This is an optimization exercise on Yosys and OpenROAD, whose aim is a short achievable clock period and few clock cycles, not a production implementation.
Only simulation tests tie the RTL to the original design; equivalence was not proved.
Some runs may be left out. An edit can pass the tests and still lose a function that they never use.
Power figures rest on the tool's default switching activity, not on a simulated workload.

Run 1, where the registers sit:
Scale: 1 px per um.
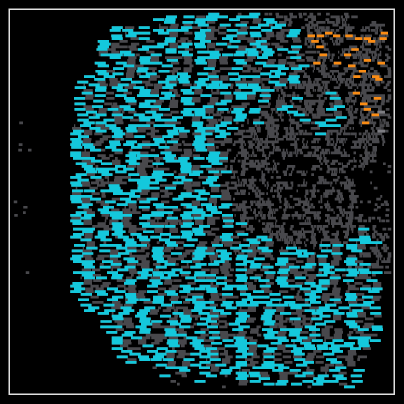
Run 1, pin placement:
Scale: 1 px per um. Pins as bars across the die edge, other pins in gray.
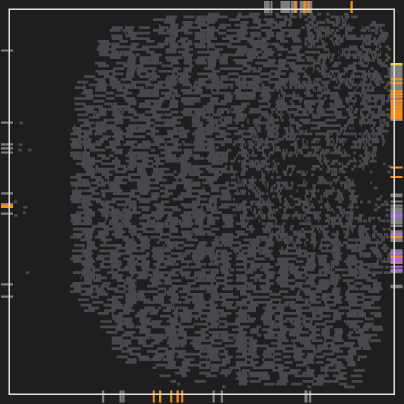
Run 1, final layout:
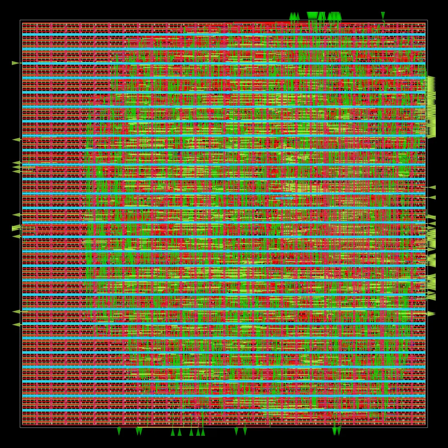
**design/flow/design.v**
```verilog
module and_3b(output wire res,input wire a, input wire b, input wire c );
    wire ab;  
    and (ab, a, b);  
    and (res, ab, c);  
endmodule
module and_4b(output wire res,input wire a, input wire b, input wire c, input wire d );
    wire ab, cd;  
    and (ab, a, b);  
    and (cd, c, d);  
    and (res, ab, cd);  
endmodule
module and_5b(output wire res,input wire a, input wire b, input wire c, input wire d, input wire e);
	and_4b and1(t1, a,b,c,d);
	and and2(res, t1,e);
endmodule
module and_6b (
    output wire out,
    input wire in1,
    input wire in2,
    input wire in3,
    input wire in4,
    input wire in5,
    input wire in6
);
    wire temp; 
    and_5b and_5b_0 (temp, in1, in2, in3, in4, in5);
    and and_0 (out, temp, in6);
endmodule
module or_3b( output wire res, input wire a, input wire b, input wire c);
    wire ab;  
    or (ab, a, b);  
    or (res, ab, c);  
endmodule
module or_4b( output wire res, input wire a, input wire b, input wire c, input wire d);
    wire ab, cd;  
    or (ab, a, b);  
    or (cd, c, d);  
    or (res, ab, cd);  
endmodule
module or_5b( output wire res, input wire a, input wire b, input wire c, input wire d, input wire e);
    wire ab, cd, abc;  
    or (ab, a, b);  
    or (cd, c, d);  
    or (abc, ab, cd);  
    or (res, abc, e);  
endmodule
module xor_3b( output wire y,input wire a, input wire b, input wire c);
    wire ab;  
    xor (ab, a, b);  
    xor (y, ab, c);  
endmodule
module buf_4b( output  [3:0] y, input  [3:0] a);
    buf buf0 ( y[0],a[0]);
    buf buf1 ( y[1],a[1]);
    buf buf2 ( y[2],a[2]);
    buf buf3 ( y[3],a[3]);
endmodule
module mux_2x1_1b (
    output wire out,
    input wire in1,
    input wire in2,
    input wire sel
);
    wire nsel;
    wire a, b;
    not (nsel, sel);  
    and (a, in1, nsel);  
    and (b, in2, sel);  
    or (out, a, b);  
endmodule
module mux_2x1_5b (
    output wire [4:0] out,
    input wire [4:0] in1,
    input wire [4:0] in2,
    input wire sel
);
    genvar i;
    generate
        for (i = 0; i < 5; i = i + 1) begin : mux_gen
            mux_2x1_1b mux_i (.out(out[i]), .in1(in1[i]), .in2(in2[i]), .sel(sel));
        end
    endgenerate
endmodule
module mux_2x1_32b (
    output wire [31:0] out,
    input wire [31:0] in1,
    input wire [31:0] in2,
    input wire sel
);
    genvar i;
    generate
        for (i = 0; i < 32; i = i + 1) begin : mux_gen
            mux_2x1_1b mux_i (.out(out[i]), .in1(in1[i]), .in2(in2[i]), .sel(sel));
        end
    endgenerate
endmodule
module mux8x1_1b(
    input [2:0] sel,
    output wire res,
    input in0, in1, in2, in3, in4, in5, in6, in7
);
    wire and_out0, and_out1, and_out2, and_out3, and_out4, and_out5, and_out6, and_out7;
    wire or_out0, or_out1, or_out2, or_out3;
	 wire sel0,sel1,sel2,sel3,sel4,sel5,sel6,sel7;
    and_3b and1(sel0,!sel[2],!sel[1],!sel[0] );
	 and_3b and2(sel1,!sel[2],!sel[1],sel[0] );
	 and_3b and3(sel2,!sel[2],sel[1],!sel[0] );
	 and_3b and4(sel3,!sel[2],sel[1],sel[0] );
	 and_3b and5(sel4,sel[2],!sel[1],!sel[0] );
	 and_3b and6(sel5,sel[2],!sel[1],sel[0] );
	 and_3b and7(sel6,sel[2],sel[1],!sel[0] );
	 and_3b and8(sel7,sel[2],sel[1],sel[0] );
    and(and_out0, sel0, in0);
    and(and_out1, sel1, in1);
    and(and_out2, sel2, in2);
    and(and_out3, sel3, in3);
    and(and_out4, sel4, in4);
    and(and_out5, sel5, in5);
    and(and_out6, sel6, in6);
    and(and_out7, sel7, in7);
    or(or_out0, and_out0, and_out1);
    or(or_out1, and_out2, and_out3);
    or(or_out2, and_out4, and_out5);
    or(or_out3, and_out6, and_out7);
    or_4b or1(res, or_out0, or_out1, or_out2, or_out3);
endmodule
module mux8x1_32b(
    input [2:0] sel,
    output [31:0] res,
    input [31:0] in0, in1, in2, in3, in4, in5, in6, in7
);
    mux8x1_1b u0 (.sel(sel), .res(res[0]), .in0(in0[0]), .in1(in1[0]), .in2(in2[0]), .in3(in3[0]), .in4(in4[0]), .in5(in5[0]), .in6(in6[0]), .in7(in7[0]));
    mux8x1_1b u1 (.sel(sel), .res(res[1]), .in0(in0[1]), .in1(in1[1]), .in2(in2[1]), .in3(in3[1]), .in4(in4[1]), .in5(in5[1]), .in6(in6[1]), .in7(in7[1]));
    mux8x1_1b u2 (.sel(sel), .res(res[2]), .in0(in0[2]), .in1(in1[2]), .in2(in2[2]), .in3(in3[2]), .in4(in4[2]), .in5(in5[2]), .in6(in6[2]), .in7(in7[2]));
    mux8x1_1b u3 (.sel(sel), .res(res[3]), .in0(in0[3]), .in1(in1[3]), .in2(in2[3]), .in3(in3[3]), .in4(in4[3]), .in5(in5[3]), .in6(in6[3]), .in7(in7[3]));
    mux8x1_1b u4 (.sel(sel), .res(res[4]), .in0(in0[4]), .in1(in1[4]), .in2(in2[4]), .in3(in3[4]), .in4(in4[4]), .in5(in5[4]), .in6(in6[4]), .in7(in7[4]));
    mux8x1_1b u5 (.sel(sel), .res(res[5]), .in0(in0[5]), .in1(in1[5]), .in2(in2[5]), .in3(in3[5]), .in4(in4[5]), .in5(in5[5]), .in6(in6[5]), .in7(in7[5]));
    mux8x1_1b u6 (.sel(sel), .res(res[6]), .in0(in0[6]), .in1(in1[6]), .in2(in2[6]), .in3(in3[6]), .in4(in4[6]), .in5(in5[6]), .in6(in6[6]), .in7(in7[6]));
    mux8x1_1b u7 (.sel(sel), .res(res[7]), .in0(in0[7]), .in1(in1[7]), .in2(in2[7]), .in3(in3[7]), .in4(in4[7]), .in5(in5[7]), .in6(in6[7]), .in7(in7[7]));
    mux8x1_1b u8 (.sel(sel), .res(res[8]), .in0(in0[8]), .in1(in1[8]), .in2(in2[8]), .in3(in3[8]), .in4(in4[8]), .in5(in5[8]), .in6(in6[8]), .in7(in7[8]));
    mux8x1_1b u9 (.sel(sel), .res(res[9]), .in0(in0[9]), .in1(in1[9]), .in2(in2[9]), .in3(in3[9]), .in4(in4[9]), .in5(in5[9]), .in6(in6[9]), .in7(in7[9]));
    mux8x1_1b u10 (.sel(sel), .res(res[10]), .in0(in0[10]), .in1(in1[10]), .in2(in2[10]), .in3(in3[10]), .in4(in4[10]), .in5(in5[10]), .in6(in6[10]), .in7(in7[10]));
    mux8x1_1b u11 (.sel(sel), .res(res[11]), .in0(in0[11]), .in1(in1[11]), .in2(in2[11]), .in3(in3[11]), .in4(in4[11]), .in5(in5[11]), .in6(in6[11]), .in7(in7[11]));
    mux8x1_1b u12 (.sel(sel), .res(res[12]), .in0(in0[12]), .in1(in1[12]), .in2(in2[12]), .in3(in3[12]), .in4(in4[12]), .in5(in5[12]), .in6(in6[12]), .in7(in7[12]));
    mux8x1_1b u13 (.sel(sel), .res(res[13]), .in0(in0[13]), .in1(in1[13]), .in2(in2[13]), .in3(in3[13]), .in4(in4[13]), .in5(in5[13]), .in6(in6[13]), .in7(in7[13]));
    mux8x1_1b u14 (.sel(sel), .res(res[14]), .in0(in0[14]), .in1(in1[14]), .in2(in2[14]), .in3(in3[14]), .in4(in4[14]), .in5(in5[14]), .in6(in6[14]), .in7(in7[14]));
    mux8x1_1b u15 (.sel(sel), .res(res[15]), .in0(in0[15]), .in1(in1[15]), .in2(in2[15]), .in3(in3[15]), .in4(in4[15]), .in5(in5[15]), .in6(in6[15]), .in7(in7[15]));
    mux8x1_1b u16 (.sel(sel), .res(res[16]), .in0(in0[16]), .in1(in1[16]), .in2(in2[16]), .in3(in3[16]), .in4(in4[16]), .in5(in5[16]), .in6(in6[16]), .in7(in7[16]));
    mux8x1_1b u17 (.sel(sel), .res(res[17]), .in0(in0[17]), .in1(in1[17]), .in2(in2[17]), .in3(in3[17]), .in4(in4[17]), .in5(in5[17]), .in6(in6[17]), .in7(in7[17]));
    mux8x1_1b u18 (.sel(sel), .res(res[18]), .in0(in0[18]), .in1(in1[18]), .in2(in2[18]), .in3(in3[18]), .in4(in4[18]), .in5(in5[18]), .in6(in6[18]), .in7(in7[18]));
    mux8x1_1b u19 (.sel(sel), .res(res[19]), .in0(in0[19]), .in1(in1[19]), .in2(in2[19]), .in3(in3[19]), .in4(in4[19]), .in5(in5[19]), .in6(in6[19]), .in7(in7[19]));
    mux8x1_1b u20 (.sel(sel), .res(res[20]), .in0(in0[20]), .in1(in1[20]), .in2(in2[20]), .in3(in3[20]), .in4(in4[20]), .in5(in5[20]), .in6(in6[20]), .in7(in7[20]));
    mux8x1_1b u21 (.sel(sel), .res(res[21]), .in0(in0[21]), .in1(in1[21]), .in2(in2[21]), .in3(in3[21]), .in4(in4[21]), .in5(in5[21]), .in6(in6[21]), .in7(in7[21]));
    mux8x1_1b u22 (.sel(sel), .res(res[22]), .in0(in0[22]), .in1(in1[22]), .in2(in2[22]), .in3(in3[22]), .in4(in4[22]), .in5(in5[22]), .in6(in6[22]), .in7(in7[22]));
    mux8x1_1b u23 (.sel(sel), .res(res[23]), .in0(in0[23]), .in1(in1[23]), .in2(in2[23]), .in3(in3[23]), .in4(in4[23]), .in5(in5[23]), .in6(in6[23]), .in7(in7[23]));
    mux8x1_1b u24 (.sel(sel), .res(res[24]), .in0(in0[24]), .in1(in1[24]), .in2(in2[24]), .in3(in3[24]), .in4(in4[24]), .in5(in5[24]), .in6(in6[24]), .in7(in7[24]));
    mux8x1_1b u25 (.sel(sel), .res(res[25]), .in0(in0[25]), .in1(in1[25]), .in2(in2[25]), .in3(in3[25]), .in4(in4[25]), .in5(in5[25]), .in6(in6[25]), .in7(in7[25]));
    mux8x1_1b u26 (.sel(sel), .res(res[26]), .in0(in0[26]), .in1(in1[26]), .in2(in2[26]), .in3(in3[26]), .in4(in4[26]), .in5(in5[26]), .in6(in6[26]), .in7(in7[26]));
    mux8x1_1b u27 (.sel(sel), .res(res[27]), .in0(in0[27]), .in1(in1[27]), .in2(in2[27]), .in3(in3[27]), .in4(in4[27]), .in5(in5[27]), .in6(in6[27]), .in7(in7[27]));
    mux8x1_1b u28 (.sel(sel), .res(res[28]), .in0(in0[28]), .in1(in1[28]), .in2(in2[28]), .in3(in3[28]), .in4(in4[28]), .in5(in5[28]), .in6(in6[28]), .in7(in7[28]));
    mux8x1_1b u29 (.sel(sel), .res(res[29]), .in0(in0[29]), .in1(in1[29]), .in2(in2[29]), .in3(in3[29]), .in4(in4[29]), .in5(in5[29]), .in6(in6[29]), .in7(in7[29]));
    mux8x1_1b u30 (.sel(sel), .res(res[30]), .in0(in0[30]), .in1(in1[30]), .in2(in2[30]), .in3(in3[30]), .in4(in4[30]), .in5(in5[30]), .in6(in6[30]), .in7(in7[30]));
    mux8x1_1b u31 (.sel(sel), .res(res[31]), .in0(in0[31]), .in1(in1[31]), .in2(in2[31]), .in3(in3[31]), .in4(in4[31]), .in5(in5[31]), .in6(in6[31]), .in7(in7[31]));
endmodule
module and_32b(
    output [31:0] res,
    input [31:0] a,
    input [31:0] b
);
    and u0 (res[0], a[0], b[0]);
    and u1 (res[1], a[1], b[1]);
    and u2 (res[2], a[2], b[2]);
    and u3 (res[3], a[3], b[3]);
    and u4 (res[4], a[4], b[4]);
    and u5 (res[5], a[5], b[5]);
    and u6 (res[6], a[6], b[6]);
    and u7 (res[7], a[7], b[7]);
    and u8 (res[8], a[8], b[8]);
    and u9 (res[9], a[9], b[9]);
    and u10 (res[10], a[10], b[10]);
    and u11 (res[11], a[11], b[11]);
    and u12 (res[12], a[12], b[12]);
    and u13 (res[13], a[13], b[13]);
    and u14 (res[14], a[14], b[14]);
    and u15 (res[15], a[15], b[15]);
    and u16 (res[16], a[16], b[16]);
    and u17 (res[17], a[17], b[17]);
    and u18 (res[18], a[18], b[18]);
    and u19 (res[19], a[19], b[19]);
    and u20 (res[20], a[20], b[20]);
    and u21 (res[21], a[21], b[21]);
    and u22 (res[22], a[22], b[22]);
    and u23 (res[23], a[23], b[23]);
    and u24 (res[24], a[24], b[24]);
    and u25 (res[25], a[25], b[25]);
    and u26 (res[26], a[26], b[26]);
    and u27 (res[27], a[27], b[27]);
    and u28 (res[28], a[28], b[28]);
    and u29 (res[29], a[29], b[29]);
    and u30 (res[30], a[30], b[30]);
    and u31 (res[31], a[31], b[31]);
endmodule
module or_32b(
    output [31:0] res,
    input [31:0] a,
    input [31:0] b
);
    or u0 (res[0], a[0], b[0]);
    or u1 (res[1], a[1], b[1]);
    or u2 (res[2], a[2], b[2]);
    or u3 (res[3], a[3], b[3]);
    or u4 (res[4], a[4], b[4]);
    or u5 (res[5], a[5], b[5]);
    or u6 (res[6], a[6], b[6]);
    or u7 (res[7], a[7], b[7]);
    or u8 (res[8], a[8], b[8]);
    or u9 (res[9], a[9], b[9]);
    or u10 (res[10], a[10], b[10]);
    or u11 (res[11], a[11], b[11]);
    or u12 (res[12], a[12], b[12]);
    or u13 (res[13], a[13], b[13]);
    or u14 (res[14], a[14], b[14]);
    or u15 (res[15], a[15], b[15]);
    or u16 (res[16], a[16], b[16]);
    or u17 (res[17], a[17], b[17]);
    or u18 (res[18], a[18], b[18]);
    or u19 (res[19], a[19], b[19]);
    or u20 (res[20], a[20], b[20]);
    or u21 (res[21], a[21], b[21]);
    or u22 (res[22], a[22], b[22]);
    or u23 (res[23], a[23], b[23]);
    or u24 (res[24], a[24], b[24]);
    or u25 (res[25], a[25], b[25]);
    or u26 (res[26], a[26], b[26]);
    or u27 (res[27], a[27], b[27]);
    or u28 (res[28], a[28], b[28]);
    or u29 (res[29], a[29], b[29]);
    or u30 (res[30], a[30], b[30]);
    or u31 (res[31], a[31], b[31]);
endmodule
module xor_32b(
    output [31:0] res,
    input [31:0] a,
    input [31:0] b
);
    xor u0 (res[0], a[0], b[0]);
    xor u1 (res[1], a[1], b[1]);
    xor u2 (res[2], a[2], b[2]);
    xor u3 (res[3], a[3], b[3]);
    xor u4 (res[4], a[4], b[4]);
    xor u5 (res[5], a[5], b[5]);
    xor u6 (res[6], a[6], b[6]);
    xor u7 (res[7], a[7], b[7]);
    xor u8 (res[8], a[8], b[8]);
    xor u9 (res[9], a[9], b[9]);
    xor u10 (res[10], a[10], b[10]);
    xor u11 (res[11], a[11], b[11]);
    xor u12 (res[12], a[12], b[12]);
    xor u13 (res[13], a[13], b[13]);
    xor u14 (res[14], a[14], b[14]);
    xor u15 (res[15], a[15], b[15]);
    xor u16 (res[16], a[16], b[16]);
    xor u17 (res[17], a[17], b[17]);
    xor u18 (res[18], a[18], b[18]);
    xor u19 (res[19], a[19], b[19]);
    xor u20 (res[20], a[20], b[20]);
    xor u21 (res[21], a[21], b[21]);
    xor u22 (res[22], a[22], b[22]);
    xor u23 (res[23], a[23], b[23]);
    xor u24 (res[24], a[24], b[24]);
    xor u25 (res[25], a[25], b[25]);
    xor u26 (res[26], a[26], b[26]);
    xor u27 (res[27], a[27], b[27]);
    xor u28 (res[28], a[28], b[28]);
    xor u29 (res[29], a[29], b[29]);
    xor u30 (res[30], a[30], b[30]);
    xor u31 (res[31], a[31], b[31]);
endmodule
module nor_32b(
    output [31:0] res,
    input [31:0] a,
    input [31:0] b
);
    nor u0 (res[0], a[0], b[0]);
    nor u1 (res[1], a[1], b[1]);
    nor u2 (res[2], a[2], b[2]);
    nor u3 (res[3], a[3], b[3]);
    nor u4 (res[4], a[4], b[4]);
    nor u5 (res[5], a[5], b[5]);
    nor u6 (res[6], a[6], b[6]);
    nor u7 (res[7], a[7], b[7]);
    nor u8 (res[8], a[8], b[8]);
    nor u9 (res[9], a[9], b[9]);
    nor u10 (res[10], a[10], b[10]);
    nor u11 (res[11], a[11], b[11]);
    nor u12 (res[12], a[12], b[12]);
    nor u13 (res[13], a[13], b[13]);
    nor u14 (res[14], a[14], b[14]);
    nor u15 (res[15], a[15], b[15]);
    nor u16 (res[16], a[16], b[16]);
    nor u17 (res[17], a[17], b[17]);
    nor u18 (res[18], a[18], b[18]);
    nor u19 (res[19], a[19], b[19]);
    nor u20 (res[20], a[20], b[20]);
    nor u21 (res[21], a[21], b[21]);
    nor u22 (res[22], a[22], b[22]);
    nor u23 (res[23], a[23], b[23]);
    nor u24 (res[24], a[24], b[24]);
    nor u25 (res[25], a[25], b[25]);
    nor u26 (res[26], a[26], b[26]);
    nor u27 (res[27], a[27], b[27]);
    nor u28 (res[28], a[28], b[28]);
    nor u29 (res[29], a[29], b[29]);
    nor u30 (res[30], a[30], b[30]);
    nor u31 (res[31], a[31], b[31]);
endmodule
module cla_4b(input [3:0] a, b, input c_in, output [3:0] S  
, output G,P );
	wire g[3:0];
	wire p[3:0];
	and and1(g[0],a[0], b[0]);
	and and2(g[1],a[1], b[1]);
	and and3(g[2],a[2], b[2]);
	and and4(g[3],a[3], b[3]);
	or or1 (p[0],a[0], b[0]);
	or or2 (p[1],a[1], b[1]);
	or or3 (p[2],a[2], b[2]);
	or or4 (p[3],a[3], b[3]);
	wire c1;
	and and5(t1,p[0], c_in);
	or or5 (c1, g[0], t1);
	wire c2;
	and and6(t2, p[1],g[0]);
	and_3b and7(t3, p[1],p[0],c_in);
	or_3b or6(c2, g[1], t2, t3);
	wire c3;
	and and8(t4, p[2],g[1]);
	and_3b and9(t5, p[2],p[1],g[0]);
	and_4b and10(t6, p[2],p[1],p[0],c_in);
	or_4b or7(c3, g[2], t4, t5, t6);
	wire c4;
	and and11(t7, p[3],g[2]);
	and_3b and12(t8, p[3],p[2],g[1]);
	and_4b and13(t9, p[3],p[2],p[1],g[0]);
	and_5b and14(t10, p[3],p[2],p[1],p[0],c_in);
	or_5b or8(c4, g[3], t7, t8,t9,t10);
	xor_3b xor1(S[0], a[0],b[0],c_in);
	xor_3b xor2(S[1], a[1],b[1],c1);
	xor_3b xor3(S[2], a[2],b[2],c2);
	xor_3b xor4(S[3], a[3],b[3],c3);
	and_4b and15(P,p[3],p[2],p[1],p[0]);
	and and16(t11,p[3],g[2]);
	and_3b and17(t12, p[3],p[2],g[1]);
	and_4b and18(t13, p[3],p[2],p[1],g[0]);
	or_4b or9(G,g[3],t11,t12,t13);
endmodule
module cla_16b(input [15:0] a, b, input c_in, output [15:0] S, output c_out);
		wire [31:0] g;
		wire [31:0] p;
		wire c4,c8,c12;
		cla_4b cla_1 (a[3:0],b[3:0], c_in, S[3:0],g[0],p[0]); 
		and and1(t1, p[0],c_in);
		or or1 (c4, g[0], t1);
		cla_4b cla_2 (a[7:4],b[7:4], c4, S[7:4],g[1],p[1]); 
		and and6(t2, p[1],g[0]);
		and_3b and7(t3, p[1],p[0],c_in);
		or_3b or6(c8, g[1], t2, t3);
		cla_4b cla_3 (a[11:8],b[11:8], c8, S[11:8],g[2],p[2]);
		and and8(t4, p[2],g[1]);
		and_3b and9(t5, p[2],p[1],g[0]);
		and_4b and10(t6, p[2],p[1],p[0],c_in);
		or_4b or7(c12, g[2], t4, t5, t6);
		cla_4b cla_4 (a[15:12],b[15:12], c12, S[15:12],g[3],p[3]);
		and and11(t7, p[3],g[2]);
		and_3b and12(t8, p[3],p[2],g[1]);
		and_4b and13(t9, p[3],p[2],p[1],g[0]);
		and_5b and14(t10, p[3],p[2],p[1],p[0],c_in);
		or_5b or8(c_out, g[3], t7, t8,t9,t10);
endmodule
module cla_32b(input [31:0] a, b, input c_in, output [31:0] S, output c_out);
		wire wc;
		cla_16b cla1(a[15:0], b[15:0], c_in, S[15:0], wc);
		cla_16b cla2(a[31:16], b[31:16], wc, S[31:16], c_out);
endmodule 
module adder(input [31:0] a, b, input c_in, output [31:0] S, output c_out);
	cla_32b cla1(a,b,c_in,S,c_out);
endmodule
module flip_bit(
    input wire in_bit,
    output wire out_bit
);
    not(out_bit, in_bit);
endmodule
module flip_32b(
    input [31:0] in_number,
    output [31:0] out_number
);
    flip_bit u0 (.in_bit(in_number[0]), .out_bit(out_number[0]));
    flip_bit u1 (.in_bit(in_number[1]), .out_bit(out_number[1]));
    flip_bit u2 (.in_bit(in_number[2]), .out_bit(out_number[2]));
    flip_bit u3 (.in_bit(in_number[3]), .out_bit(out_number[3]));
    flip_bit u4 (.in_bit(in_number[4]), .out_bit(out_number[4]));
    flip_bit u5 (.in_bit(in_number[5]), .out_bit(out_number[5]));
    flip_bit u6 (.in_bit(in_number[6]), .out_bit(out_number[6]));
    flip_bit u7 (.in_bit(in_number[7]), .out_bit(out_number[7]));
    flip_bit u8 (.in_bit(in_number[8]), .out_bit(out_number[8]));
    flip_bit u9 (.in_bit(in_number[9]), .out_bit(out_number[9]));
    flip_bit u10 (.in_bit(in_number[10]), .out_bit(out_number[10]));
    flip_bit u11 (.in_bit(in_number[11]), .out_bit(out_number[11]));
    flip_bit u12 (.in_bit(in_number[12]), .out_bit(out_number[12]));
    flip_bit u13 (.in_bit(in_number[13]), .out_bit(out_number[13]));
    flip_bit u14 (.in_bit(in_number[14]), .out_bit(out_number[14]));
    flip_bit u15 (.in_bit(in_number[15]), .out_bit(out_number[15]));
    flip_bit u16 (.in_bit(in_number[16]), .out_bit(out_number[16]));
    flip_bit u17 (.in_bit(in_number[17]), .out_bit(out_number[17]));
    flip_bit u18 (.in_bit(in_number[18]), .out_bit(out_number[18]));
    flip_bit u19 (.in_bit(in_number[19]), .out_bit(out_number[19]));
    flip_bit u20 (.in_bit(in_number[20]), .out_bit(out_number[20]));
    flip_bit u21 (.in_bit(in_number[21]), .out_bit(out_number[21]));
    flip_bit u22 (.in_bit(in_number[22]), .out_bit(out_number[22]));
    flip_bit u23 (.in_bit(in_number[23]), .out_bit(out_number[23]));
    flip_bit u24 (.in_bit(in_number[24]), .out_bit(out_number[24]));
    flip_bit u25 (.in_bit(in_number[25]), .out_bit(out_number[25]));
    flip_bit u26 (.in_bit(in_number[26]), .out_bit(out_number[26]));
    flip_bit u27 (.in_bit(in_number[27]), .out_bit(out_number[27]));
    flip_bit u28 (.in_bit(in_number[28]), .out_bit(out_number[28]));
    flip_bit u29 (.in_bit(in_number[29]), .out_bit(out_number[29]));
    flip_bit u30 (.in_bit(in_number[30]), .out_bit(out_number[30]));
    flip_bit u31 (.in_bit(in_number[31]), .out_bit(out_number[31]));
endmodule
module sub_32b(input [31:0] a, b, output [31:0] res, output borrow);
    wire [31:0] b_complement;
    flip_32b flp(.in_number(b), .out_number(b_complement));
    cla_32b adder(a, b_complement, 1'b1, res, borrow);
endmodule
module lt_32b(input [31:0] a, b, output[31:0] res);
    wire borrow;
		wire[31:0] result;
    sub_32b sub(a, b, result, borrow);
	wire zero = 1'b0;	
not not0 (res[0 ],borrow);
and andt1 (res[1 ],zero);
and andt2 (res[2 ],zero);
and andt3 (res[3 ],zero);
and andt4 (res[4 ],zero);
and andt5 (res[5 ],zero);
and andt6 (res[6 ],zero);
and andt7 (res[7 ],zero);
and andt8 (res[8 ],zero);
and andt9 (res[9 ],zero);
and andt10(res[10],zero);
and andt11(res[11],zero);
and andt12(res[12],zero);
and andt13(res[13],zero);
and andt14(res[14],zero);
and andt15(res[15],zero);
and andt16(res[16],zero);
and andt17(res[17],zero);
and andt18(res[18],zero);
and andt19(res[19],zero);
and andt20(res[20],zero);
and andt21(res[21],zero);
and andt22(res[22],zero);
and andt23(res[23],zero);
and andt24(res[24],zero);
and andt25(res[25],zero);
and andt26(res[26],zero);
and andt27(res[27],zero);
and andt28(res[28],zero);
and andt29(res[29],zero);
and andt30(res[30],zero);
and andt31(res[31],zero);
endmodule
module zero_bit (
    input [31:0] data,
    output wire all_zero
);
    wire [31:0] not_data_in;
    not not_gate_0 (not_data_in[0], data[0]);
    not not_gate_1 (not_data_in[1], data[1]);
    not not_gate_2 (not_data_in[2], data[2]);
    not not_gate_3 (not_data_in[3], data[3]);
    not not_gate_4 (not_data_in[4], data[4]);
    not not_gate_5 (not_data_in[5], data[5]);
    not not_gate_6 (not_data_in[6], data[6]);
    not not_gate_7 (not_data_in[7], data[7]);
    not not_gate_8 (not_data_in[8], data[8]);
    not not_gate_9 (not_data_in[9], data[9]);
    not not_gate_10 (not_data_in[10], data[10]);
    not not_gate_11 (not_data_in[11], data[11]);
    not not_gate_12 (not_data_in[12], data[12]);
    not not_gate_13 (not_data_in[13], data[13]);
    not not_gate_14 (not_data_in[14], data[14]);
    not not_gate_15 (not_data_in[15], data[15]);
    not not_gate_16 (not_data_in[16], data[16]);
    not not_gate_17 (not_data_in[17], data[17]);
    not not_gate_18 (not_data_in[18], data[18]);
    not not_gate_19 (not_data_in[19], data[19]);
    not not_gate_20 (not_data_in[20], data[20]);
    not not_gate_21 (not_data_in[21], data[21]);
    not not_gate_22 (not_data_in[22], data[22]);
    not not_gate_23 (not_data_in[23], data[23]);
    not not_gate_24 (not_data_in[24], data[24]);
    not not_gate_25 (not_data_in[25], data[25]);
    not not_gate_26 (not_data_in[26], data[26]);
    not not_gate_27 (not_data_in[27], data[27]);
    not not_gate_28 (not_data_in[28], data[28]);
    not not_gate_29 (not_data_in[29], data[29]);
    not not_gate_30 (not_data_in[30], data[30]);
    not not_gate_31 (not_data_in[31], data[31]);
    wire [30:0] inter_wire;
    and and_gate_0 (inter_wire[0],   not_data_in[0], not_data_in[1]);
    and and_gate_1 (inter_wire[1],   inter_wire[0],    not_data_in[2]);
    and and_gate_2 (inter_wire[2],   inter_wire[1],    not_data_in[3]);
    and and_gate_3 (inter_wire[3],   inter_wire[2],    not_data_in[4]);
    and and_gate_4 (inter_wire[4],   inter_wire[3],    not_data_in[5]);
    and and_gate_5 (inter_wire[5],   inter_wire[4],    not_data_in[6]);
    and and_gate_6 (inter_wire[6],   inter_wire[5],    not_data_in[7]);
    and and_gate_7 (inter_wire[7],   inter_wire[6],    not_data_in[8]);
    and and_gate_8 (inter_wire[8],   inter_wire[7],    not_data_in[9]);
    and and_gate_9 (inter_wire[9],   inter_wire[8],    not_data_in[10]);
    and and_gate_10 (inter_wire[10], inter_wire[9],    not_data_in[11]);
    and and_gate_11 (inter_wire[11], inter_wire[10],   not_data_in[12]);
    and and_gate_12 (inter_wire[12], inter_wire[11],   not_data_in[13]);
    and and_gate_13 (inter_wire[13], inter_wire[12],   not_data_in[14]);
    and and_gate_14 (inter_wire[14], inter_wire[13],   not_data_in[15]);
    and and_gate_15 (inter_wire[15], inter_wire[14],   not_data_in[16]);
    and and_gate_16 (inter_wire[16], inter_wire[15],   not_data_in[17]);
    and and_gate_17 (inter_wire[17], inter_wire[16],   not_data_in[18]);
    and and_gate_18 (inter_wire[18], inter_wire[17],   not_data_in[19]);
    and and_gate_19 (inter_wire[19], inter_wire[18],   not_data_in[20]);
    and and_gate_20 (inter_wire[20], inter_wire[19],   not_data_in[21]);
    and and_gate_21 (inter_wire[21], inter_wire[20],   not_data_in[22]);
    and and_gate_22 (inter_wire[22], inter_wire[21],   not_data_in[23]);
    and and_gate_23 (inter_wire[23], inter_wire[22],   not_data_in[24]);
    and and_gate_24 (inter_wire[24], inter_wire[23],   not_data_in[25]);
    and and_gate_25 (inter_wire[25], inter_wire[24],   not_data_in[26]);
    and and_gate_26 (inter_wire[26], inter_wire[25],   not_data_in[27]);
    and and_gate_27 (inter_wire[27], inter_wire[26],   not_data_in[28]);
    and and_gate_28 (inter_wire[28], inter_wire[27],   not_data_in[29]);
    and and_gate_29 (inter_wire[29], inter_wire[28],   not_data_in[30]);
    and and_gate_30 (inter_wire[30], inter_wire[29],   not_data_in[31]);
    and and_gate_31 (all_zero, inter_wire[30], inter_wire[29]);
endmodule
module alu(
    output [31:0] res,
    output zero,
    input [31:0] a,
    input [31:0] b,
    input [2:0] sel
);
	wire borrow;
	wire c_in = 1'b0;
	wire x;
	wire [31:0] res_and,res_or,res_xor,res_nor,res_add,res_lt,res_sub,res_mod;
	and_32b u1(res_and,a,b);						 
	or_32b u2(res_or,a,b);							 
	xor_32b u4(res_xor,a,b);						 
	nor_32b u3(res_nor,a,b);						 
	adder u5(a, b, c_in, res_add, x);			 
	lt_32b lt1(a, b,res_lt);						 
	sub_32b sub1(a, b, res_sub, borrow);		 
	mux8x1_32b mux(sel, res, res_and,res_or,res_xor,res_nor,res_lt,res_add,res_sub, res_sub);
	zero_bit zero1(res, zero);
endmodule 
 module alu_control(
output  [2:0] C,
input [5:0] F,
input [2:0] P);
    wire rtype;
    wire not_rtype;
    wire N0, N1, N2;
    wire H0, H1, H2;
    wire R0, R1;
	 wire Mq;
    and_3b and1(rtype, P[0], P[1], P[2]);
    not not1(not_rtype, rtype);
    xor xor1(R0, F[1], F[0]);
    not not2(M1, F[2]);
    and_3b and_3b_1(R1, M1,F[1], F[0]);
    and and3(N0, P[0], not_rtype);
    and and4(N1, P[1], not_rtype);
    and and5(N2, P[2], not_rtype);
    and and6(H0, R0, rtype);
    and and7(H1, R1, rtype);
    and and8(H2, F[1], rtype);
    or or1(C[0], H0, N0);
    or or2(C[1], H1, N1);
    or or3(C[2], H2, N2);
endmodule
module control_unit (
output regDst, 
output branch, 
output memRead,
output memWrite,
output [2:0] ALUop,
output ALUsrc,
output regWrite,
output jump,
output byteOperations,
output move,  
input [5:0] opcode);
    not not_0 (not_p0, opcode[0]);
    not not_1 (not_p1, opcode[1]);
    not not_2 (not_p2, opcode[2]);
    not not_3 (not_p3, opcode[3]);
    not not_4 (not_p4, opcode[4]);
    not not_5 (not_p5, opcode[5]);
    and_6b and_6b_0 (move, opcode[5], not_p4, not_p3, not_p2, not_p1, not_p0);
    and_3b and_3b_0 (branch, opcode[5], opcode[1], opcode[0]);  
    and_6b and_6b_1 ( regDst, not_p5, not_p4, not_p3, not_p2, not_p1, not_p0);
    and_6b and_6b_5 ( temp4, not_p5, opcode[4], not_p3, not_p2, not_p1, opcode[0]);
    and_6b and_6b_3 ( temp2, not_p5, opcode[4], not_p3, not_p2, not_p1, not_p0);
    or or_0 ( memWrite, temp4, temp2);
    and_6b and_6b_4 ( temp3, not_p5, not_p4, opcode[3], not_p2, not_p1, opcode[0]);
    and_6b and_6b_2 ( temp1, not_p5, not_p4, opcode[3], not_p2, not_p1, not_p0);
    or or_1 (  memRead, temp3, temp1);
    and_3b and_3b_1 ( temp5, opcode[5], opcode[4], opcode[3]);
    not not_6 ( not_regDst, regDst);
    not not_7(temp6, temp5);
    and_3b and_3b_7 ( temp11, opcode[5], opcode[1], opcode[0]);
    not not_9 ( not_temp11, temp11);
    and_3b and_3b_6 ( ALUsrc, temp6, not_regDst, not_temp11);
    and_3b and_3b_3 ( jump, opcode[5], opcode[4], opcode[3]);
    or or_2 ( byteOperations, temp3, temp4 );
    or_3b or_3b_0 (temp10, memWrite, jump , branch );
    not not_8 ( regWrite, temp10);
	     xor xor_0 ( xor_1_0, opcode[0], opcode[1]); 
    or or_3 ( or_3_4, opcode[3], opcode[4]);
    or or_4 ( temp7 , or_3_4, xor_1_0);
    or or_5(ALUop[0], temp7, regDst);
    and_3b and_3b_5 ( temp8, not_p2, opcode[1], opcode[0]);
    or or_6 ( temp9, opcode[5], temp8);
    or or_7 ( ALUop[1], temp9, regDst);
    nand nand_0 ( ALUop[2] , opcode[2], not_p1);
endmodule
module sign_extend (
    output wire [31:0] sign_ext_imm,
    input wire [15:0] imm
); 
    wire zero = 1'b0;
    buf_4b buf_4b0 ( sign_ext_imm[3:0],imm[3:0]);
    buf_4b buf_4b1 ( sign_ext_imm[7:4],imm[7:4]);
    buf_4b buf_4b2 ( sign_ext_imm[11:8],imm[11:8]);
    buf_4b buf_4b3 ( sign_ext_imm[15:12],imm[15:12]);
    buf buf_0 ( sign_ext_imm[16],imm[15]);
    buf buf_1 ( sign_ext_imm[17],imm[15]);
    buf buf_2 ( sign_ext_imm[18],imm[15]);
    buf buf_3 ( sign_ext_imm[19],imm[15]);
    buf buf_4 ( sign_ext_imm[20],imm[15]);
    buf buf_5 ( sign_ext_imm[21],imm[15]);
    buf buf_6 ( sign_ext_imm[22],imm[15]);
    buf buf_7 ( sign_ext_imm[23],imm[15]);
    buf buf_8 ( sign_ext_imm[24],imm[15]);
    buf buf_9 ( sign_ext_imm[25],imm[15]);
    buf buf_10 ( sign_ext_imm[26],imm[15]);
    buf buf_11 ( sign_ext_imm[27],imm[15]);
    buf buf_12 ( sign_ext_imm[28],imm[15]);
    buf buf_13 ( sign_ext_imm[29],imm[15]);
    buf buf_14 ( sign_ext_imm[30],imm[15]);
    buf buf_15 ( sign_ext_imm[31],imm[15]);
endmodule
module shift_left_2 (
output [31:0] shifted_address,
input [31:0] address);
wire [1:0] zero = 2'b00;
buf_4b buf_4b0 ( shifted_address[5:2],address[3:0]);
buf_4b buf_4b1 ( shifted_address[9:6],address[7:4]);
buf_4b buf_4b2 ( shifted_address[13:10],address[11:8]);
buf_4b buf_4b3 ( shifted_address[17:14],address[15:12]);
buf_4b buf_4b4 ( shifted_address[21:18],address[19:16]);
buf_4b buf_4b5 ( shifted_address[25:22],address[23:20]);
buf_4b buf_4b6 ( shifted_address[29:26],address[27:24]);
buf buf_0 ( shifted_address[30],address[28]);
buf buf_1 ( shifted_address[31],address[29]);
buf buf_2 ( shifted_address[0],zero[0]);
buf buf_3 ( shifted_address[1],zero[1]);
endmodule
module register_block (
    input clock,
    output [31:0] read_data1,
    output [31:0] read_data2,
    input [31:0] write_data,
    input [4:0] read_reg1,
    input [4:0] read_reg2,
    input[4:0] write_reg,
    input regWrite
);
    reg [31:0] registers [31:0];
    always @ (posedge clock) begin
        if (regWrite) begin
            registers[write_reg] <= write_data;
        end
    end
    assign read_data1 = registers[read_reg1];
    assign read_data2 = registers[read_reg2];
endmodule
module mips (
    input clock,
    input reset,
    output [31:0] imem_addr,
    input  [31:0] imem_data,
    output [7:0]  dmem_addr,
    output [31:0] dmem_wdata,
    output        dmem_we,
    output        dmem_byte,
    input  [31:0] dmem_rdata
);
    wire [31:0]  instruction, read_data1, read_data2, sign_ext_imm, shifted_address, alu_result, mem_data;
    wire regDst, branch, memRead, memWrite, ALUsrc, regWrite, jump, byteOperations, move;
    wire [2:0] ALUop;
    wire [4:0] write_reg;
    wire zero;
    wire [31:0] alu_in, write_data;
    wire [2:0] alu_sel;
    wire [31:0] add_con = 32'h00000004;
    wire [31:0] temp1, temp2;
    wire temp3;
    reg [31:0] pc;
    wire [31:0] pc_in;
    wire [31:0] write_move_or_not;
    wire [31:0] jumpadress;
    wire [31:0] pc_in_1;
    always @(posedge clock) begin
        if (reset)
            pc <= 32'd0;
        else
            pc <= pc_in;
    end
    assign imem_addr = pc;
    assign instruction = imem_data;
    control_unit control_unit (
        .regDst(regDst),
        .branch(branch),
        .memRead(memRead),
        .memWrite(memWrite),
        .ALUop(ALUop),
        .ALUsrc(ALUsrc),
        .regWrite(regWrite),
        .jump(jump),
        .byteOperations(byteOperations),
        .move(move),
        .opcode(instruction[31:26])
    );
    mux_2x1_5b mux_2x1_5b (
        .out(write_reg),
        .in1(instruction[20:16]),
        .in2(instruction[15:11]),
        .sel(regDst)
    );
    mux_2x1_32b mux_2x1_32b_1 (
        .out(write_move_or_not),
        .in1(write_data),
        .in2(read_data1),
        .sel(move)
    );
    register_block register_block (
        .clock(clock),
        .read_data1(read_data1),
        .read_data2(read_data2),
        .write_data(write_move_or_not),
        .read_reg1(instruction[25:21]),
        .read_reg2(instruction[20:16]),
        .write_reg(write_reg),
        .regWrite(regWrite & ~reset)
    );
    sign_extend sign_extend (
        .sign_ext_imm(sign_ext_imm),
        .imm(instruction[15:0])
    );
    shift_left_2 shift_left_2 (
        .shifted_address(shifted_address),
        .address(sign_ext_imm)
    );
    mux_2x1_32b mux_2x1_32b_4 (
        .out(alu_in),
        .in1(read_data2),
        .in2(sign_ext_imm),
        .sel(ALUsrc)
    );
    alu_control alu_control (
        .C(alu_sel),
        .F(instruction[5:0]),
        .P(ALUop)
    );
    alu alu (
        .res(alu_result),
        .zero(zero),
        .a(read_data1),
        .b(alu_in),
        .sel(alu_sel)
    );
    assign dmem_addr  = alu_result[7:0];
    assign dmem_wdata = read_data2;
    assign dmem_we    = memWrite & ~reset;
    assign dmem_byte  = byteOperations;
    assign mem_data   = byteOperations ? {24'b0, dmem_rdata[7:0]} : dmem_rdata;
    mux_2x1_32b mux_2x1_32b_2 (
        .out(write_data),
        .in1(alu_result),
        .in2(mem_data),
        .sel(memRead)
    );
    wire c_out;
    adder adder_1 (
        .S(temp1),
        .a(pc),
        .b(add_con),
        .c_in(1'b0),
        .c_out(c_out)
    );
    wire c_out2;
    adder adder_2 (
        .S(temp2),
        .a(temp1),
        .b(shifted_address),
        .c_in(1'b0),
        .c_out(c_out2)
    );
    and and1 (temp3, branch, zero);
    mux_2x1_32b mux_2x1_32b_3 (
       .out(pc_in_1),
       .in1(temp1),
       .in2(temp2),
       .sel(temp3)
    );
    assign jumpadress = {6'b000000, instruction[25:0]};
    mux_2x1_32b mux_2x1_32b_5 (
       .out(pc_in),
       .in1(pc_in_1),
       .in2(jumpadress),
       .sel(jump)
    );
endmodule
```
**design/flow/run.sh**
```bash
#!/bin/bash
# synth_recipe.tcl (not shown) runs the flow's synth.tcl, then flattens the netlist and writes it again
# the make line also repeats each setting of config.mk as NAME=value (left out here)
make -C /OpenROAD-flow-scripts/flow DESIGN_CONFIG=/design/flow/config.mk WORK_HOME=/design/flow/orfs CLKGATE_MAP_FILE= SYNTH_SCRIPT=/design/flow/synth_recipe.tcl finish
```
**design/flow/config.mk**
```make
export PLATFORM = sky130hd
export DESIGN_NAME = mips
export DESIGN_NICKNAME = mips
export VERILOG_FILES = /design/flow/design.v
export SDC_FILE = /design/flow/constraint.sdc
export NUM_CORES = 4
export LEC_CHECK = 0
export CAP_MARGIN = 20
export CORE_MARGIN = 2
export CORE_UTILIZATION = 40
export SLEW_MARGIN = 20
```
**design/flow/constraint.sdc**
```tcl
create_clock -name core_clock -period 11.0 [get_ports {clock}]
set_input_delay 2.2000 -clock core_clock [delete_from_list [all_inputs] [get_ports {clock}]]
set_output_delay 2.2000 -clock core_clock [all_outputs]
set_load 0.01 [all_outputs]
```
==> reports/qor.csv, run 1 <==
stage,metric,value,unit
status,outcome,"complete, no violations",
critical_path,worst setup path class,in -> out,
finish,sequential cells,1056,
routing,routed len/inst,33.77,um
clock_network,CTS Buf Count,110,
power_and_ir_drop,clk pwr,3.67,mW
routing,vias per inst,6.409,
power_and_ir_drop,Top power group,sequential cells,
finish,"most common cell after layout, fill and taps aside",edfxtp_1,
power_and_ir_drop,clock power share,34.5,%
floorplanning,Initial Util,40.22,%
synthesis,Synth top cells by count,"1024 x edfxtp_1, 640 x mux4_2, 198 x ha_1",
critical_path,Critical Path Start Type,input pin,
power_and_ir_drop,combinational power,2.09,mW
critical_path,RR Startpoint,register_block.registers[16][4]$_DFFE_PP_,
critical_path,Worst Reg2Reg Path Length in Cells,25,
power_and_ir_drop,Int Pwr,7.670,mW
synthesis,"Primary FF master, synth",edfxtp_1,
global_route,GRT met2 Usage,38.66,%
critical_path,"Slowest-stage cell, CP",buf_4,
timing,Final Cycle Share,92.23,%
synthesis,Post-Synth XOR/XNOR Area,1.003,%
routing,uppermost routed layer,met5,
clock_network,Clock Latency Late Sink,770,ps
power_and_ir_drop,Gate power share,19.7,%
placement,Post-DP Area,61830,um2
clock_network,clock root buffer,clkbuf_16,
placement,DPL Wire Length,115.7,mm
synthesis,Area contributors post-synth,"edfxtp_1 53%, mux4_2 25%, ha_1 4.3%",
routing,final wirelength,187.7,mm
floorplanning,Tap Count,1903,
finish,Filler cells,12350,
clock_network,TritonCTS clock tree,done,
finish,sequential share of cell area,48.05,%
synthesis,area share of the largest cell type after synthesis,53.36,%
global_route,GRT busiest layer,met2,
finish,clk cell area share,5.320,%
synthesis,post-synthesis compound-gate area fraction,4.991,%
critical_path,"Arr. time, crit path",7950,ps
routing,DR WL met3,18.00,mm
finish,most frequent cells in the layout,"1024 x edfxtp_1, 640 x mux4_2, 198 x ha_1, 167 x inv_1, 141 x nor2_1",
power_and_ir_drop,switching power,2.971,mW
critical_path,Worst EP required,8800,ps
finish,area taken by flip-flops and latches,31390,um2
critical_path,end point of the critical path,dmem_addr[0],
synthesis,most common cell in the synthesized netlist,edfxtp_1,
timing,post-route setup TNS,0,ps
critical_path,"CP delay by family, top",buffers and inverters,
synthesis,multiplexer share of the synthesized area,26.75,%
finish,Max-area cell class,flip-flops and latches,
power_and_ir_drop,"Power, Total",10.64,mW
hold_path,Tightest Hold Check Type,reg -> reg,
timing,RSZ-0062 raised after global routing,false,
global_route,vias in the first global route,34810,
synthesis,Post-synth EDFFs,1024,
synthesis,Mapped Nets,3747,
placement,DP Worst Slack,830.0,ps
finish,Clock Buffer Count,135,
finish,Nets,3858,
power_and_ir_drop,Cell Pwr Density,162.9,nW/um2
critical_path,crit end category,output pin,
synthesis,main combinational cell family by area after synthesis,multiplexers,
synthesis,Post-Syn Instances,3460,
global_route,total grt overflow,0,
critical_path,WP buf/inv,4,
global_route,largest net degree at the start of global routing,78,
synthesis,area of the mapped netlist,57630,um2
timing,Worst Tran Pin Value,1170,ps
critical_path,CP max FO,48,
synthesis,Ys Warns,49,
routing,number of iterations in the first detailed-routing pass,5,
clock_network,# hold bufs at CTS,0,
finish,Non-Filler Instances,5558,
power_and_ir_drop,Net Sw Frac,27.92,%
global_route,met3 GRT Util,4.271,%
critical_path,critical path depth,15,
synthesis,synthesized area per cell,16.66,um2
synthesis,Synth Area in Adders,5.098,%
critical_path,launch point of the worst path,imem_data[16],
timing,final setup vio count,0,
finish,ant diodes,0,
critical_path,reg-to-reg endpoint,pc[23]$_SDFF_PP0_,
finish,Top reg by flops,register_block.registers,
placement,DP Cell Count,5362,
global_route,first-pass GRT wire length,263.6,mm
global_route,initial antenna violation count,5,
finish,Logic inverters,168,
finish,Multi-input gate area,24660,um2
clock_network,CTS Buffer Depth,3,
timing,max-slew violations,0,
synthesis,count of cell types in the netlist,88,
power_and_ir_drop,VDD IR max,0.0001344,V
finish,non-clock buffering overhead in the final layout,4.278,%
routing,DR iter-0 viols,4594,
critical_path,critical path cell sequence,"buf_8, buf_4, mux4_2, mux4_2, mux2_2, o21ai_0, inv_1, ha_1, or4_1, a31oi_1, o211ai_1, a211oi_1, and2_1, o41ai_1, clkdlybuf4s50_1",
clock_network,postcts setup bufs,0,
routing,Antenna Nets Post-Route,0,
clock_network,clk sinks,1056,
timing,normalized max-slew margin,21.79,%
clock_network,H-Tree Depth,3,
synthesis,Synth Area in Simple Gates,4.088,%
clock_network,Clock transition at path regs,50,ps
finish,comb_multi_in,1942,
routing,DRC,0,
Testbench counts for the RTL of run 1, summed over its fixed seeds: cycles 36,750.
-- 'where the registers sit' (at the start) --
- cyan: register_block.registers (flops 1024)
- orange: pc (flops 30; where upper right)
- not colored: 2
final core occ: 45.59%
Seq power: 4.88 mW

-- 'pin placement' (at the start) --
- orange: imem_data (pins 32; direction input; edge 21 right, 5 bottom, 4 top, 2 left)
- yellow: dmem_we (pins 1; direction output; edge right)
- purple: dmem_addr (pins 8; direction output; edge right)
- all pins by edge: 85 right, 30 top, 13 bottom, 12 left
chip width: 383.6 um
Chip Height: 383.6 um
input/output buffers: 139

-- 'final layout' (at the start) --
final instance area: 65330 um2
Ports: 140
std cell rows: 139

## Run 2: files that changed since run 1, shown whole
removed: design/flow/run.sh
==> design/flow/design.v <==
module mips (
    input clock,
    input reset,
    output [31:0] imem_addr,
    input  [31:0] imem_data,
    output [7:0]  dmem_addr,
    output [31:0] dmem_wdata,
    output        dmem_we,
    output        dmem_byte,
    input  [31:0] dmem_rdata
);
    reg [31:0] pc;
    reg        d_valid;
    reg [31:0] d_ir;
    reg [31:0] d_pc4;
    reg        e_valid_wr;    
    reg        e_load;
    reg        e_store;
    reg        e_byte;
    reg        e_branch;      
    reg [4:0]  e_rd;
    reg [2:0]  e_sel;         
    reg [31:0] e_a;
    reg [31:0] e_b;
    reg [31:0] e_sd;          
    reg        e_fwd_a, e_fwd_b, e_fwd_sd;
    reg [31:0] e_target;
    reg        m_wr;
    reg        m_load;
    reg        m_store;
    reg        m_byte;
    reg [4:0]  m_rd;
    reg [31:0] m_res;
    reg [31:0] m_sd;
    reg        w_wr;
    reg [4:0]  w_rd;
    reg [31:0] w_data;
    reg [31:0] registers [0:31];
    assign imem_addr = pc;
    wire [31:0] pc_plus4 = pc + 32'd4;
    wire        f_jump = &imem_data[31:29];
    wire [31:0] f_jtarget = {6'b000000, imem_data[25:0]};
    wire [5:0] op = d_ir[31:26];
    wire [4:0] rs = d_ir[25:21];
    wire [4:0] rt = d_ir[20:16];
    wire [4:0] rd = d_ir[15:11];
    wire [31:0] simm = {{16{d_ir[15]}}, d_ir[15:0]};
    wire dc_rtype  = (op == 6'b000000);
    wire dc_jump   = op[5] & op[4] & op[3];
    wire dc_branch = op[5] & op[1] & op[0] & ~dc_jump;
    wire dc_move   = (op == 6'b100000);
    wire dc_store  = (op[5:1] == 5'b01000);
    wire dc_load   = (op[5:1] == 5'b00100);
    wire dc_byte   = (op == 6'b001001) | (op == 6'b010001);
    wire dc_regwr  = ~(dc_store | dc_jump | (op[5] & op[1] & op[0]));
    wire dc_useimm = ~dc_rtype & ~(op[5] & op[1] & op[0]);
    wire [2:0] P;
    assign P[0] = op[3] | op[4] | (op[0] ^ op[1]) | dc_rtype;
    assign P[1] = op[5] | (~op[2] & op[1] & op[0]) | dc_rtype;
    assign P[2] = ~op[2] | op[1];
    wire       fn_sel = &P;
    wire [2:0] C = fn_sel ? {d_ir[1], ~d_ir[2] & d_ir[1] & d_ir[0], d_ir[1] ^ d_ir[0]} : P;
    wire d_static_taken = d_valid & dc_branch & (rs == rt) & C[2] & ~(~C[1] & C[0]);
    wire [31:0] d_target = d_pc4 + {simm[29:0], 2'b00};
    wire [4:0] dst = dc_rtype ? rd : rt;
    wire uses_rs = ~d_static_taken;
    wire uses_rt = dc_rtype | dc_branch | dc_store;
    wire        e_wr_now = e_valid_wr;
    wire a_hit_e = e_wr_now & (e_rd == rs);
    wire a_hit_m = m_wr & (m_rd == rs);
    wire a_hit_w = w_wr & (w_rd == rs);
    wire b_hit_e = e_wr_now & (e_rd == rt);
    wire b_hit_m = m_wr & (m_rd == rt);
    wire b_hit_w = w_wr & (w_rd == rt);
    wire [31:0] rf_a = registers[rs];
    wire [31:0] rf_b = registers[rt];
    wire [31:0] va = a_hit_m ? m_res : a_hit_w ? w_data : rf_a;
    wire [31:0] vb = b_hit_m ? m_res : b_hit_w ? w_data : rf_b;
    wire a_wait = a_hit_e ? e_load : (a_hit_m & m_load);
    wire b_wait = b_hit_e ? e_load : (b_hit_m & m_load);
    wire stall = d_valid & ((uses_rs & a_wait) | (uses_rt & b_wait));
    wire [31:0] a  = e_fwd_a  ? m_res : e_a;
    wire [31:0] b  = e_fwd_b  ? m_res : e_b;
    wire [31:0] sd = e_fwd_sd ? m_res : e_sd;
    wire [31:0] sum  = a + b;
    wire [31:0] diff = a - b;
    wire        ltu  = a < b;
    reg  [31:0] alu;
    always @(*) begin
        case (e_sel)
            3'b000: alu = a & b;
            3'b001: alu = a | b;
            3'b010: alu = a ^ b;
            3'b011: alu = ~(a | b);
            3'b100: alu = {31'd0, ltu};
            3'b101: alu = sum;
            default: alu = diff;
        endcase
    end
    wire z_and = ~|(a & sd);
    wire z_or  = ~|(a | sd);
    wire z_add = ~|((a ^ sd) ^ {(a[30:0] | sd[30:0]), 1'b0});
    wire z_sub = (a == sd);
    wire z_lt  = ~(a < sd);
    reg  cond;
    always @(*) begin
        case (e_sel)
            3'b000: cond = z_and;
            3'b001: cond = z_or;
            3'b100: cond = z_lt;
            3'b101: cond = z_add;
            default: cond = z_sub;
        endcase
    end
    wire e_redirect = e_branch & cond;
    assign dmem_addr  = m_res[7:0];
    assign dmem_wdata = m_sd;
    assign dmem_we    = m_store;
    assign dmem_byte  = m_byte;
    wire [31:0] mem_data = m_byte ? {24'b0, dmem_rdata[7:0]} : dmem_rdata;
    wire d_go = d_valid & ~stall & ~e_redirect;
    always @(posedge clock) begin
        if (reset)
            pc <= 32'd0;
        else if (e_redirect)
            pc <= e_target;
        else if (d_static_taken)
            pc <= d_target;
        else if (stall)
            pc <= pc;
        else if (f_jump)
            pc <= f_jtarget;
        else
            pc <= pc_plus4;
        if (reset)
            d_valid <= 1'b0;
        else if (e_redirect | d_static_taken)
            d_valid <= 1'b0;
        else if (~stall)
            d_valid <= ~f_jump;
        if (~stall) begin
            d_ir  <= imem_data;
            d_pc4 <= pc_plus4;
        end
        if (reset) begin
            e_valid_wr <= 1'b0;
            e_load     <= 1'b0;
            e_store    <= 1'b0;
            e_branch   <= 1'b0;
        end else begin
            e_valid_wr <= d_go & dc_regwr;
            e_load     <= d_go & dc_load;
            e_store    <= d_go & dc_store;
            e_branch   <= d_go & dc_branch & ~d_static_taken;
        end
        e_byte   <= dc_byte;
        e_rd     <= dst;
        e_sel    <= dc_move ? 3'b001 : C;
        e_a      <= va;
        e_b      <= dc_move ? 32'd0 : dc_useimm ? simm : vb;
        e_sd     <= vb;
        e_fwd_a  <= a_hit_e;
        e_fwd_b  <= b_hit_e & ~dc_useimm;
        e_fwd_sd <= b_hit_e;
        e_target <= d_target;
        if (reset) begin
            m_wr    <= 1'b0;
            m_load  <= 1'b0;
            m_store <= 1'b0;
        end else begin
            m_wr    <= e_valid_wr;
            m_load  <= e_load;
            m_store <= e_store;
        end
        m_byte <= e_byte;
        m_rd   <= e_rd;
        m_res  <= alu;
        m_sd   <= sd;
        if (reset)
            w_wr <= 1'b0;
        else
            w_wr <= m_wr;
        w_rd   <= m_rd;
        w_data <= m_load ? mem_data : m_res;
        if (w_wr)
            registers[w_rd] <= w_data;
    end
endmodule
==> design/flow/flow/run.sh <==
#!/bin/bash
export SETUP_SLACK_MARGIN=7.6
bash standard.sh > standard.log 2>&1
==> design/flow/standard.sh <==
#!/bin/bash
# synth_recipe.tcl (not shown) runs the flow's synth.tcl, then flattens the netlist and writes it again
# the make line also repeats each setting of config.mk as NAME=value (left out here)
make -C /OpenROAD-flow-scripts/flow DESIGN_CONFIG=/design/flow/config.mk WORK_HOME=/design/flow/orfs CLKGATE_MAP_FILE= SYNTH_SCRIPT=/design/flow/synth_recipe.tcl "${@:-finish}"
==> design/flow/config.mk <==
export PLATFORM = sky130hd
export DESIGN_NAME = mips
export DESIGN_NICKNAME = mips
export VERILOG_FILES = /design/flow/design.v
export SDC_FILE = /design/flow/constraint.sdc
export NUM_CORES = 4
export LEC_CHECK = 0
export ABC_CLOCK_PERIOD_IN_PS = 3000
export CAP_MARGIN = 20
export CORE_MARGIN = 2
export CORE_UTILIZATION = 40
export SLEW_MARGIN = 20
==> reports/qor.csv, run 2 <==
stage,metric,value,unit,change
placement,DP Worst Slack,5942,ps,+5112 ps
routing,vias per inst,6.135,,-4.3%
synthesis,"Primary FF master, synth",edfxtp_1,,
global_route,met3 GRT Util,4.437,%,+0.17 points
placement,DP Cell Count,6832,,+27%
floorplanning,Initial Util,40.38,%,+0.17 points
hold_path,Tightest Hold Check Type,reg -> reg,,
global_route,vias in the first global route,44040,,+27%
synthesis,Mapped Nets,4899,,+31%
critical_path,Critical Path Start Type,flip-flop,,
clock_network,H-Tree Depth,4,,+1
routing,number of iterations in the first detailed-routing pass,5,,unchanged
clock_network,TritonCTS clock tree,done,,
critical_path,reg-to-reg endpoint,pc[10]$_SDFFE_PP0P_,,
power_and_ir_drop,switching power,4.167,mW,+40%
power_and_ir_drop,VDD IR max,0.0001638,V,+22%
critical_path,RR Startpoint,e_fwd_sd$_DFF_P_,,
global_route,GRT busiest layer,met2,,
critical_path,crit end category,flip-flop,,
synthesis,Synth top cells by count,"1088 x edfxtp_1, 640 x mux4_2, 298 x dfxtp_1",,
critical_path,worst setup path class,reg -> reg,,
synthesis,area share of the largest cell type after synthesis,47.01,%,-6.3 points
global_route,largest net degree at the start of global routing,83,,+6.4%
clock_network,clock root buffer,clkbuf_16,,
timing,Final Cycle Share,33.73,%,-58 points
placement,input/output buffers,139,,unchanged
power_and_ir_drop,clk pwr,5.29,mW,+44%
timing,max-slew violations,0,,unchanged
critical_path,end point of the critical path,pc[10]$_SDFFE_PP0P_,,
finish,final core occ,48.82,%,+3.2 points
synthesis,Post-synth EDFFs,1088,,+6.3%
global_route,first-pass GRT wire length,320.1,mm,+21%
synthesis,post-synthesis compound-gate area fraction,7.058,%,+2.1 points
critical_path,WP buf/inv,6,,+2
synthesis,Synth Area in Simple Gates,4.781,%,+0.69 points
synthesis,most common cell in the synthesized netlist,edfxtp_1,,
clock_network,clk sinks,1386,,+31%
critical_path,launch point of the worst path,e_fwd_sd$_DFF_P_,,
placement,DPL Wire Length,131.2,mm,+13%
critical_path,"Arr. time, crit path",4430,ps,-3520 ps
synthesis,Area contributors post-synth,"edfxtp_1 47%, mux4_2 21%, dfxtp_1 8.6%",,
timing,post-route setup TNS,0,ps,unchanged
finish,Nets,5183,,+34%
finish,ant diodes,0,,unchanged
critical_path,CP max FO,8,,-83%
power_and_ir_drop,clock power share,36.4,%,+1.9 points
synthesis,Post-Syn Instances,4606,,+33%
floorplanning,Ports,140,,unchanged
critical_path,"Slowest-stage cell, CP",or4_1,,
routing,Antenna Nets Post-Route,0,,unchanged
finish,Non-Filler Instances,7324,,+32%
power_and_ir_drop,Cell Pwr Density,173.3,nW/um2,+6.4%
global_route,initial antenna violation count,7,,+2
critical_path,critical path cell sequence,"buf_12, buf_16, mux2i_4, ha_4, inv_1, a21oi_2, o31ai_2, a221o_1, a311oi_2, a31oi_4, buf_4, buf_12, buf_16, or4_1, a21oi_1",,
synthesis,Ys Warns,1,,-98%
status,outcome,"complete, no violations",,
timing,normalized max-slew margin,25.83,%,+4.0 points
finish,Logic inverters,196,,+17%
finish,layout cells sized above 1,34.94,%,
floorplanning,std cell rows,152,,+9.4%
synthesis,Synth Area in Adders,4.119,%,-0.98 points
power_and_ir_drop,Int Pwr,10.39,mW,+35%
clock_network,# hold bufs at CTS,0,,unchanged
power_and_ir_drop,Gate power share,16.5,%,-3.2 points
timing,RSZ-0062 raised after global routing,true,,
synthesis,main combinational cell family by area after synthesis,multiplexers,,
routing,uppermost routed layer,met4,,
finish,Max-area cell class,flip-flops and latches,,
critical_path,Worst EP required,11720,ps,+2920 ps
synthesis,Post-Synth XOR/XNOR Area,1.550,%,+0.55 points
floorplanning,Tap Count,2310,,+21%
critical_path,"CP delay by family, top",compound AO/OA/AOI/OAI gates,,
synthesis,multiplexer share of the synthesized area,24.02,%,-2.7 points
critical_path,critical path depth,15,,unchanged
global_route,total grt overflow,0,,unchanged
clock_network,postcts setup bufs,120,,+120
critical_path,Worst Reg2Reg Path Length in Cells,15,,-40%
clock_network,Clock transition at path regs,60,ps,about the same
timing,final setup vio count,0,,unchanged
placement,Post-DP Area,73590,um2,+19%
power_and_ir_drop,Net Sw Frac,28.62,%,+0.70 points
finish,comb_multi_in,2713,,+40%
routing,DRC,0,,unchanged
finish,clk cell area share,6.138,%,+0.82 points
synthesis,count of cell types in the netlist,90,,+2.3%
timing,Worst Tran Pin Value,1111,ps,-59.41 ps
Testbench counts for the RTL of run 2, summed over its fixed seeds: cycles 40,346.
Run 2, where the registers sit:
Scale: 1 px per um.
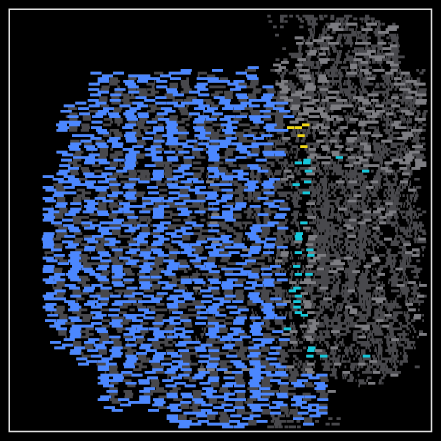
- cyan: e_a (flops 32)
- yellow: w_rd (flops 5)
- blue: registers (flops 1024)
sequential share of cell area: 46.34%
area taken by flip-flops and latches: 38940 um2
Seq power: 6.86 mW

Run 2, pin placement:
Scale: 1 px per um. Pins as bars across the die edge, other pins in gray.
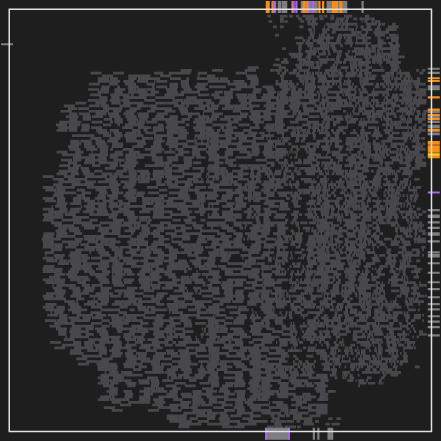
- purple: dmem_addr (pins 8; direction output; edge 5 top, 2 bottom, 1 right)
- yellow: dmem_we (pins 1; direction output; edge right)
- orange: imem_data (pins 32; direction input; edge 16 top, 16 right)
- all pins by edge: 54 right, 53 top, 32 bottom, 1 left
chip width: 420.9 um
Chip Height: 420.9 um

Run 2, metal 2:
Scale: 1.5 px per um.
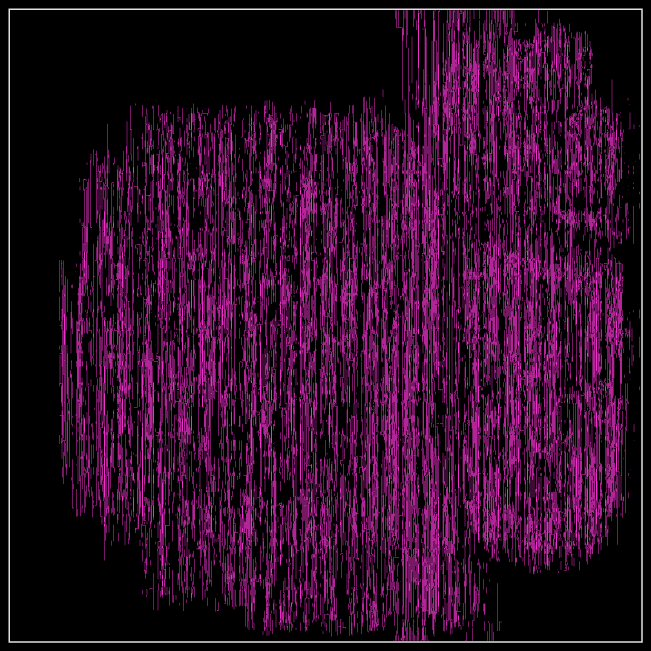
- wire length on this layer: 108 mm
- share of all routed wire: 47%
- main direction: vertical
final wirelength: 227.5 mm
via count: 44930
GRT met2 Usage: 40.25%

Run 2, final layout:
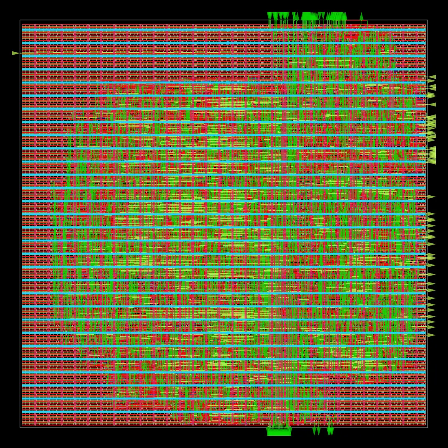
final instance area: 84020 um2
DIE AREA: 177100 um2

==> run 3, diff against run 2 <==
==> design/flow/run.sh (new file) <==
#!/bin/bash
# synth_recipe.tcl (not shown) runs the flow's synth.tcl, then flattens the netlist and writes it again
# the make line also repeats each setting of config.mk as NAME=value (left out here)
make -C /OpenROAD-flow-scripts/flow DESIGN_CONFIG=/design/flow/config.mk WORK_HOME=/design/flow/orfs CLKGATE_MAP_FILE= SYNTH_SCRIPT=/design/flow/synth_recipe.tcl finish
--- a/design/flow/config.mk
+++ b/design/flow/config.mk
@@ -6,5 +6,4 @@
 export NUM_CORES = 4
 export LEC_CHECK = 0
-export ABC_CLOCK_PERIOD_IN_PS = 3000
 export CAP_MARGIN = 20
 export CORE_MARGIN = 2
removed: design/flow/flow/run.sh
removed: design/flow/standard.sh
==> reports/qor.csv, run 3 <==
stage,metric,value,unit,change
status,outcome,"complete, no violations",,
critical_path,reg-to-reg endpoint,m_res[30]$_DFF_P_,,
finish,Logic inverters,196,,unchanged
critical_path,Worst Reg2Reg Path Length in Cells,15,,unchanged
synthesis,Synth Area in Simple Gates,4.781,%,unchanged
power_and_ir_drop,VDD IR max,0.0001796,V,+9.7%
global_route,total grt overflow,0,,unchanged
timing,final setup vio count,0,,unchanged
synthesis,Mapped Nets,4899,,unchanged
clock_network,TritonCTS clock tree,done,,
critical_path,launch point of the worst path,e_fwd_a$_DFF_P_,,
synthesis,Ys Warns,1,,unchanged
floorplanning,Chip Height,420.9,um,unchanged
critical_path,"Slowest-stage cell, CP",a21boi_0,,
placement,DP Worst Slack,5622,ps,-319.7 ps
synthesis,Post-Synth XOR/XNOR Area,1.550,%,unchanged
critical_path,Critical Path Start Type,flip-flop,,
global_route,vias in the first global route,43250,,-1.8%
power_and_ir_drop,clock power share,36.4,%,about the same
critical_path,worst setup path class,reg -> reg,,
routing,DRC,0,,unchanged
synthesis,Post-synth EDFFs,1088,,unchanged
finish,layout cells sized above 1,22.83,%,-12 points
synthesis,post-synthesis compound-gate area fraction,7.058,%,unchanged
power_and_ir_drop,clk pwr,4.99,mW,-5.7%
synthesis,multiplexer share of the synthesized area,24.02,%,unchanged
clock_network,Clock transition at path regs,60,ps,about the same
timing,RSZ-0062 raised after global routing,false,,
finish,ant diodes,1,,+1
placement,DPL Wire Length,128.8,mm,-1.8%
synthesis,main combinational cell family by area after synthesis,multiplexers,,
floorplanning,Ports,140,,unchanged
synthesis,"Primary FF master, synth",edfxtp_1,,
placement,input/output buffers,139,,unchanged
floorplanning,DIE AREA,177100,um2,unchanged
power_and_ir_drop,Gate power share,14.0,%,-2.5 points
critical_path,WP buf/inv,2,,-4
synthesis,count of cell types in the netlist,90,,unchanged
synthesis,Synth top cells by count,"1088 x edfxtp_1, 640 x mux4_2, 298 x dfxtp_1",,
synthesis,Post-Syn Instances,4606,,unchanged
power_and_ir_drop,Cell Pwr Density,174.9,nW/um2,+0.93%
Run 3, metal 2:
Scale: 1.5 px per um.
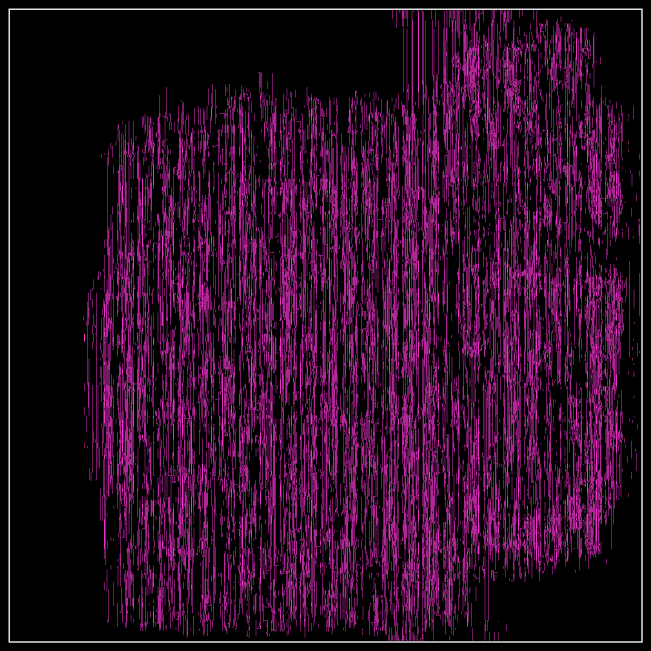
- main direction: vertical
- wire length on this layer: 102 mm
- nets with wire on the layer: 4214
- share of all routed wire: 48%
GRT met2 Usage: 38.55%
final wirelength: 214.0 mm
via count: 43360

Run 3, final layout:
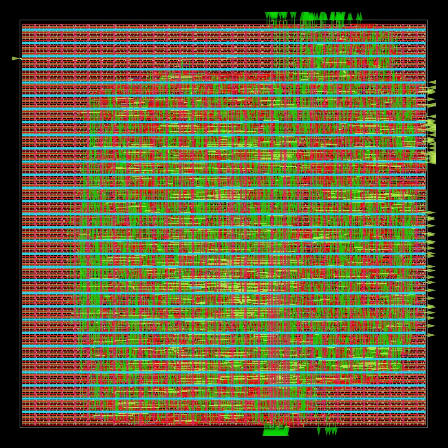
Non-Filler Instances: 7112
std cell rows: 152
final instance area: 78450 um2
final core occ: 45.58%

Run 3, where the registers sit:
Scale: 1 px per um.
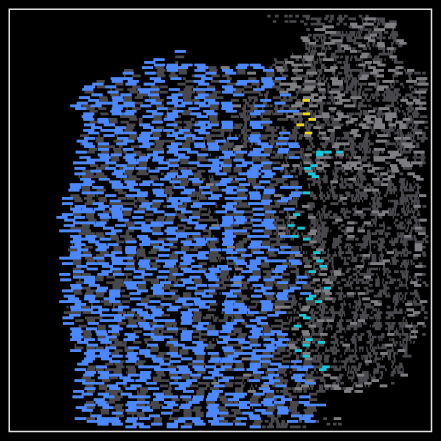
- yellow: w_rd (flops 5)
- cyan: e_a (flops 32)
- blue: registers (flops 1024)
- not colored: 325
area taken by flip-flops and latches: 38710 um2
sequential share of cell area: 49.35%
Seq power: 6.81 mW

Run 3, pin placement:
Scale: 1 px per um. Pins as bars across the die edge, other pins in gray.
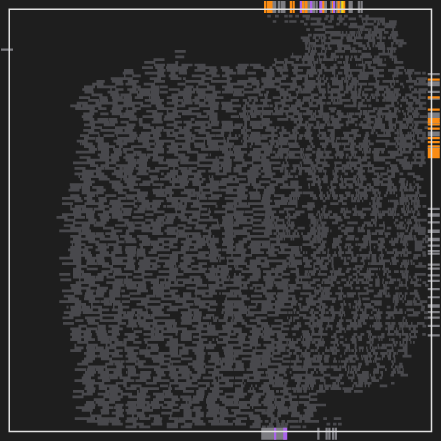
- yellow: dmem_we (pins 1; direction output; edge top)
- orange: imem_data (pins 32; direction input; edge 18 right, 14 top)
- purple: dmem_addr (pins 8; direction output; edge 5 top, 3 bottom)
- all pins by edge: 56 right, 51 top, 32 bottom, 1 left

==> run 4: a larger rewrite; changed files in full <==
removed: design/flow/run.sh
==> design/flow/design.v <==
module mips (
    input clock,
    input reset,
    output [31:0] imem_addr,
    input  [31:0] imem_data,
    output [7:0]  dmem_addr,
    output [31:0] dmem_wdata,
    output        dmem_we,
    output        dmem_byte,
    input  [31:0] dmem_rdata
);
    reg [31:0] pc;
    reg        e_wr;          
    reg        e_load;
    reg        e_store;
    reg        e_branch;
    reg        e_byte;
    reg [4:0]  e_rd;
    reg        e_and, e_or, e_xor, e_nor, e_lt, e_add, e_sub;
    reg [31:0] e_a;           
    reg [31:0] e_t;           
    reg [31:0] e_imm;         
    reg [31:0] e_pc4;
    reg        e_am, e_aw, e_ar;
    reg        e_tm, e_tw, e_tr;
    reg        e_bm, e_bw, e_br, e_bi;
    reg        m_wr;
    reg        m_load;
    reg        m_store;
    reg        m_byte;
    reg [4:0]  m_rd;
    reg [31:0] m_res;
    reg [31:0] m_sd;
    reg [31:0] w_data;        
    reg [31:0] registers [0:31];
    assign imem_addr = pc;
    wire [31:0] ins = imem_data;
    wire [31:0] pc_plus4 = pc + 32'd4;
    wire [5:0] op = ins[31:26];
    wire [4:0] rs = ins[25:21];
    wire [4:0] rt = ins[20:16];
    wire [4:0] rd = ins[15:11];
    wire dc_rtype  = (op == 6'b000000);
    wire dc_jump   = op[5] & op[4] & op[3];
    wire dc_brlike = op[5] & op[1] & op[0];
    wire dc_branch = dc_brlike & ~dc_jump;
    wire dc_move   = (op == 6'b100000);
    wire dc_store  = (op[5:1] == 5'b01000);
    wire dc_load   = (op[5:1] == 5'b00100);
    wire dc_byte   = (op == 6'b001001) | (op == 6'b010001);
    wire dc_regwr  = ~(dc_store | dc_jump | dc_brlike);
    wire dc_useimm = ~dc_rtype & ~dc_brlike;
    wire [2:0] P;
    assign P[0] = op[3] | op[4] | (op[0] ^ op[1]) | dc_rtype;
    assign P[1] = op[5] | (~op[2] & op[1] & op[0]) | dc_rtype;
    assign P[2] = ~op[2] | op[1];
    wire       fn_sel = &P;
    wire [2:0] C = fn_sel ? {ins[1], ~ins[2] & ins[1] & ins[0], ins[1] ^ ins[0]} : P;
    wire [4:0] dst = dc_rtype ? rd : rt;
    wire uses_rs = ~dc_jump;
    wire uses_rt = dc_rtype | dc_branch | dc_store;
    wire a_hit_m = e_wr & (e_rd == rs);      
    wire a_hit_w = m_wr & (m_rd == rs);      
    wire t_hit_m = e_wr & (e_rd == rt);
    wire t_hit_w = m_wr & (m_rd == rt);
    wire stall = (uses_rs & e_load & (e_rd == rs)) | (uses_rt & e_load & (e_rd == rt));
    wire [31:0] a = ({32{e_am}} & m_res) | ({32{e_aw}} & w_data) | ({32{e_ar}} & e_a);
    wire [31:0] t = ({32{e_tm}} & m_res) | ({32{e_tw}} & w_data) | ({32{e_tr}} & e_t);
    wire [31:0] b = ({32{e_bm}} & m_res) | ({32{e_bw}} & w_data) | ({32{e_br}} & e_t) |
                    ({32{e_bi}} & e_imm);
    wire [31:0] sum = a + b;
    wire [32:0] dif = {1'b0, a} + {1'b0, ~b} + 33'd1;    
    wire        ltu = ~dif[32];
    wire [31:0] alu = ({32{e_and}} & (a & b)) |
                      ({32{e_or}}  & (a | b)) |
                      ({32{e_xor}} & (a ^ b)) |
                      ({32{e_nor}} & ~(a | b)) |
                      ({32{e_add}} & sum) |
                      ({32{e_sub}} & dif[31:0]) |
                      {31'd0, e_lt & ltu};
    wire z_and = ~|(a & b);
    wire z_or  = ~|(a | b);
    wire z_add = ~|((a ^ b) ^ {(a[30:0] | b[30:0]), 1'b0});
    wire z_sub = ~|(a ^ b);
    wire z_lt  = dif[32];
    wire cond  = (e_and & z_and) | (e_or & z_or) | (e_add & z_add) |
                 (e_sub & z_sub) | (e_lt & z_lt);
    wire e_redirect = e_branch & cond;
    wire [31:0] e_target = e_pc4 + {e_imm[29:0], 2'b00};
    assign dmem_addr  = m_res[7:0];
    assign dmem_wdata = m_sd;
    assign dmem_we    = m_store;
    assign dmem_byte  = m_byte;
    wire [31:0] mem_data = m_byte ? {24'b0, dmem_rdata[7:0]} : dmem_rdata;
    wire [31:0] wb_data  = m_load ? mem_data : m_res;
    wire go = ~stall & ~e_redirect;
    always @(posedge clock) begin
        if (reset)
            pc <= 32'd0;
        else if (e_redirect)
            pc <= e_target;
        else if (stall)
            pc <= pc;
        else if (dc_jump)
            pc <= {6'b000000, ins[25:0]};
        else
            pc <= pc_plus4;
        if (reset) begin
            e_wr     <= 1'b0;
            e_load   <= 1'b0;
            e_store  <= 1'b0;
            e_branch <= 1'b0;
        end else begin
            e_wr     <= go & dc_regwr;
            e_load   <= go & dc_load;
            e_store  <= go & dc_store;
            e_branch <= go & dc_branch;
        end
        e_byte <= dc_byte;
        e_rd   <= dst;
        e_and  <= ~dc_move & (C == 3'b000);
        e_or   <=  dc_move | (C == 3'b001);
        e_xor  <= ~dc_move & (C == 3'b010);
        e_nor  <= ~dc_move & (C == 3'b011);
        e_lt   <= ~dc_move & (C == 3'b100);
        e_add  <= ~dc_move & (C == 3'b101);
        e_sub  <= ~dc_move & C[2] & C[1];
        e_a    <= registers[rs];
        e_t    <= registers[rt];
        e_imm  <= {{16{ins[15]}}, ins[15:0]};
        e_pc4  <= pc_plus4;
        e_am   <= a_hit_m;
        e_aw   <= ~a_hit_m & a_hit_w;
        e_ar   <= ~a_hit_m & ~a_hit_w;
        e_tm   <= t_hit_m;
        e_tw   <= ~t_hit_m & t_hit_w;
        e_tr   <= ~t_hit_m & ~t_hit_w;
        e_bm   <= ~dc_useimm & t_hit_m;
        e_bw   <= ~dc_useimm & ~t_hit_m & t_hit_w;
        e_br   <= ~dc_useimm & ~t_hit_m & ~t_hit_w;
        e_bi   <= dc_useimm & ~dc_move;
        if (reset) begin
            m_wr    <= 1'b0;
            m_load  <= 1'b0;
            m_store <= 1'b0;
        end else begin
            m_wr    <= e_wr;
            m_load  <= e_load;
            m_store <= e_store;
        end
        m_byte <= e_byte;
        m_rd   <= e_rd;
        m_res  <= alu;
        m_sd   <= t;
        w_data <= wb_data;
        if (m_wr)
            registers[m_rd] <= wb_data;
    end
endmodule
==> design/flow/flow/run.sh <==
#!/bin/bash
export SETUP_SLACK_MARGIN=7.6
bash standard.sh > standard.log 2>&1
==> design/flow/standard.sh <==
#!/bin/bash
# synth_recipe.tcl (not shown) runs the flow's synth.tcl, then flattens the netlist and writes it again
# the make line also repeats each setting of config.mk as NAME=value (left out here)
make -C /OpenROAD-flow-scripts/flow DESIGN_CONFIG=/design/flow/config.mk WORK_HOME=/design/flow/orfs CLKGATE_MAP_FILE= SYNTH_SCRIPT=/design/flow/synth_recipe.tcl "${@:-finish}"
==> design/flow/config.mk <==
export PLATFORM = sky130hd
export DESIGN_NAME = mips
export DESIGN_NICKNAME = mips
export VERILOG_FILES = /design/flow/design.v
export SDC_FILE = /design/flow/constraint.sdc
export NUM_CORES = 4
export LEC_CHECK = 0
export ABC_CLOCK_PERIOD_IN_PS = 3000
export CAP_MARGIN = 20
export CORE_MARGIN = 2
export CORE_UTILIZATION = 40
export SLEW_MARGIN = 20
==> reports/qor.csv, run 4 <==
stage,metric,value,unit,change
critical_path,RR Startpoint,e_am$_DFF_P_,,
synthesis,multiplexer share of the synthesized area,24.46,%,+0.45 points
finish,Non-Filler Instances,6481,,-8.9%
critical_path,critical path cell sequence,"buf_12, a222oi_1, inv_1, ha_4, buf_2, or3_1, o41a_4, o221ai_4, a31oi_4, o31ai_4, buf_4, buf_6, o21a_1, o21ai_2",,
power_and_ir_drop,Cell Pwr Density,170.2,nW/um2,-2.7%
timing,normalized max-slew margin,28.34,%,
synthesis,Synth Area in Adders,2.447,%,
finish,Clock Buffer Count,191,,
clock_network,postcts setup bufs,168,,
synthesis,Post-Syn Instances,3947,,-14%
global_route,vias in the first global route,41000,,-5.2%
routing,routed len/inst,34.36,um,
power_and_ir_drop,power share of the sequential group,46.3,%,
timing,skew final,36.51,ps,
synthesis,Synth Area in Simple Gates,4.481,%,-0.30 points
timing,Fin. Hold Viols,0,,
power_and_ir_drop,Top power group,sequential cells,,
synthesis,Ys Warns,1,,unchanged
finish,most frequent cells in the layout,"1024 x edfxtp_1, 640 x mux4_2, 240 x buf_4, 207 x dfxtp_1, 189 x nand2_1",,
finish,layout cells sized above 1,38.37,%,+16 points
finish,area taken by flip-flops and latches,36450,um2,-5.8%
finish,Non-clk bufs,504,,
clock_network,clk sinks,1300,,
synthesis,most common cell in the synthesized netlist,edfxtp_1,,
floorplanning,Ports,140,,unchanged
finish,area grow syn2layout,21.76,%,
critical_path,Worst EP required,11660,ps,
finish,ant diodes,0,,-1
critical_path,launch point of the worst path,e_am$_DFF_P_,,
clock_network,# hold bufs at CTS,0,,
critical_path,worst setup path class,reg -> reg,,
placement,DPL Wire Length,118.0,mm,-8.4%
finish,Nets,4500,,
timing,RSZ-0062 raised after global routing,true,,
power_and_ir_drop,Net Sw Frac,27.90,%,
synthesis,Post-Synth XOR/XNOR Area,1.868,%,+0.32 points
synthesis,Mapped Nets,4135,,-16%
clock_network,clock root buffer,clkbuf_16,,
critical_path,r2r setup slk,7090,ps,
global_route,total grt overflow,0,,unchanged
synthesis,post-synthesis compound-gate area fraction,6.658,%,-0.40 points
synthesis,Synth top cells by count,"1024 x edfxtp_1, 640 x mux4_2, 276 x dfxtp_1",,
synthesis,main combinational cell family by area after synthesis,multiplexers,,
timing,final setup vio count,0,,unchanged
global_route,first-pass GRT wire length,308.0,mm,
timing,post-route setup TNS,0,ps,
finish,Logic inverters,170,,-13%
finish,comb_multi_in,2199,,
power_and_ir_drop,clk pwr,4.51,mW,-9.6%
power_and_ir_drop,VDD IR max,0.0001736,V,-3.4%
power_and_ir_drop,clock power share,34.4,%,-2.0 points
routing,DR iter-0 viols,6154,,
finish,final instance area,77070,um2,-1.8%
floorplanning,DIE AREA,161400,um2,-8.9%
placement,Post-DP Area,67440,um2,
finish,multi-input gate share of total cell area,34.91,%,
critical_path,"Arr. time, crit path",4570,ps,
floorplanning,Tap Count,2058,,
critical_path,reg-to-reg endpoint,m_res[27]$_DFF_P_,,
critical_path,CP max FO,8,,
routing,DRC,0,,unchanged
hold_path,"Endpoint, Worst Hold",m_byte$_DFF_P_,,
finish,max reg flops,1024,,
floorplanning,std cell rows,145,,-4.6%
synthesis,post-synth top area cell,edfxtp_1,,
synthesis,"Seq/Total Area, Yosys",57.31,%,
hold_path,Hold Path Origin,e_byte$_DFF_P_,,
critical_path,"Slowest-stage cell, CP",o41a_4,,
power_and_ir_drop,"Power, Total",13.12,mW,
timing,Final Cycle Share,35.54,%,
critical_path,Critical Path Start Type,flip-flop,,
global_route,M1 GR Usage,34.85,%,
placement,input/output buffers,139,,unchanged
finish,non-clock buffering overhead in the final layout,7.983,%,
global_route,GR Util All Layers,26.77,%,
critical_path,critical path depth,14,,
critical_path,Max stage delay on crit path,490,ps,
clock_network,TritonCTS clock tree,done,,
synthesis,count of cell types in the netlist,79,,-12%
synthesis,synthesized area per cell,16.04,um2,
critical_path,end point of the critical path,m_res[27]$_DFF_P_,,
synthesis,area share of the largest cell type after synthesis,48.58,%,
critical_path,WP buf/inv,5,,+3
synthesis,"Primary FF master, synth",edfxtp_1,,
power_and_ir_drop,Pleak,26.46,nW,
synthesis,Area contributors post-synth,"edfxtp_1 49%, mux4_2 23%, dfxtp_1 8.7%",,
power_and_ir_drop,Gate power share,19.3,%,+5.3 points
critical_path,Worst Reg2Reg Path Length in Cells,14,,-1
clock_network,Clock transition at path regs,60,ps,about the same
status,outcome,"complete, no violations",,
placement,DP Worst Slack,5143,ps,-479.3 ps
flow_run,max-cap violations,0,,
global_route,largest net degree at the start of global routing,65,,
synthesis,Post-synth EDFFs,1024,,-5.9%
Testbench counts for the RTL of run 4, summed over its fixed seeds: cycles 39,013.
Run 4, pin placement:
Scale: 1 px per um. Pins as bars across the die edge, other pins in gray.
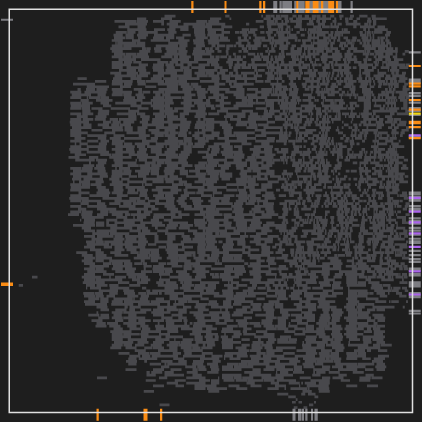
- orange: imem_data (pins 32; direction input; edge 17 top, 9 right, 4 bottom, 2 left)
- purple: dmem_addr (pins 8; direction output; edge right)
- yellow: dmem_we (pins 1; direction output; edge right)
- all pins by edge: 63 right, 61 top, 13 bottom, 3 left
chip width: 401.8 um
Chip Height: 401.8 um

Run 4, metal 2:
Scale: 1.5 px per um.
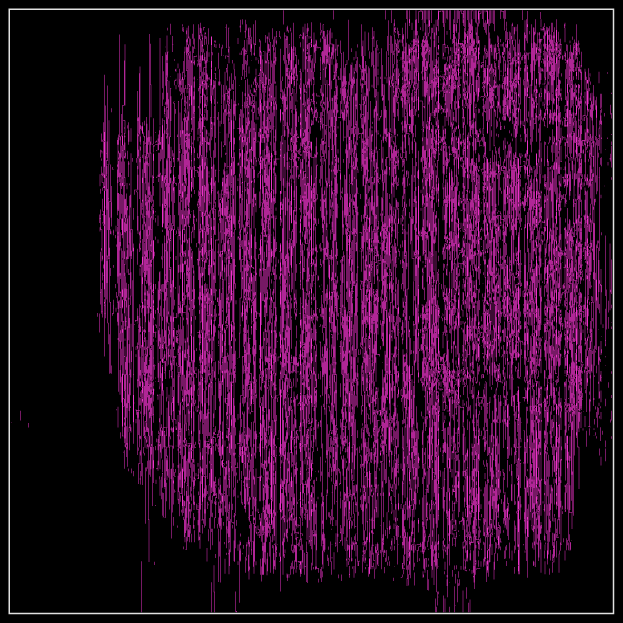
- longest straight run: 192 um
- share of all routed wire: 48%
- wire length on this layer: 107 mm
- nets with wire on the layer: 4013
- main direction: vertical
GRT met2 Usage: 43.66%
via count: 41860
final wirelength: 222.7 mm

Run 4, where the registers sit:
Scale: 1 px per um.
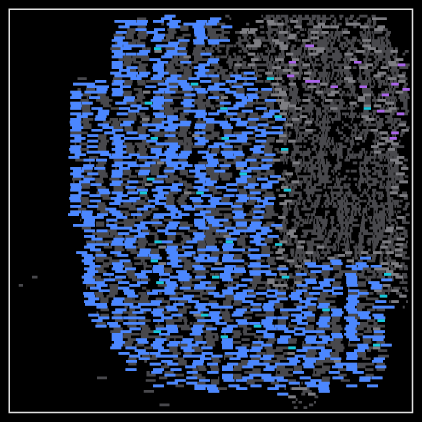
- blue: registers (flops 1024)
- cyan: e_a (flops 32)
- purple: e_imm (flops 16; where upper right)
- not colored: 228
sequential share of cell area: 47.30%
final core occ: 49.17%
Seq power: 6.07 mW

Run 4, placement density heat map:
Scale: 1 px per um. The die is cut into 20 by 20 equal tiles; black is low, pale yellow is high, 0 to 100% covered.
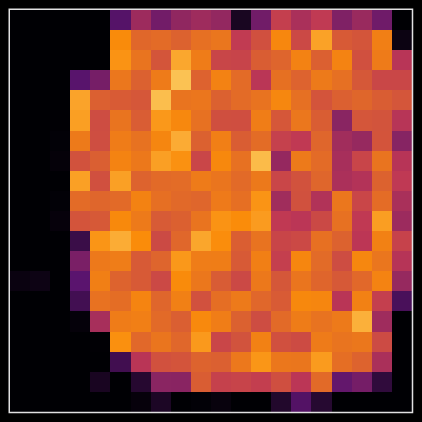
- mean over tiles: 46%
- densest ninth of the die: center
- nearly empty tiles: 22%
- fullest tile: 87%
Initial Util: 40.38%
Core ar.: 156800 um2

==> run 5, diff against run 4 <==
--- a/design/flow/design.v
+++ b/design/flow/design.v
@@ -58,6 +58,10 @@
     wire [2:0] C = fn_sel ? {ins[1], ~ins[2] & ins[1] & ins[0], ins[1] ^ ins[0]} : P;
     wire [4:0] dst = dc_rtype ? rd : rt;
-    wire uses_rs = ~dc_jump;
-    wire uses_rt = dc_rtype | dc_branch | dc_store;
+    wire f_static = dc_branch & (rs == rt) & (~fn_sel | (ins[1] & ins[0]));
+    wire [32:0] f_tsum;
+    ks_add32 ftgt_u (.x({2'b00, pc[31:2]}), .y({{16{ins[15]}}, ins[15:0]}), .cin(1'b1), .s(f_tsum));
+    wire [31:0] f_target = {f_tsum[29:0], pc[1:0]};
+    wire uses_rs = ~dc_jump & ~f_static;
+    wire uses_rt = (dc_rtype | dc_branch | dc_store) & ~f_static;
     wire a_hit_m = e_wr & (e_rd == rs);      
     wire a_hit_w = m_wr & (m_rd == rs);      
@@ -69,6 +73,9 @@
     wire [31:0] b = ({32{e_bm}} & m_res) | ({32{e_bw}} & w_data) | ({32{e_br}} & e_t) |
                     ({32{e_bi}} & e_imm);
-    wire [31:0] sum = a + b;
-    wire [32:0] dif = {1'b0, a} + {1'b0, ~b} + 33'd1;    
+    wire [32:0] sum_c;
+    wire [32:0] dif;                                      
+    ks_add32 add_u (.x(a), .y(b),  .cin(1'b0), .s(sum_c));
+    ks_add32 sub_u (.x(a), .y(~b), .cin(1'b1), .s(dif));
+    wire [31:0] sum = sum_c[31:0];
     wire        ltu = ~dif[32];
     wire [31:0] alu = ({32{e_and}} & (a & b)) |
@@ -87,5 +94,7 @@
                  (e_sub & z_sub) | (e_lt & z_lt);
     wire e_redirect = e_branch & cond;
-    wire [31:0] e_target = e_pc4 + {e_imm[29:0], 2'b00};
+    wire [32:0] e_tsum;
+    ks_add32 etgt_u (.x({2'b00, e_pc4[31:2]}), .y(e_imm), .cin(1'b0), .s(e_tsum));
+    wire [31:0] e_target = {e_tsum[29:0], e_pc4[1:0]};
     assign dmem_addr  = m_res[7:0];
     assign dmem_wdata = m_sd;
@@ -95,15 +104,12 @@
     wire [31:0] wb_data  = m_load ? mem_data : m_res;
     wire go = ~stall & ~e_redirect;
+    wire sel_inc = ~stall & ~f_static & ~dc_jump;
+    wire [31:0] pc_f = ({32{stall}}    & pc) |
+                       ({32{f_static}} & f_target) |
+                       ({32{dc_jump}}  & {6'b000000, ins[25:0]}) |
+                       ({32{sel_inc}}  & pc_plus4);
+    wire [31:0] pc_next = reset ? 32'd0 : e_redirect ? e_target : pc_f;
     always @(posedge clock) begin
-        if (reset)
-            pc <= 32'd0;
-        else if (e_redirect)
-            pc <= e_target;
-        else if (stall)
-            pc <= pc;
-        else if (dc_jump)
-            pc <= {6'b000000, ins[25:0]};
-        else
-            pc <= pc_plus4;
+        pc <= pc_next;
         if (reset) begin
             e_wr     <= 1'b0;
@@ -115,5 +121,5 @@
             e_load   <= go & dc_load;
             e_store  <= go & dc_store;
-            e_branch <= go & dc_branch;
+            e_branch <= go & dc_branch & ~f_static;
         end
         e_byte <= dc_byte;
@@ -158,2 +164,29 @@
     end
 endmodule
+module ks_add32 (
+    input  [31:0] x,
+    input  [31:0] y,
+    input         cin,
+    output [32:0] s
+);
+    wire [31:0] p0 = x ^ y;
+    wire [191:0] g;
+    wire [191:0] p;
+    assign g[31:0] = (x & y) | {31'd0, p0[0] & cin};
+    assign p[31:0] = p0;
+    genvar l, i;
+    generate
+        for (l = 0; l < 5; l = l + 1) begin : lvl
+            for (i = 0; i < 32; i = i + 1) begin : col
+                if (i >= (1 << l)) begin : op
+                    assign g[32*(l+1) + i] = g[32*l + i] | (p[32*l + i] & g[32*l + i - (1 << l)]);
+                    assign p[32*(l+1) + i] = p[32*l + i] & p[32*l + i - (1 << l)];
+                end else begin : pass
+                    assign g[32*(l+1) + i] = g[32*l + i];
+                    assign p[32*(l+1) + i] = p[32*l + i];
+                end
+            end
+        end
+    endgenerate
+    assign s = {g[191], p0 ^ {g[190:160], cin}};
+endmodule
==> reports/qor.csv, run 5 <==
stage,metric,value,unit,change
status,outcome,"complete, no violations",,
clock_network,# hold bufs at CTS,0,,unchanged
critical_path,Max stage delay on crit path,470,ps,-20 ps
power_and_ir_drop,power share of the sequential group,44.5,%,-1.8 points
finish,ant diodes,2,,+2
clock_network,clock root buffer,clkbuf_16,,
finish,Clock Buffer Count,184,,-3.7%
critical_path,worst setup path class,reg -> reg,,
routing,DR iter-0 viols,6671,,+8.4%
finish,Max-area cell class,flip-flops and latches,,
synthesis,Synth Area in Simple Gates,5.290,%,+0.81 points
power_and_ir_drop,"Power, Total",13.73,mW,+4.6%
power_and_ir_drop,VDD IR max,0.0001358,V,-22%
power_and_ir_drop,Seq power,6.11,mW,+0.7%
synthesis,Post-Syn Instances,4259,,+7.9%
clock_network,postcts setup bufs,220,,+31%
routing,uppermost routed layer,met5,,
synthesis,Mapped Nets,4479,,+8.3%
power_and_ir_drop,Int Pwr,9.754,mW,
global_route,met3 GRT Util,5.421,%,
floorplanning,Ports,140,,unchanged
synthesis,post-synth top area cell,edfxtp_1,,
finish,Top reg by flops,registers,,
clock_network,TritonCTS clock tree,done,,
global_route,M1 GR Usage,36.52,%,+1.7 points
synthesis,synthesized area per cell,15.36,um2,-4.2%
power_and_ir_drop,clock power share,34.9,%,+0.5 points
timing,normalized max-slew margin,25.37,%,-3.0 points
critical_path,"Arr. time, crit path",4540,ps,-30 ps
global_route,GRT met2 Usage,44.95,%,+1.3 points
critical_path,critical path cell sequence,"buf_12, a222oi_1, buf_4, inv_4, ha_4, o21bai_4, a22oi_2, o41a_1, o22ai_4, o21ai_4, buf_6, o21ai_4, buf_4, buf_6, a21oi_4, xnor2_2, o221ai_2",,
synthesis,main combinational cell family by area after synthesis,multiplexers,,
synthesis,"Primary FF master, synth",edfxtp_1,,
synthesis,"Seq/Total Area, Yosys",55.47,%,-1.8 points
clock_network,Clock transition at path regs,60,ps,about the same
critical_path,"Slowest-stage cell, CP",o41a_1,,
routing,met1 WL,88.60,mm,
synthesis,"FFs w/ async S/R, synth",0,%,
synthesis,Synth top cells by count,"1024 x edfxtp_1, 640 x mux4_2, 276 x dfxtp_1",,
power_and_ir_drop,Gate power share,20.6,%,+1.3 points
critical_path,launch point of the worst path,e_am$_DFF_P_,,
finish,area grow syn2layout,24.71,%,
critical_path,reg-to-reg endpoint,m_res[23]$_DFF_P_,,
routing,DRC,0,,unchanged
placement,Placer Congestion,0.9988,,
global_route,initial antenna violation count,4,,
finish,multi-input gate share of total cell area,36.48,%,+1.6 points
global_route,total grt overflow,0,,unchanged
timing,skew final,36.16,ps,-0.3496 ps
synthesis,count of cell types in the netlist,91,,+15%
synthesis,Synth Area in Adders,2.992,%,+0.54 points
placement,DP Cell Count,6381,,
power_and_ir_drop,Cell Pwr Density,168.3,nW/um2,-1.2%
critical_path,r2r setup slk,7110,ps,+20 ps
synthesis,Area contributors post-synth,"edfxtp_1 47%, mux4_2 22%, dfxtp_1 8.4%",,
global_route,vias in the first global route,44350,,+8.2%
global_route,first-pass GRT wire length,332.7,mm,+8.0%
finish,layout cells sized above 1,39.30,%,+0.93 points
critical_path,CP max FO,8,,unchanged
clock_network,clk sinks,1300,,unchanged
hold_path,"Endpoint, Worst Hold",m_byte$_DFF_P_,,
finish,Non-clk bufs,577,,+14%
synthesis,post-synthesis compound-gate area fraction,7.683,%,+1.0 points
placement,DPL Wire Length,129.1,mm,+9.4%
floorplanning,Tap Count,2175,,+5.7%
power_and_ir_drop,Net Sw Frac,28.93,%,+1.0 points
power_and_ir_drop,switching power,3.971,mW,
global_route,largest net degree at the start of global routing,58,,-11%
placement,Post-DP Area,69920,um2,+3.7%
synthesis,most common cell in the synthesized netlist,edfxtp_1,,
timing,RSZ-0062 raised after global routing,true,,
critical_path,critical path depth,17,,+3
critical_path,end point of the critical path,m_res[23]$_DFF_P_,,
power_and_ir_drop,Top power group,sequential cells,,
finish,Nets,4900,,+8.9%
critical_path,Worst Reg2Reg Path Length in Cells,17,,+3
finish,Logic inverters,177,,+4.1%
synthesis,Post-Synth XOR/XNOR Area,2.250,%,+0.38 points
finish,max reg flops,1024,,unchanged
flow_run,max-cap violations,0,,unchanged
finish,non-clock buffering overhead in the final layout,8.916,%,+0.93 points
synthesis,Ys Warns,1,,unchanged
critical_path,"CP delay by family, top",compound AO/OA/AOI/OAI gates,,
routing,via count,45200,,+8.0%
timing,final setup vio count,0,,unchanged
synthesis,Post-synth EDFFs,1024,,unchanged
synthesis,multiplexer share of the synthesized area,23.49,%,-0.98 points
finish,comb_multi_in,2485,,+13%
placement,input/output buffers,139,,unchanged
timing,Final Cycle Share,35.36,%,-0.18 points
critical_path,Critical Path Start Type,flip-flop,,
timing,post-route setup TNS,0,ps,unchanged
finish,most frequent cells in the layout,"1024 x edfxtp_1, 640 x mux4_2, 273 x buf_4, 221 x nand2_1, 218 x dfxtp_1",,
power_and_ir_drop,Pleak,28.17,nW,+6.5%
synthesis,area share of the largest cell type after synthesis,47.02,%,-1.6 points
critical_path,WP buf/inv,6,,+1
critical_path,Worst EP required,11650,ps,about the same
routing,vias per inst,6.480,,
placement,DP Worst Slack,5051,ps,-92.11 ps
hold_path,Hold Path Origin,e_byte$_DFF_P_,,
critical_path,RR Startpoint,e_am$_DFF_P_,,
routing,routed len/inst,34.27,um,-0.23%
timing,Fin. Hold Viols,0,,unchanged
global_route,GR Util All Layers,27.93,%,+1.2 points
power_and_ir_drop,clk pwr,4.79,mW,+6.2%
Testbench counts for the RTL of run 5, summed over its fixed seeds: cycles 38,047.
Run 5, where the registers sit:
Scale: 1 px per um.
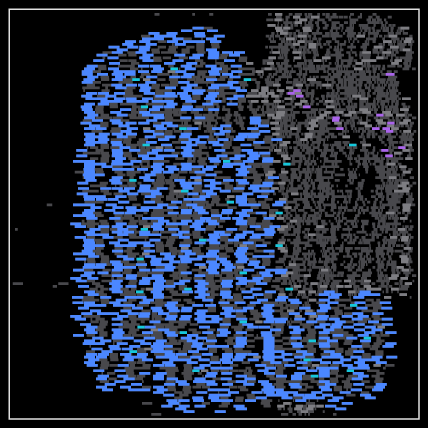
- purple: e_imm (flops 16; where upper right)
- blue: registers (flops 1024)
- cyan: e_a (flops 32)
- not colored: 228
sequential share of cell area: 44.69%
area taken by flip-flops and latches: 36450 um2

Run 5, placement density heat map:
Scale: 1 px per um. The die is cut into 20 by 20 equal tiles; black is low, pale yellow is high, 0 to 100% covered.
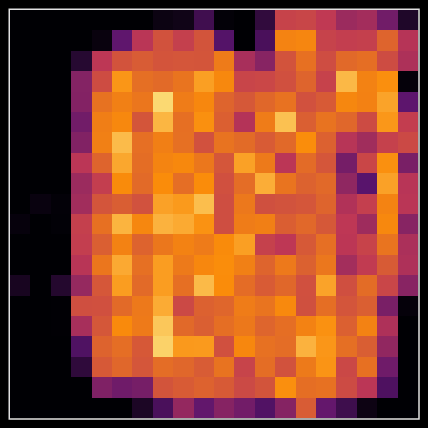
- fullest tile: 92%
- nearly empty tiles: 19%
- tiles over 75% full: 11%
- densest ninth of the die: center
- mean over tiles: 47%
Initial Util: 40.23%
Core ar.: 162600 um2
final core occ: 50.17%

Run 5, pin placement:
Scale: 1 px per um. Pins as bars across the die edge, other pins in gray.
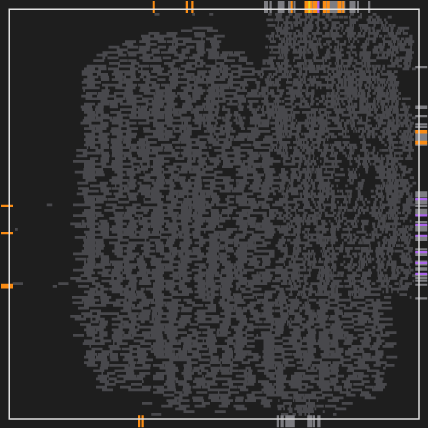
- yellow: dmem_we (pins 1; direction output; edge top)
- orange: imem_data (pins 32; direction input; edge 21 top, 5 left, 4 right, 2 bottom)
- purple: dmem_addr (pins 8; direction output; edge 7 right, 1 top)
- all pins by edge: 59 top, 56 right, 20 bottom, 5 left
chip width: 408.4 um
Chip Height: 408.4 um

Run 5, final layout:
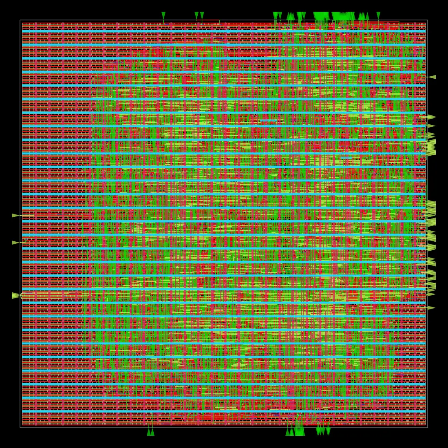
final instance area: 81560 um2
DIE AREA: 166800 um2
Non-Filler Instances: 6974
final wirelength: 239.0 mm
std cell rows: 148

==> run 6, diff against run 5 <==
--- a/design/flow/config.mk
+++ b/design/flow/config.mk
@@ -9,4 +9,5 @@
 export CAP_MARGIN = 20
 export CORE_MARGIN = 2
-export CORE_UTILIZATION = 40
+export CORE_UTILIZATION = 55
+export PLACE_DENSITY = 0.7
 export SLEW_MARGIN = 20
==> reports/qor.csv, run 6 <==
stage,metric,value,unit,change
status,outcome,"complete, no violations",,
routing,vias per inst,7.465,,+15%
clock_network,TritonCTS clock tree,done,,
finish,area grow syn2layout,23.91,%,
placement,input/output buffers,139,,unchanged
critical_path,critical path cell sequence,"buf_16, buf_4, xnor2_2, o2111a_1, o21a_4, buf_12, buf_12, and2_4, a311oi_2, a21oi_1, a21oi_1, a21oi_1, o21a_1",,
finish,Non-clk bufs,578,,+0.17%
power_and_ir_drop,clock power share,34.9,%,about the same
global_route,vias in the first global route,45870,,+3.4%
finish,comb_multi_in,2485,,unchanged
routing,DR iter-0 viols,8565,,+28%
finish,multi-input gate share of total cell area,36.72,%,+0.24 points
timing,Final Cycle Share,35.52,%,+0.16 points
critical_path,"Slowest-stage cell, CP",xnor2_2,,
critical_path,Worst Reg2Reg Path Length in Cells,15,,-2
global_route,initial antenna violation count,10,,+6
critical_path,critical path depth,13,,-4
critical_path,"Arr. time, crit path",4600,ps,+60 ps
finish,Max-area cell class,flip-flops and latches,,
power_and_ir_drop,switching power,3.913,mW,-1.5%
floorplanning,Ports,140,,unchanged
power_and_ir_drop,Gate power share,20.6,%,about the same
critical_path,end point of the critical path,pc[12]$_SDFF_PP0_,,
floorplanning,DIE AREA,121700,um2,-27%
synthesis,post-synth top area cell,edfxtp_1,,
global_route,M1 GR Usage,50.81,%,+14 points
routing,met1 WL,81.69,mm,-7.8%
critical_path,reg-to-reg endpoint,pc[30]$_SDFF_PP0_,,
synthesis,main combinational cell family by area after synthesis,multiplexers,,
synthesis,Post-synth EDFFs,1024,,unchanged
floorplanning,std cell rows,126,,-15%
power_and_ir_drop,Net Sw Frac,28.53,%,-0.40 points
power_and_ir_drop,Int Pwr,9.801,mW,+0.48%
floorplanning,Tap Count,1536,,-29%
critical_path,worst setup path class,in -> reg,,
power_and_ir_drop,power share of the sequential group,44.5,%,about the same
power_and_ir_drop,"Power, Total",13.71,mW,about the same
placement,DP Cell Count,5731,,-10%
synthesis,count of cell types in the netlist,91,,unchanged
clock_network,Clock transition at path regs,60,ps,about the same
timing,final setup vio count,0,,unchanged
hold_path,Hold Path Origin,e_byte$_DFF_P_,,
synthesis,Synth Area in Simple Gates,5.290,%,unchanged
global_route,met3 GRT Util,10.70,%,+5.3 points
hold_path,"Endpoint, Worst Hold",m_byte$_DFF_P_,,
global_route,largest net degree at the start of global routing,65,,+12%
global_route,GR Util All Layers,38.88,%,+11 points
finish,most frequent cells in the layout,"1024 x edfxtp_1, 640 x mux4_2, 252 x buf_4, 222 x nand2_1, 217 x dfxtp_1",,
synthesis,"Primary FF master, synth",edfxtp_1,,
synthesis,"Seq/Total Area, Yosys",55.47,%,unchanged
power_and_ir_drop,Cell Pwr Density,169.2,nW/um2,+0.56%
critical_path,RR Startpoint,e_aw$_DFF_P_,,
critical_path,r2r setup slk,7090,ps,-20 ps
critical_path,launch point of the worst path,imem_data[16],,
synthesis,synthesized area per cell,15.36,um2,unchanged
finish,non-clock buffering overhead in the final layout,9.381,%,+0.47 points
placement,Post-DP Area,69040,um2,-1.2%
critical_path,Max stage delay on crit path,490,ps,+20 ps
global_route,first-pass GRT wire length,334.0,mm,+0.41%
synthesis,Area contributors post-synth,"edfxtp_1 47%, mux4_2 22%, dfxtp_1 8.4%",,
finish,Nets,4898,,-0.041%
power_and_ir_drop,Pleak,28.36,nW,+0.65%
finish,max reg flops,1024,,unchanged
synthesis,multiplexer share of the synthesized area,23.49,%,unchanged
timing,post-route setup TNS,0,ps,unchanged
clock_network,postcts setup bufs,192,,-13%
critical_path,WP buf/inv,4,,-2
flow_run,max-cap violations,0,,unchanged
synthesis,area share of the largest cell type after synthesis,47.02,%,unchanged
finish,ant diodes,4,,+2
placement,DP Worst Slack,5057,ps,+6.110 ps
finish,Top reg by flops,registers,,
routing,DRC,0,,unchanged
synthesis,Synth Area in Adders,2.992,%,unchanged
Run 6, final layout:
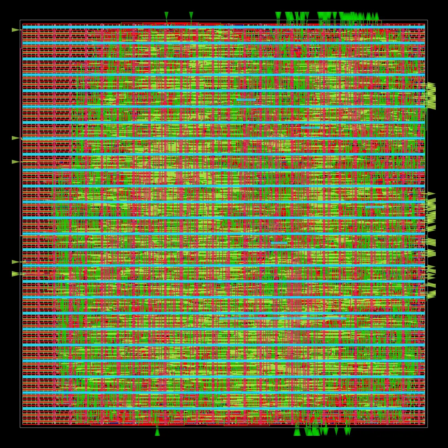
Chip Height: 348.8 um
final core occ: 68.72%
final instance area: 81040 um2

Run 6, pin placement:
Scale: 1.5 px per um. Pins as bars across the die edge, other pins in gray.
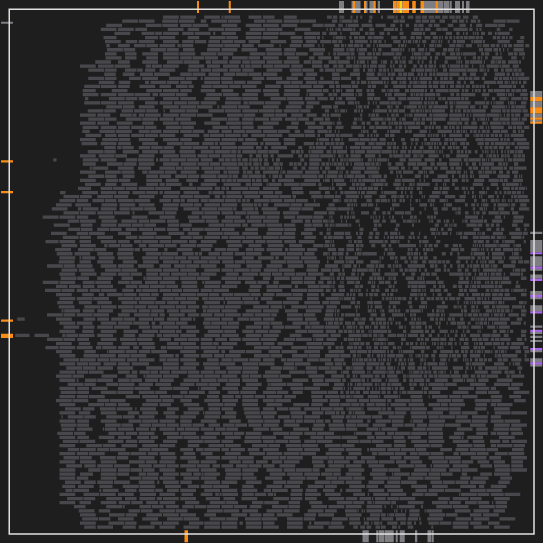
- purple: dmem_addr (pins 8; direction output; edge right)
- yellow: dmem_we (pins 1; direction output; edge top)
- orange: imem_data (pins 32; direction input; edge 18 top, 7 right, 5 left, 2 bottom)
chip width: 348.8 um

Run 6, where the registers sit:
Scale: 1.5 px per um.
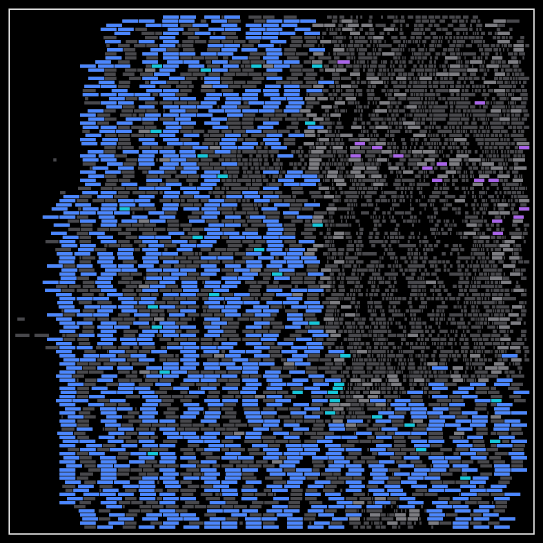
- purple: e_imm (flops 16)
- cyan: e_a (flops 32)
- blue: registers (flops 1024; where all over the die)
area taken by flip-flops and latches: 36450 um2
Seq power: 6.10 mW
sequential share of cell area: 44.98%

Run 6, metal 2:
Scale: 2 px per um.
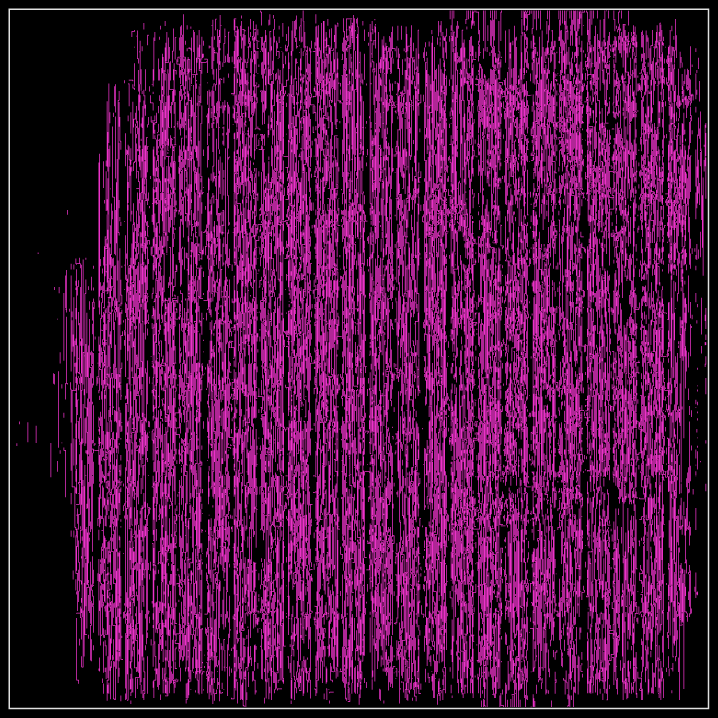
- main direction: vertical
- share of all routed wire: 45%
via count: 47250
GRT met2 Usage: 58.81%
final wirelength: 241.4 mm

## Run 7: large edit since run 6, in outline
design/flow/design.v: 192 -> 242 lines; modules unchanged: 1
  mips: edited, 165 -> 215 lines
==> design/flow/flow/run.sh (replaced) <==
#!/bin/bash
# The standard layout with two changes:
#  - synthesis maps the logic with a delay-driven ABC script
#    (flow/abc_speed.script in place of ORFS's scripts/abc_speed.script)
#    and leaves adders to ABC instead of mapping them to full-adder cells
#    first (ADDER_MAP_FILE empty); everything else, registers included, is
#    the standard synthesis;
#  - the resizer is asked to keep 7.6 ns of extra setup slack, so that it
#    works on paths well below the 11 ns clock period.
set -euo pipefail
rm -rf scripts_mod
cp -r "$FLOW_HOME/scripts" scripts_mod
cp flow/abc_speed.script scripts_mod/abc_speed.script
export SCRIPTS_DIR="$PWD/scripts_mod"
export ADDER_MAP_FILE=
export SETUP_SLACK_MARGIN=7.6
bash standard.sh > standard.log 2>&1
==> design/flow/flow/abc_speed.script (new file) <==
strash
dch -f
map -D 800
buffer
upsize -D 800
dnsize -D 800
stime -p
==> design/flow/config.mk (replaced) <==
export PLATFORM = sky130hd
export DESIGN_NAME = mips
export DESIGN_NICKNAME = mips
export VERILOG_FILES = /design/flow/design.v
export SDC_FILE = /design/flow/constraint.sdc
export NUM_CORES = 4
export LEC_CHECK = 0
export ABC_CLOCK_PERIOD_IN_PS = 800
export CAP_MARGIN = 20
export CORE_MARGIN = 2
export CORE_UTILIZATION = 40
export SLEW_MARGIN = 20
==> reports/qor.csv, run 7 <==
stage,metric,value,unit,change
flow_run,max-cap violations,0,,unchanged
power_and_ir_drop,Gate power share,18.7,%,-1.9 points
power_and_ir_drop,"Power, Total",14.92,mW,+8.8%
global_route,vias in the first global route,60390,,+32%
power_and_ir_drop,Pleak,32.44,nW,+14%
routing,routed len/inst,37.72,um,
critical_path,"Slowest-stage cell, CP",a221oi_2,,
synthesis,Synth Area in Simple Gates,16.59,%,+11 points
critical_path,critical path cell sequence,"buf_12, clkinv_8, nor2_4, nand2_4, nor2_4, buf_12, buf_12, buf_6, a22oi_2, nand3_1, a221oi_2, o221ai_2, a221oi_2, nand4_1, a221oi_2, nand3_1",,
power_and_ir_drop,Cell Pwr Density,168.9,nW/um2,-0.22%
global_route,GRT busiest layer,met2,,
power_and_ir_drop,switching power,4.669,mW,+19%
finish,most frequent cells in the layout,"1026 x edfxtp_1, 950 x nand2_1, 669 x a22oi_1, 545 x buf_4, 471 x nor2_1",,
floorplanning,Core ar.,163100,um2,
synthesis,multiplexer share of the synthesized area,0,%,-23 points
timing,normalized max-slew margin,18.96,%,
synthesis,Mapped Nets,6558,,
finish,area grow syn2layout,34.06,%,
routing,DRC,0,,unchanged
clock_network,H-Tree Depth,4,,
routing,met1 WL,122.2,mm,+50%
critical_path,RR Startpoint,e_a_sum$_DFF_P_,,
hold_path,Tightest Hold Check Type,reg -> reg,,
finish,non-clock buffering overhead in the final layout,11.98,%,+2.6 points
synthesis,area share of the largest cell type after synthesis,46.75,%,-0.27 points
synthesis,"Primary FF master, synth",edfxtp_1,,
power_and_ir_drop,VDD IR max,0.0001892,V,
hold_path,"Endpoint, Worst Hold",m_byte$_DFF_P_,,
finish,Top reg by flops,registers,,
routing,number of iterations in the first detailed-routing pass,12,,
clock_network,CTS Buffer Depth,3,,
timing,Worst Tran Pin Value,1213,ps,
finish,Max-area cell class,flip-flops and latches,,
critical_path,end point of the critical path,e_t[19]$_DFF_P_,,
timing,skew final,88.71,ps,
power_and_ir_drop,clock power share,36.1,%,+1.2 points
critical_path,launch point of the worst path,imem_data[16],,
hold_path,Hold Path Origin,e_byte$_DFF_P_,,
finish,Multi-input gate area,29210,um2,
critical_path,Worst Reg2Reg Path Length in Cells,19,,+4
critical_path,crit end category,flip-flop,,
timing,final hold slack,311.6,ps,
synthesis,Synth top cells by count,"1056 x nand2_1, 1026 x edfxtp_1, 796 x a22oi_1",,
global_route,M1 GR Usage,47.86,%,-2.9 points
synthesis,post-synthesis sequential element count,1409,,
synthesis,"FFs w/ async S/R, synth",0,%,
power_and_ir_drop,Net Sw Frac,31.30,%,+2.8 points
synthesis,"Seq/Total Area, Yosys",58.39,%,+2.9 points
synthesis,Post-synth EDFFs,1026,,+0.20%
clock_network,Clock Latency Late Sink,870,ps,
critical_path,worst setup path class,in -> reg,,
timing,max-slew violations,0,,
global_route,met3 GRT Util,17.66,%,+7.0 points
power_and_ir_drop,Int Pwr,10.25,mW,+4.6%
finish,ant diodes,15,,+11
synthesis,count of cell types in the netlist,81,,-11%
synthesis,post-synth top area cell,edfxtp_1,,
critical_path,WP buf/inv,5,,+1
finish,multi-input gate share of total cell area,33.06,%,-3.7 points
timing,f_max,275.4,MHz,
synthesis,post-synthesis compound-gate area fraction,18.50,%,
timing,Final Cycle Share,33.01,%,-2.5 points
synthesis,Ys Warns,1,,
critical_path,reg-to-reg endpoint,pc[1]$_DFFE_PN_,,
floorplanning,Tap Count,2175,,+42%
placement,DP Worst Slack,4922,ps,-135.0 ps
global_route,initial antenna violation count,23,,+13
placement,Placer Congestion,1.013,,
clock_network,clk sinks,1409,,
placement,input/output buffers,139,,unchanged
timing,post-route setup TNS,0,ps,unchanged
routing,vias per inst,6.967,,-6.7%
clock_network,post-cts sizing count,1279,,
critical_path,"Arr. time, crit path",4320,ps,-280 ps
floorplanning,DIE AREA,168000,um2,+38%
critical_path,critical path depth,16,,+3
floorplanning,Initial Util,40.39,%,
timing,Fin. Hold Viols,0,,
global_route,GR Util All Layers,39.74,%,+0.86 points
status,outcome,"complete, no violations",,
synthesis,synthesized area per cell,10.15,um2,-34%
finish,max reg flops,1024,,unchanged
synthesis,main combinational cell family by area after synthesis,compound AO/OA/AOI/OAI gates,,
synthesis,Synth Area in Adders,0,%,-3.0 points
placement,Post-DP Area,71550,um2,+3.6%
floorplanning,std cell rows,148,,+17%
finish,Nets,7326,,+50%
clock_network,TritonCTS clock tree,done,,
global_route,first-pass GRT wire length,469.7,mm,+41%
power_and_ir_drop,power share of the sequential group,45.1,%,+0.6 points
critical_path,Max stage delay on crit path,220,ps,-270 ps
synthesis,Area contributors post-synth,"edfxtp_1 47%, dfxtp_1 12%, a22oi_1 9.1%",,
clock_network,Clock transition at path regs,60,ps,about the same
power_and_ir_drop,Top power group,sequential cells,,
routing,DR iter-0 viols,13840,,+62%
clock_network,clock root buffer,clkbuf_16,,
floorplanning,Ports,140,,unchanged
routing,Antenna Nets Post-Route,0,,
timing,RSZ-0062 raised after global routing,true,,
placement,DP Cell Count,8638,,+51%
global_route,largest net degree at the start of global routing,39,,-40%
finish,comb_multi_in,4320,,+74%
clock_network,postcts setup bufs,371,,+93%
power_and_ir_drop,combinational power,2.80,mW,
critical_path,r2r setup slk,7380,ps,+290 ps
synthesis,Post-Synth XOR/XNOR Area,1.714,%,
finish,clk cell area share,5.904,%,
critical_path,"CP delay by family, top",compound AO/OA/AOI/OAI gates,,
timing,final setup vio count,0,,unchanged
finish,Non-clk bufs,938,,+62%
Testbench counts for the RTL of run 7, summed over its fixed seeds: cycles 38,196.
Run 7, metal 2:
Scale: 1.5 px per um.
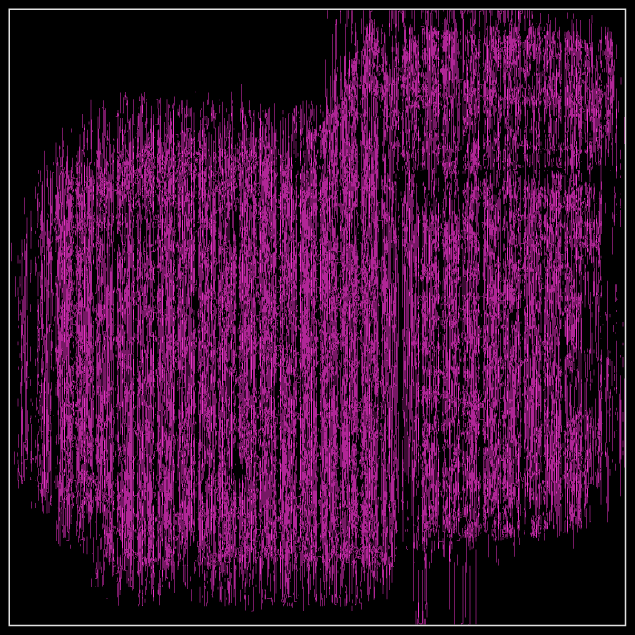
- wire length on this layer: 143 mm
- main direction: vertical
final wirelength: 361.4 mm
via count: 66750
GRT met2 Usage: 55.79%

Run 7, final layout:
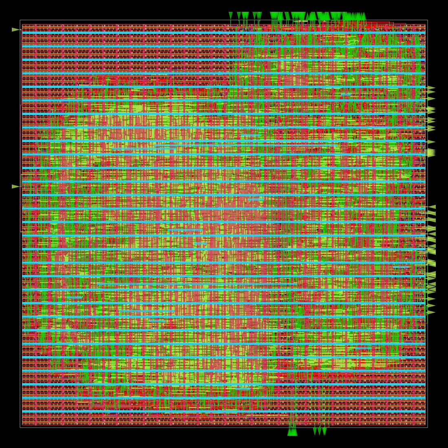
final core occ: 54.15%
Chip Height: 409.9 um
Non-Filler Instances: 9580
final instance area: 88350 um2

Run 7, pin placement:
Scale: 1 px per um. Pins as bars across the die edge, other pins in gray.
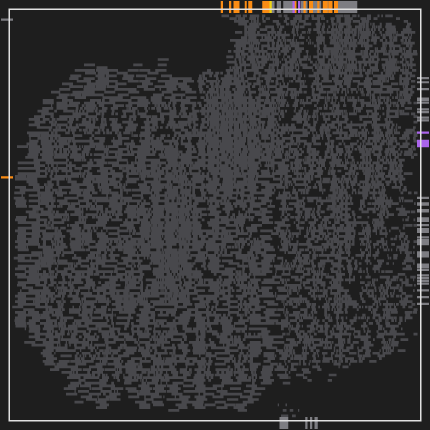
- orange: imem_data (pins 32; direction input; edge 31 top, 1 left)
- yellow: dmem_we (pins 1; direction output; edge top)
- purple: dmem_addr (pins 8; direction output; edge 6 right, 2 top)
chip width: 409.9 um

Run 7, where the registers sit:
Scale: 1 px per um.
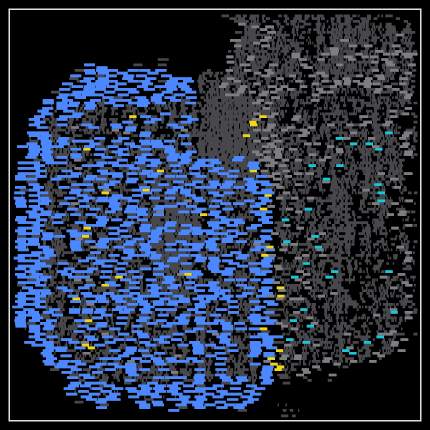
- cyan: m_dif (flops 31)
- blue: registers (flops 1024)
- yellow: e_a (flops 32)
- not colored: 322
area taken by flip-flops and latches: 38710 um2
Seq power: 6.73 mW
sequential share of cell area: 43.82%


==> gallery <==
Placement density heat map.
(a)
Scale: 1 px per um. The die is cut into 35 by 35 equal tiles; black is low, pale yellow is high, 0 to 100% covered.
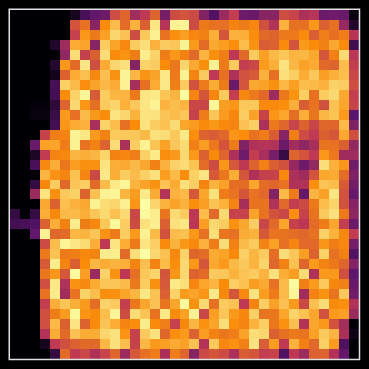
(b)
Scale: 1 px per um. The die is cut into 21 by 21 equal tiles; black is low, pale yellow is high, 0 to 100% covered.
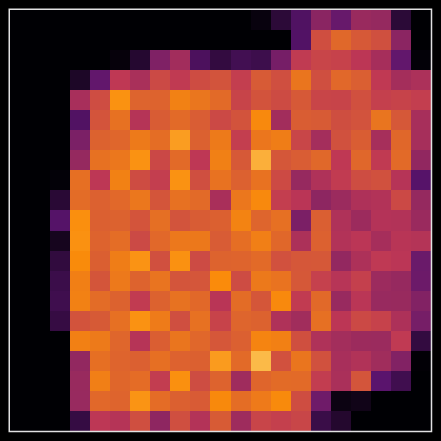
(c)
Scale: 1 px per um. The die is cut into 38 by 38 equal tiles; black is low, pale yellow is high, 0 to 100% covered.
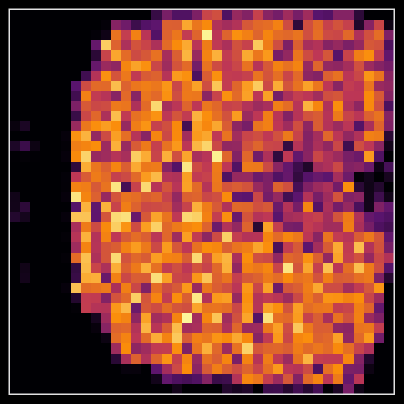
(d)
Scale: 1 px per um. The die is cut into 20 by 20 equal tiles; black is low, pale yellow is high, 0 to 100% covered.
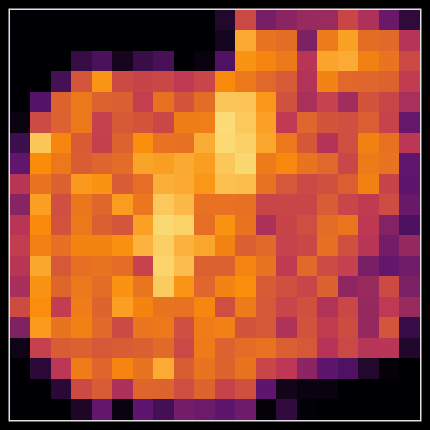
(d) is run 7.
(b) is run 3.
(c) is run 1.
(a) is run 6.
- highest utilization: (a)
- smallest die: (a)

Key to (d):
- tiles over 75% full: 14%
- fullest tile: 92%
- densest ninth of the die: center
- nearly empty tiles: 12%
- mean over tiles: 51%

## what the ideal ports hide
No port has a modelled driver above. Below, the same layouts with a new extraction and two added sets of constraints. Step 1: set_driving_cell puts a clkbuf_16 on clock and a buf_2 on each other input, an assumption about the parent block. Step 2 adds t to the input delays and takes it off the output delays; t is the mean of the earliest and latest rising clock arrival at the registers after step 1. Input paths then give back, and output paths get back, about the clock's delay inside the block. a / b / c = ideal ports / drivers / drivers and shift; a / b = the first two.
| run | shift t [ns] | slack for setup (ns) | worst slew at a driven data input, ns | cell pins on the clock port's net |
|---|---|---|---|---|
| run 1 | 0.833 | 0.855 / 0.804 / 0.724 | 0.06 | 1 |
| run 2 | 0.885 | 7.289 / 7.289 / 6.764 | 0.05 | 1 |
| run 3 | 0.861 | 5.382 / 5.382 / 5.382 | 0.09 | 1 |
| run 4 | 0.863 | 7.090 / 7.090 / 6.411 | 0.29 | 1 |
| run 5 | 0.859 | 7.110 / 7.083 / 6.225 | 0.39 | 1 |
| run 6 | 0.831 | 7.093 / 7.020 / 6.189 | 0.30 | 1 |
| run 7 | 0.906 | 7.369 / 7.177 / 6.271 | 0.33 | 1 |
After both steps setup and hold are still met in every run listed. The setup slack of run 7, which loses most, moves by -0.192 ns with the drivers and by -1.098 ns with both steps.
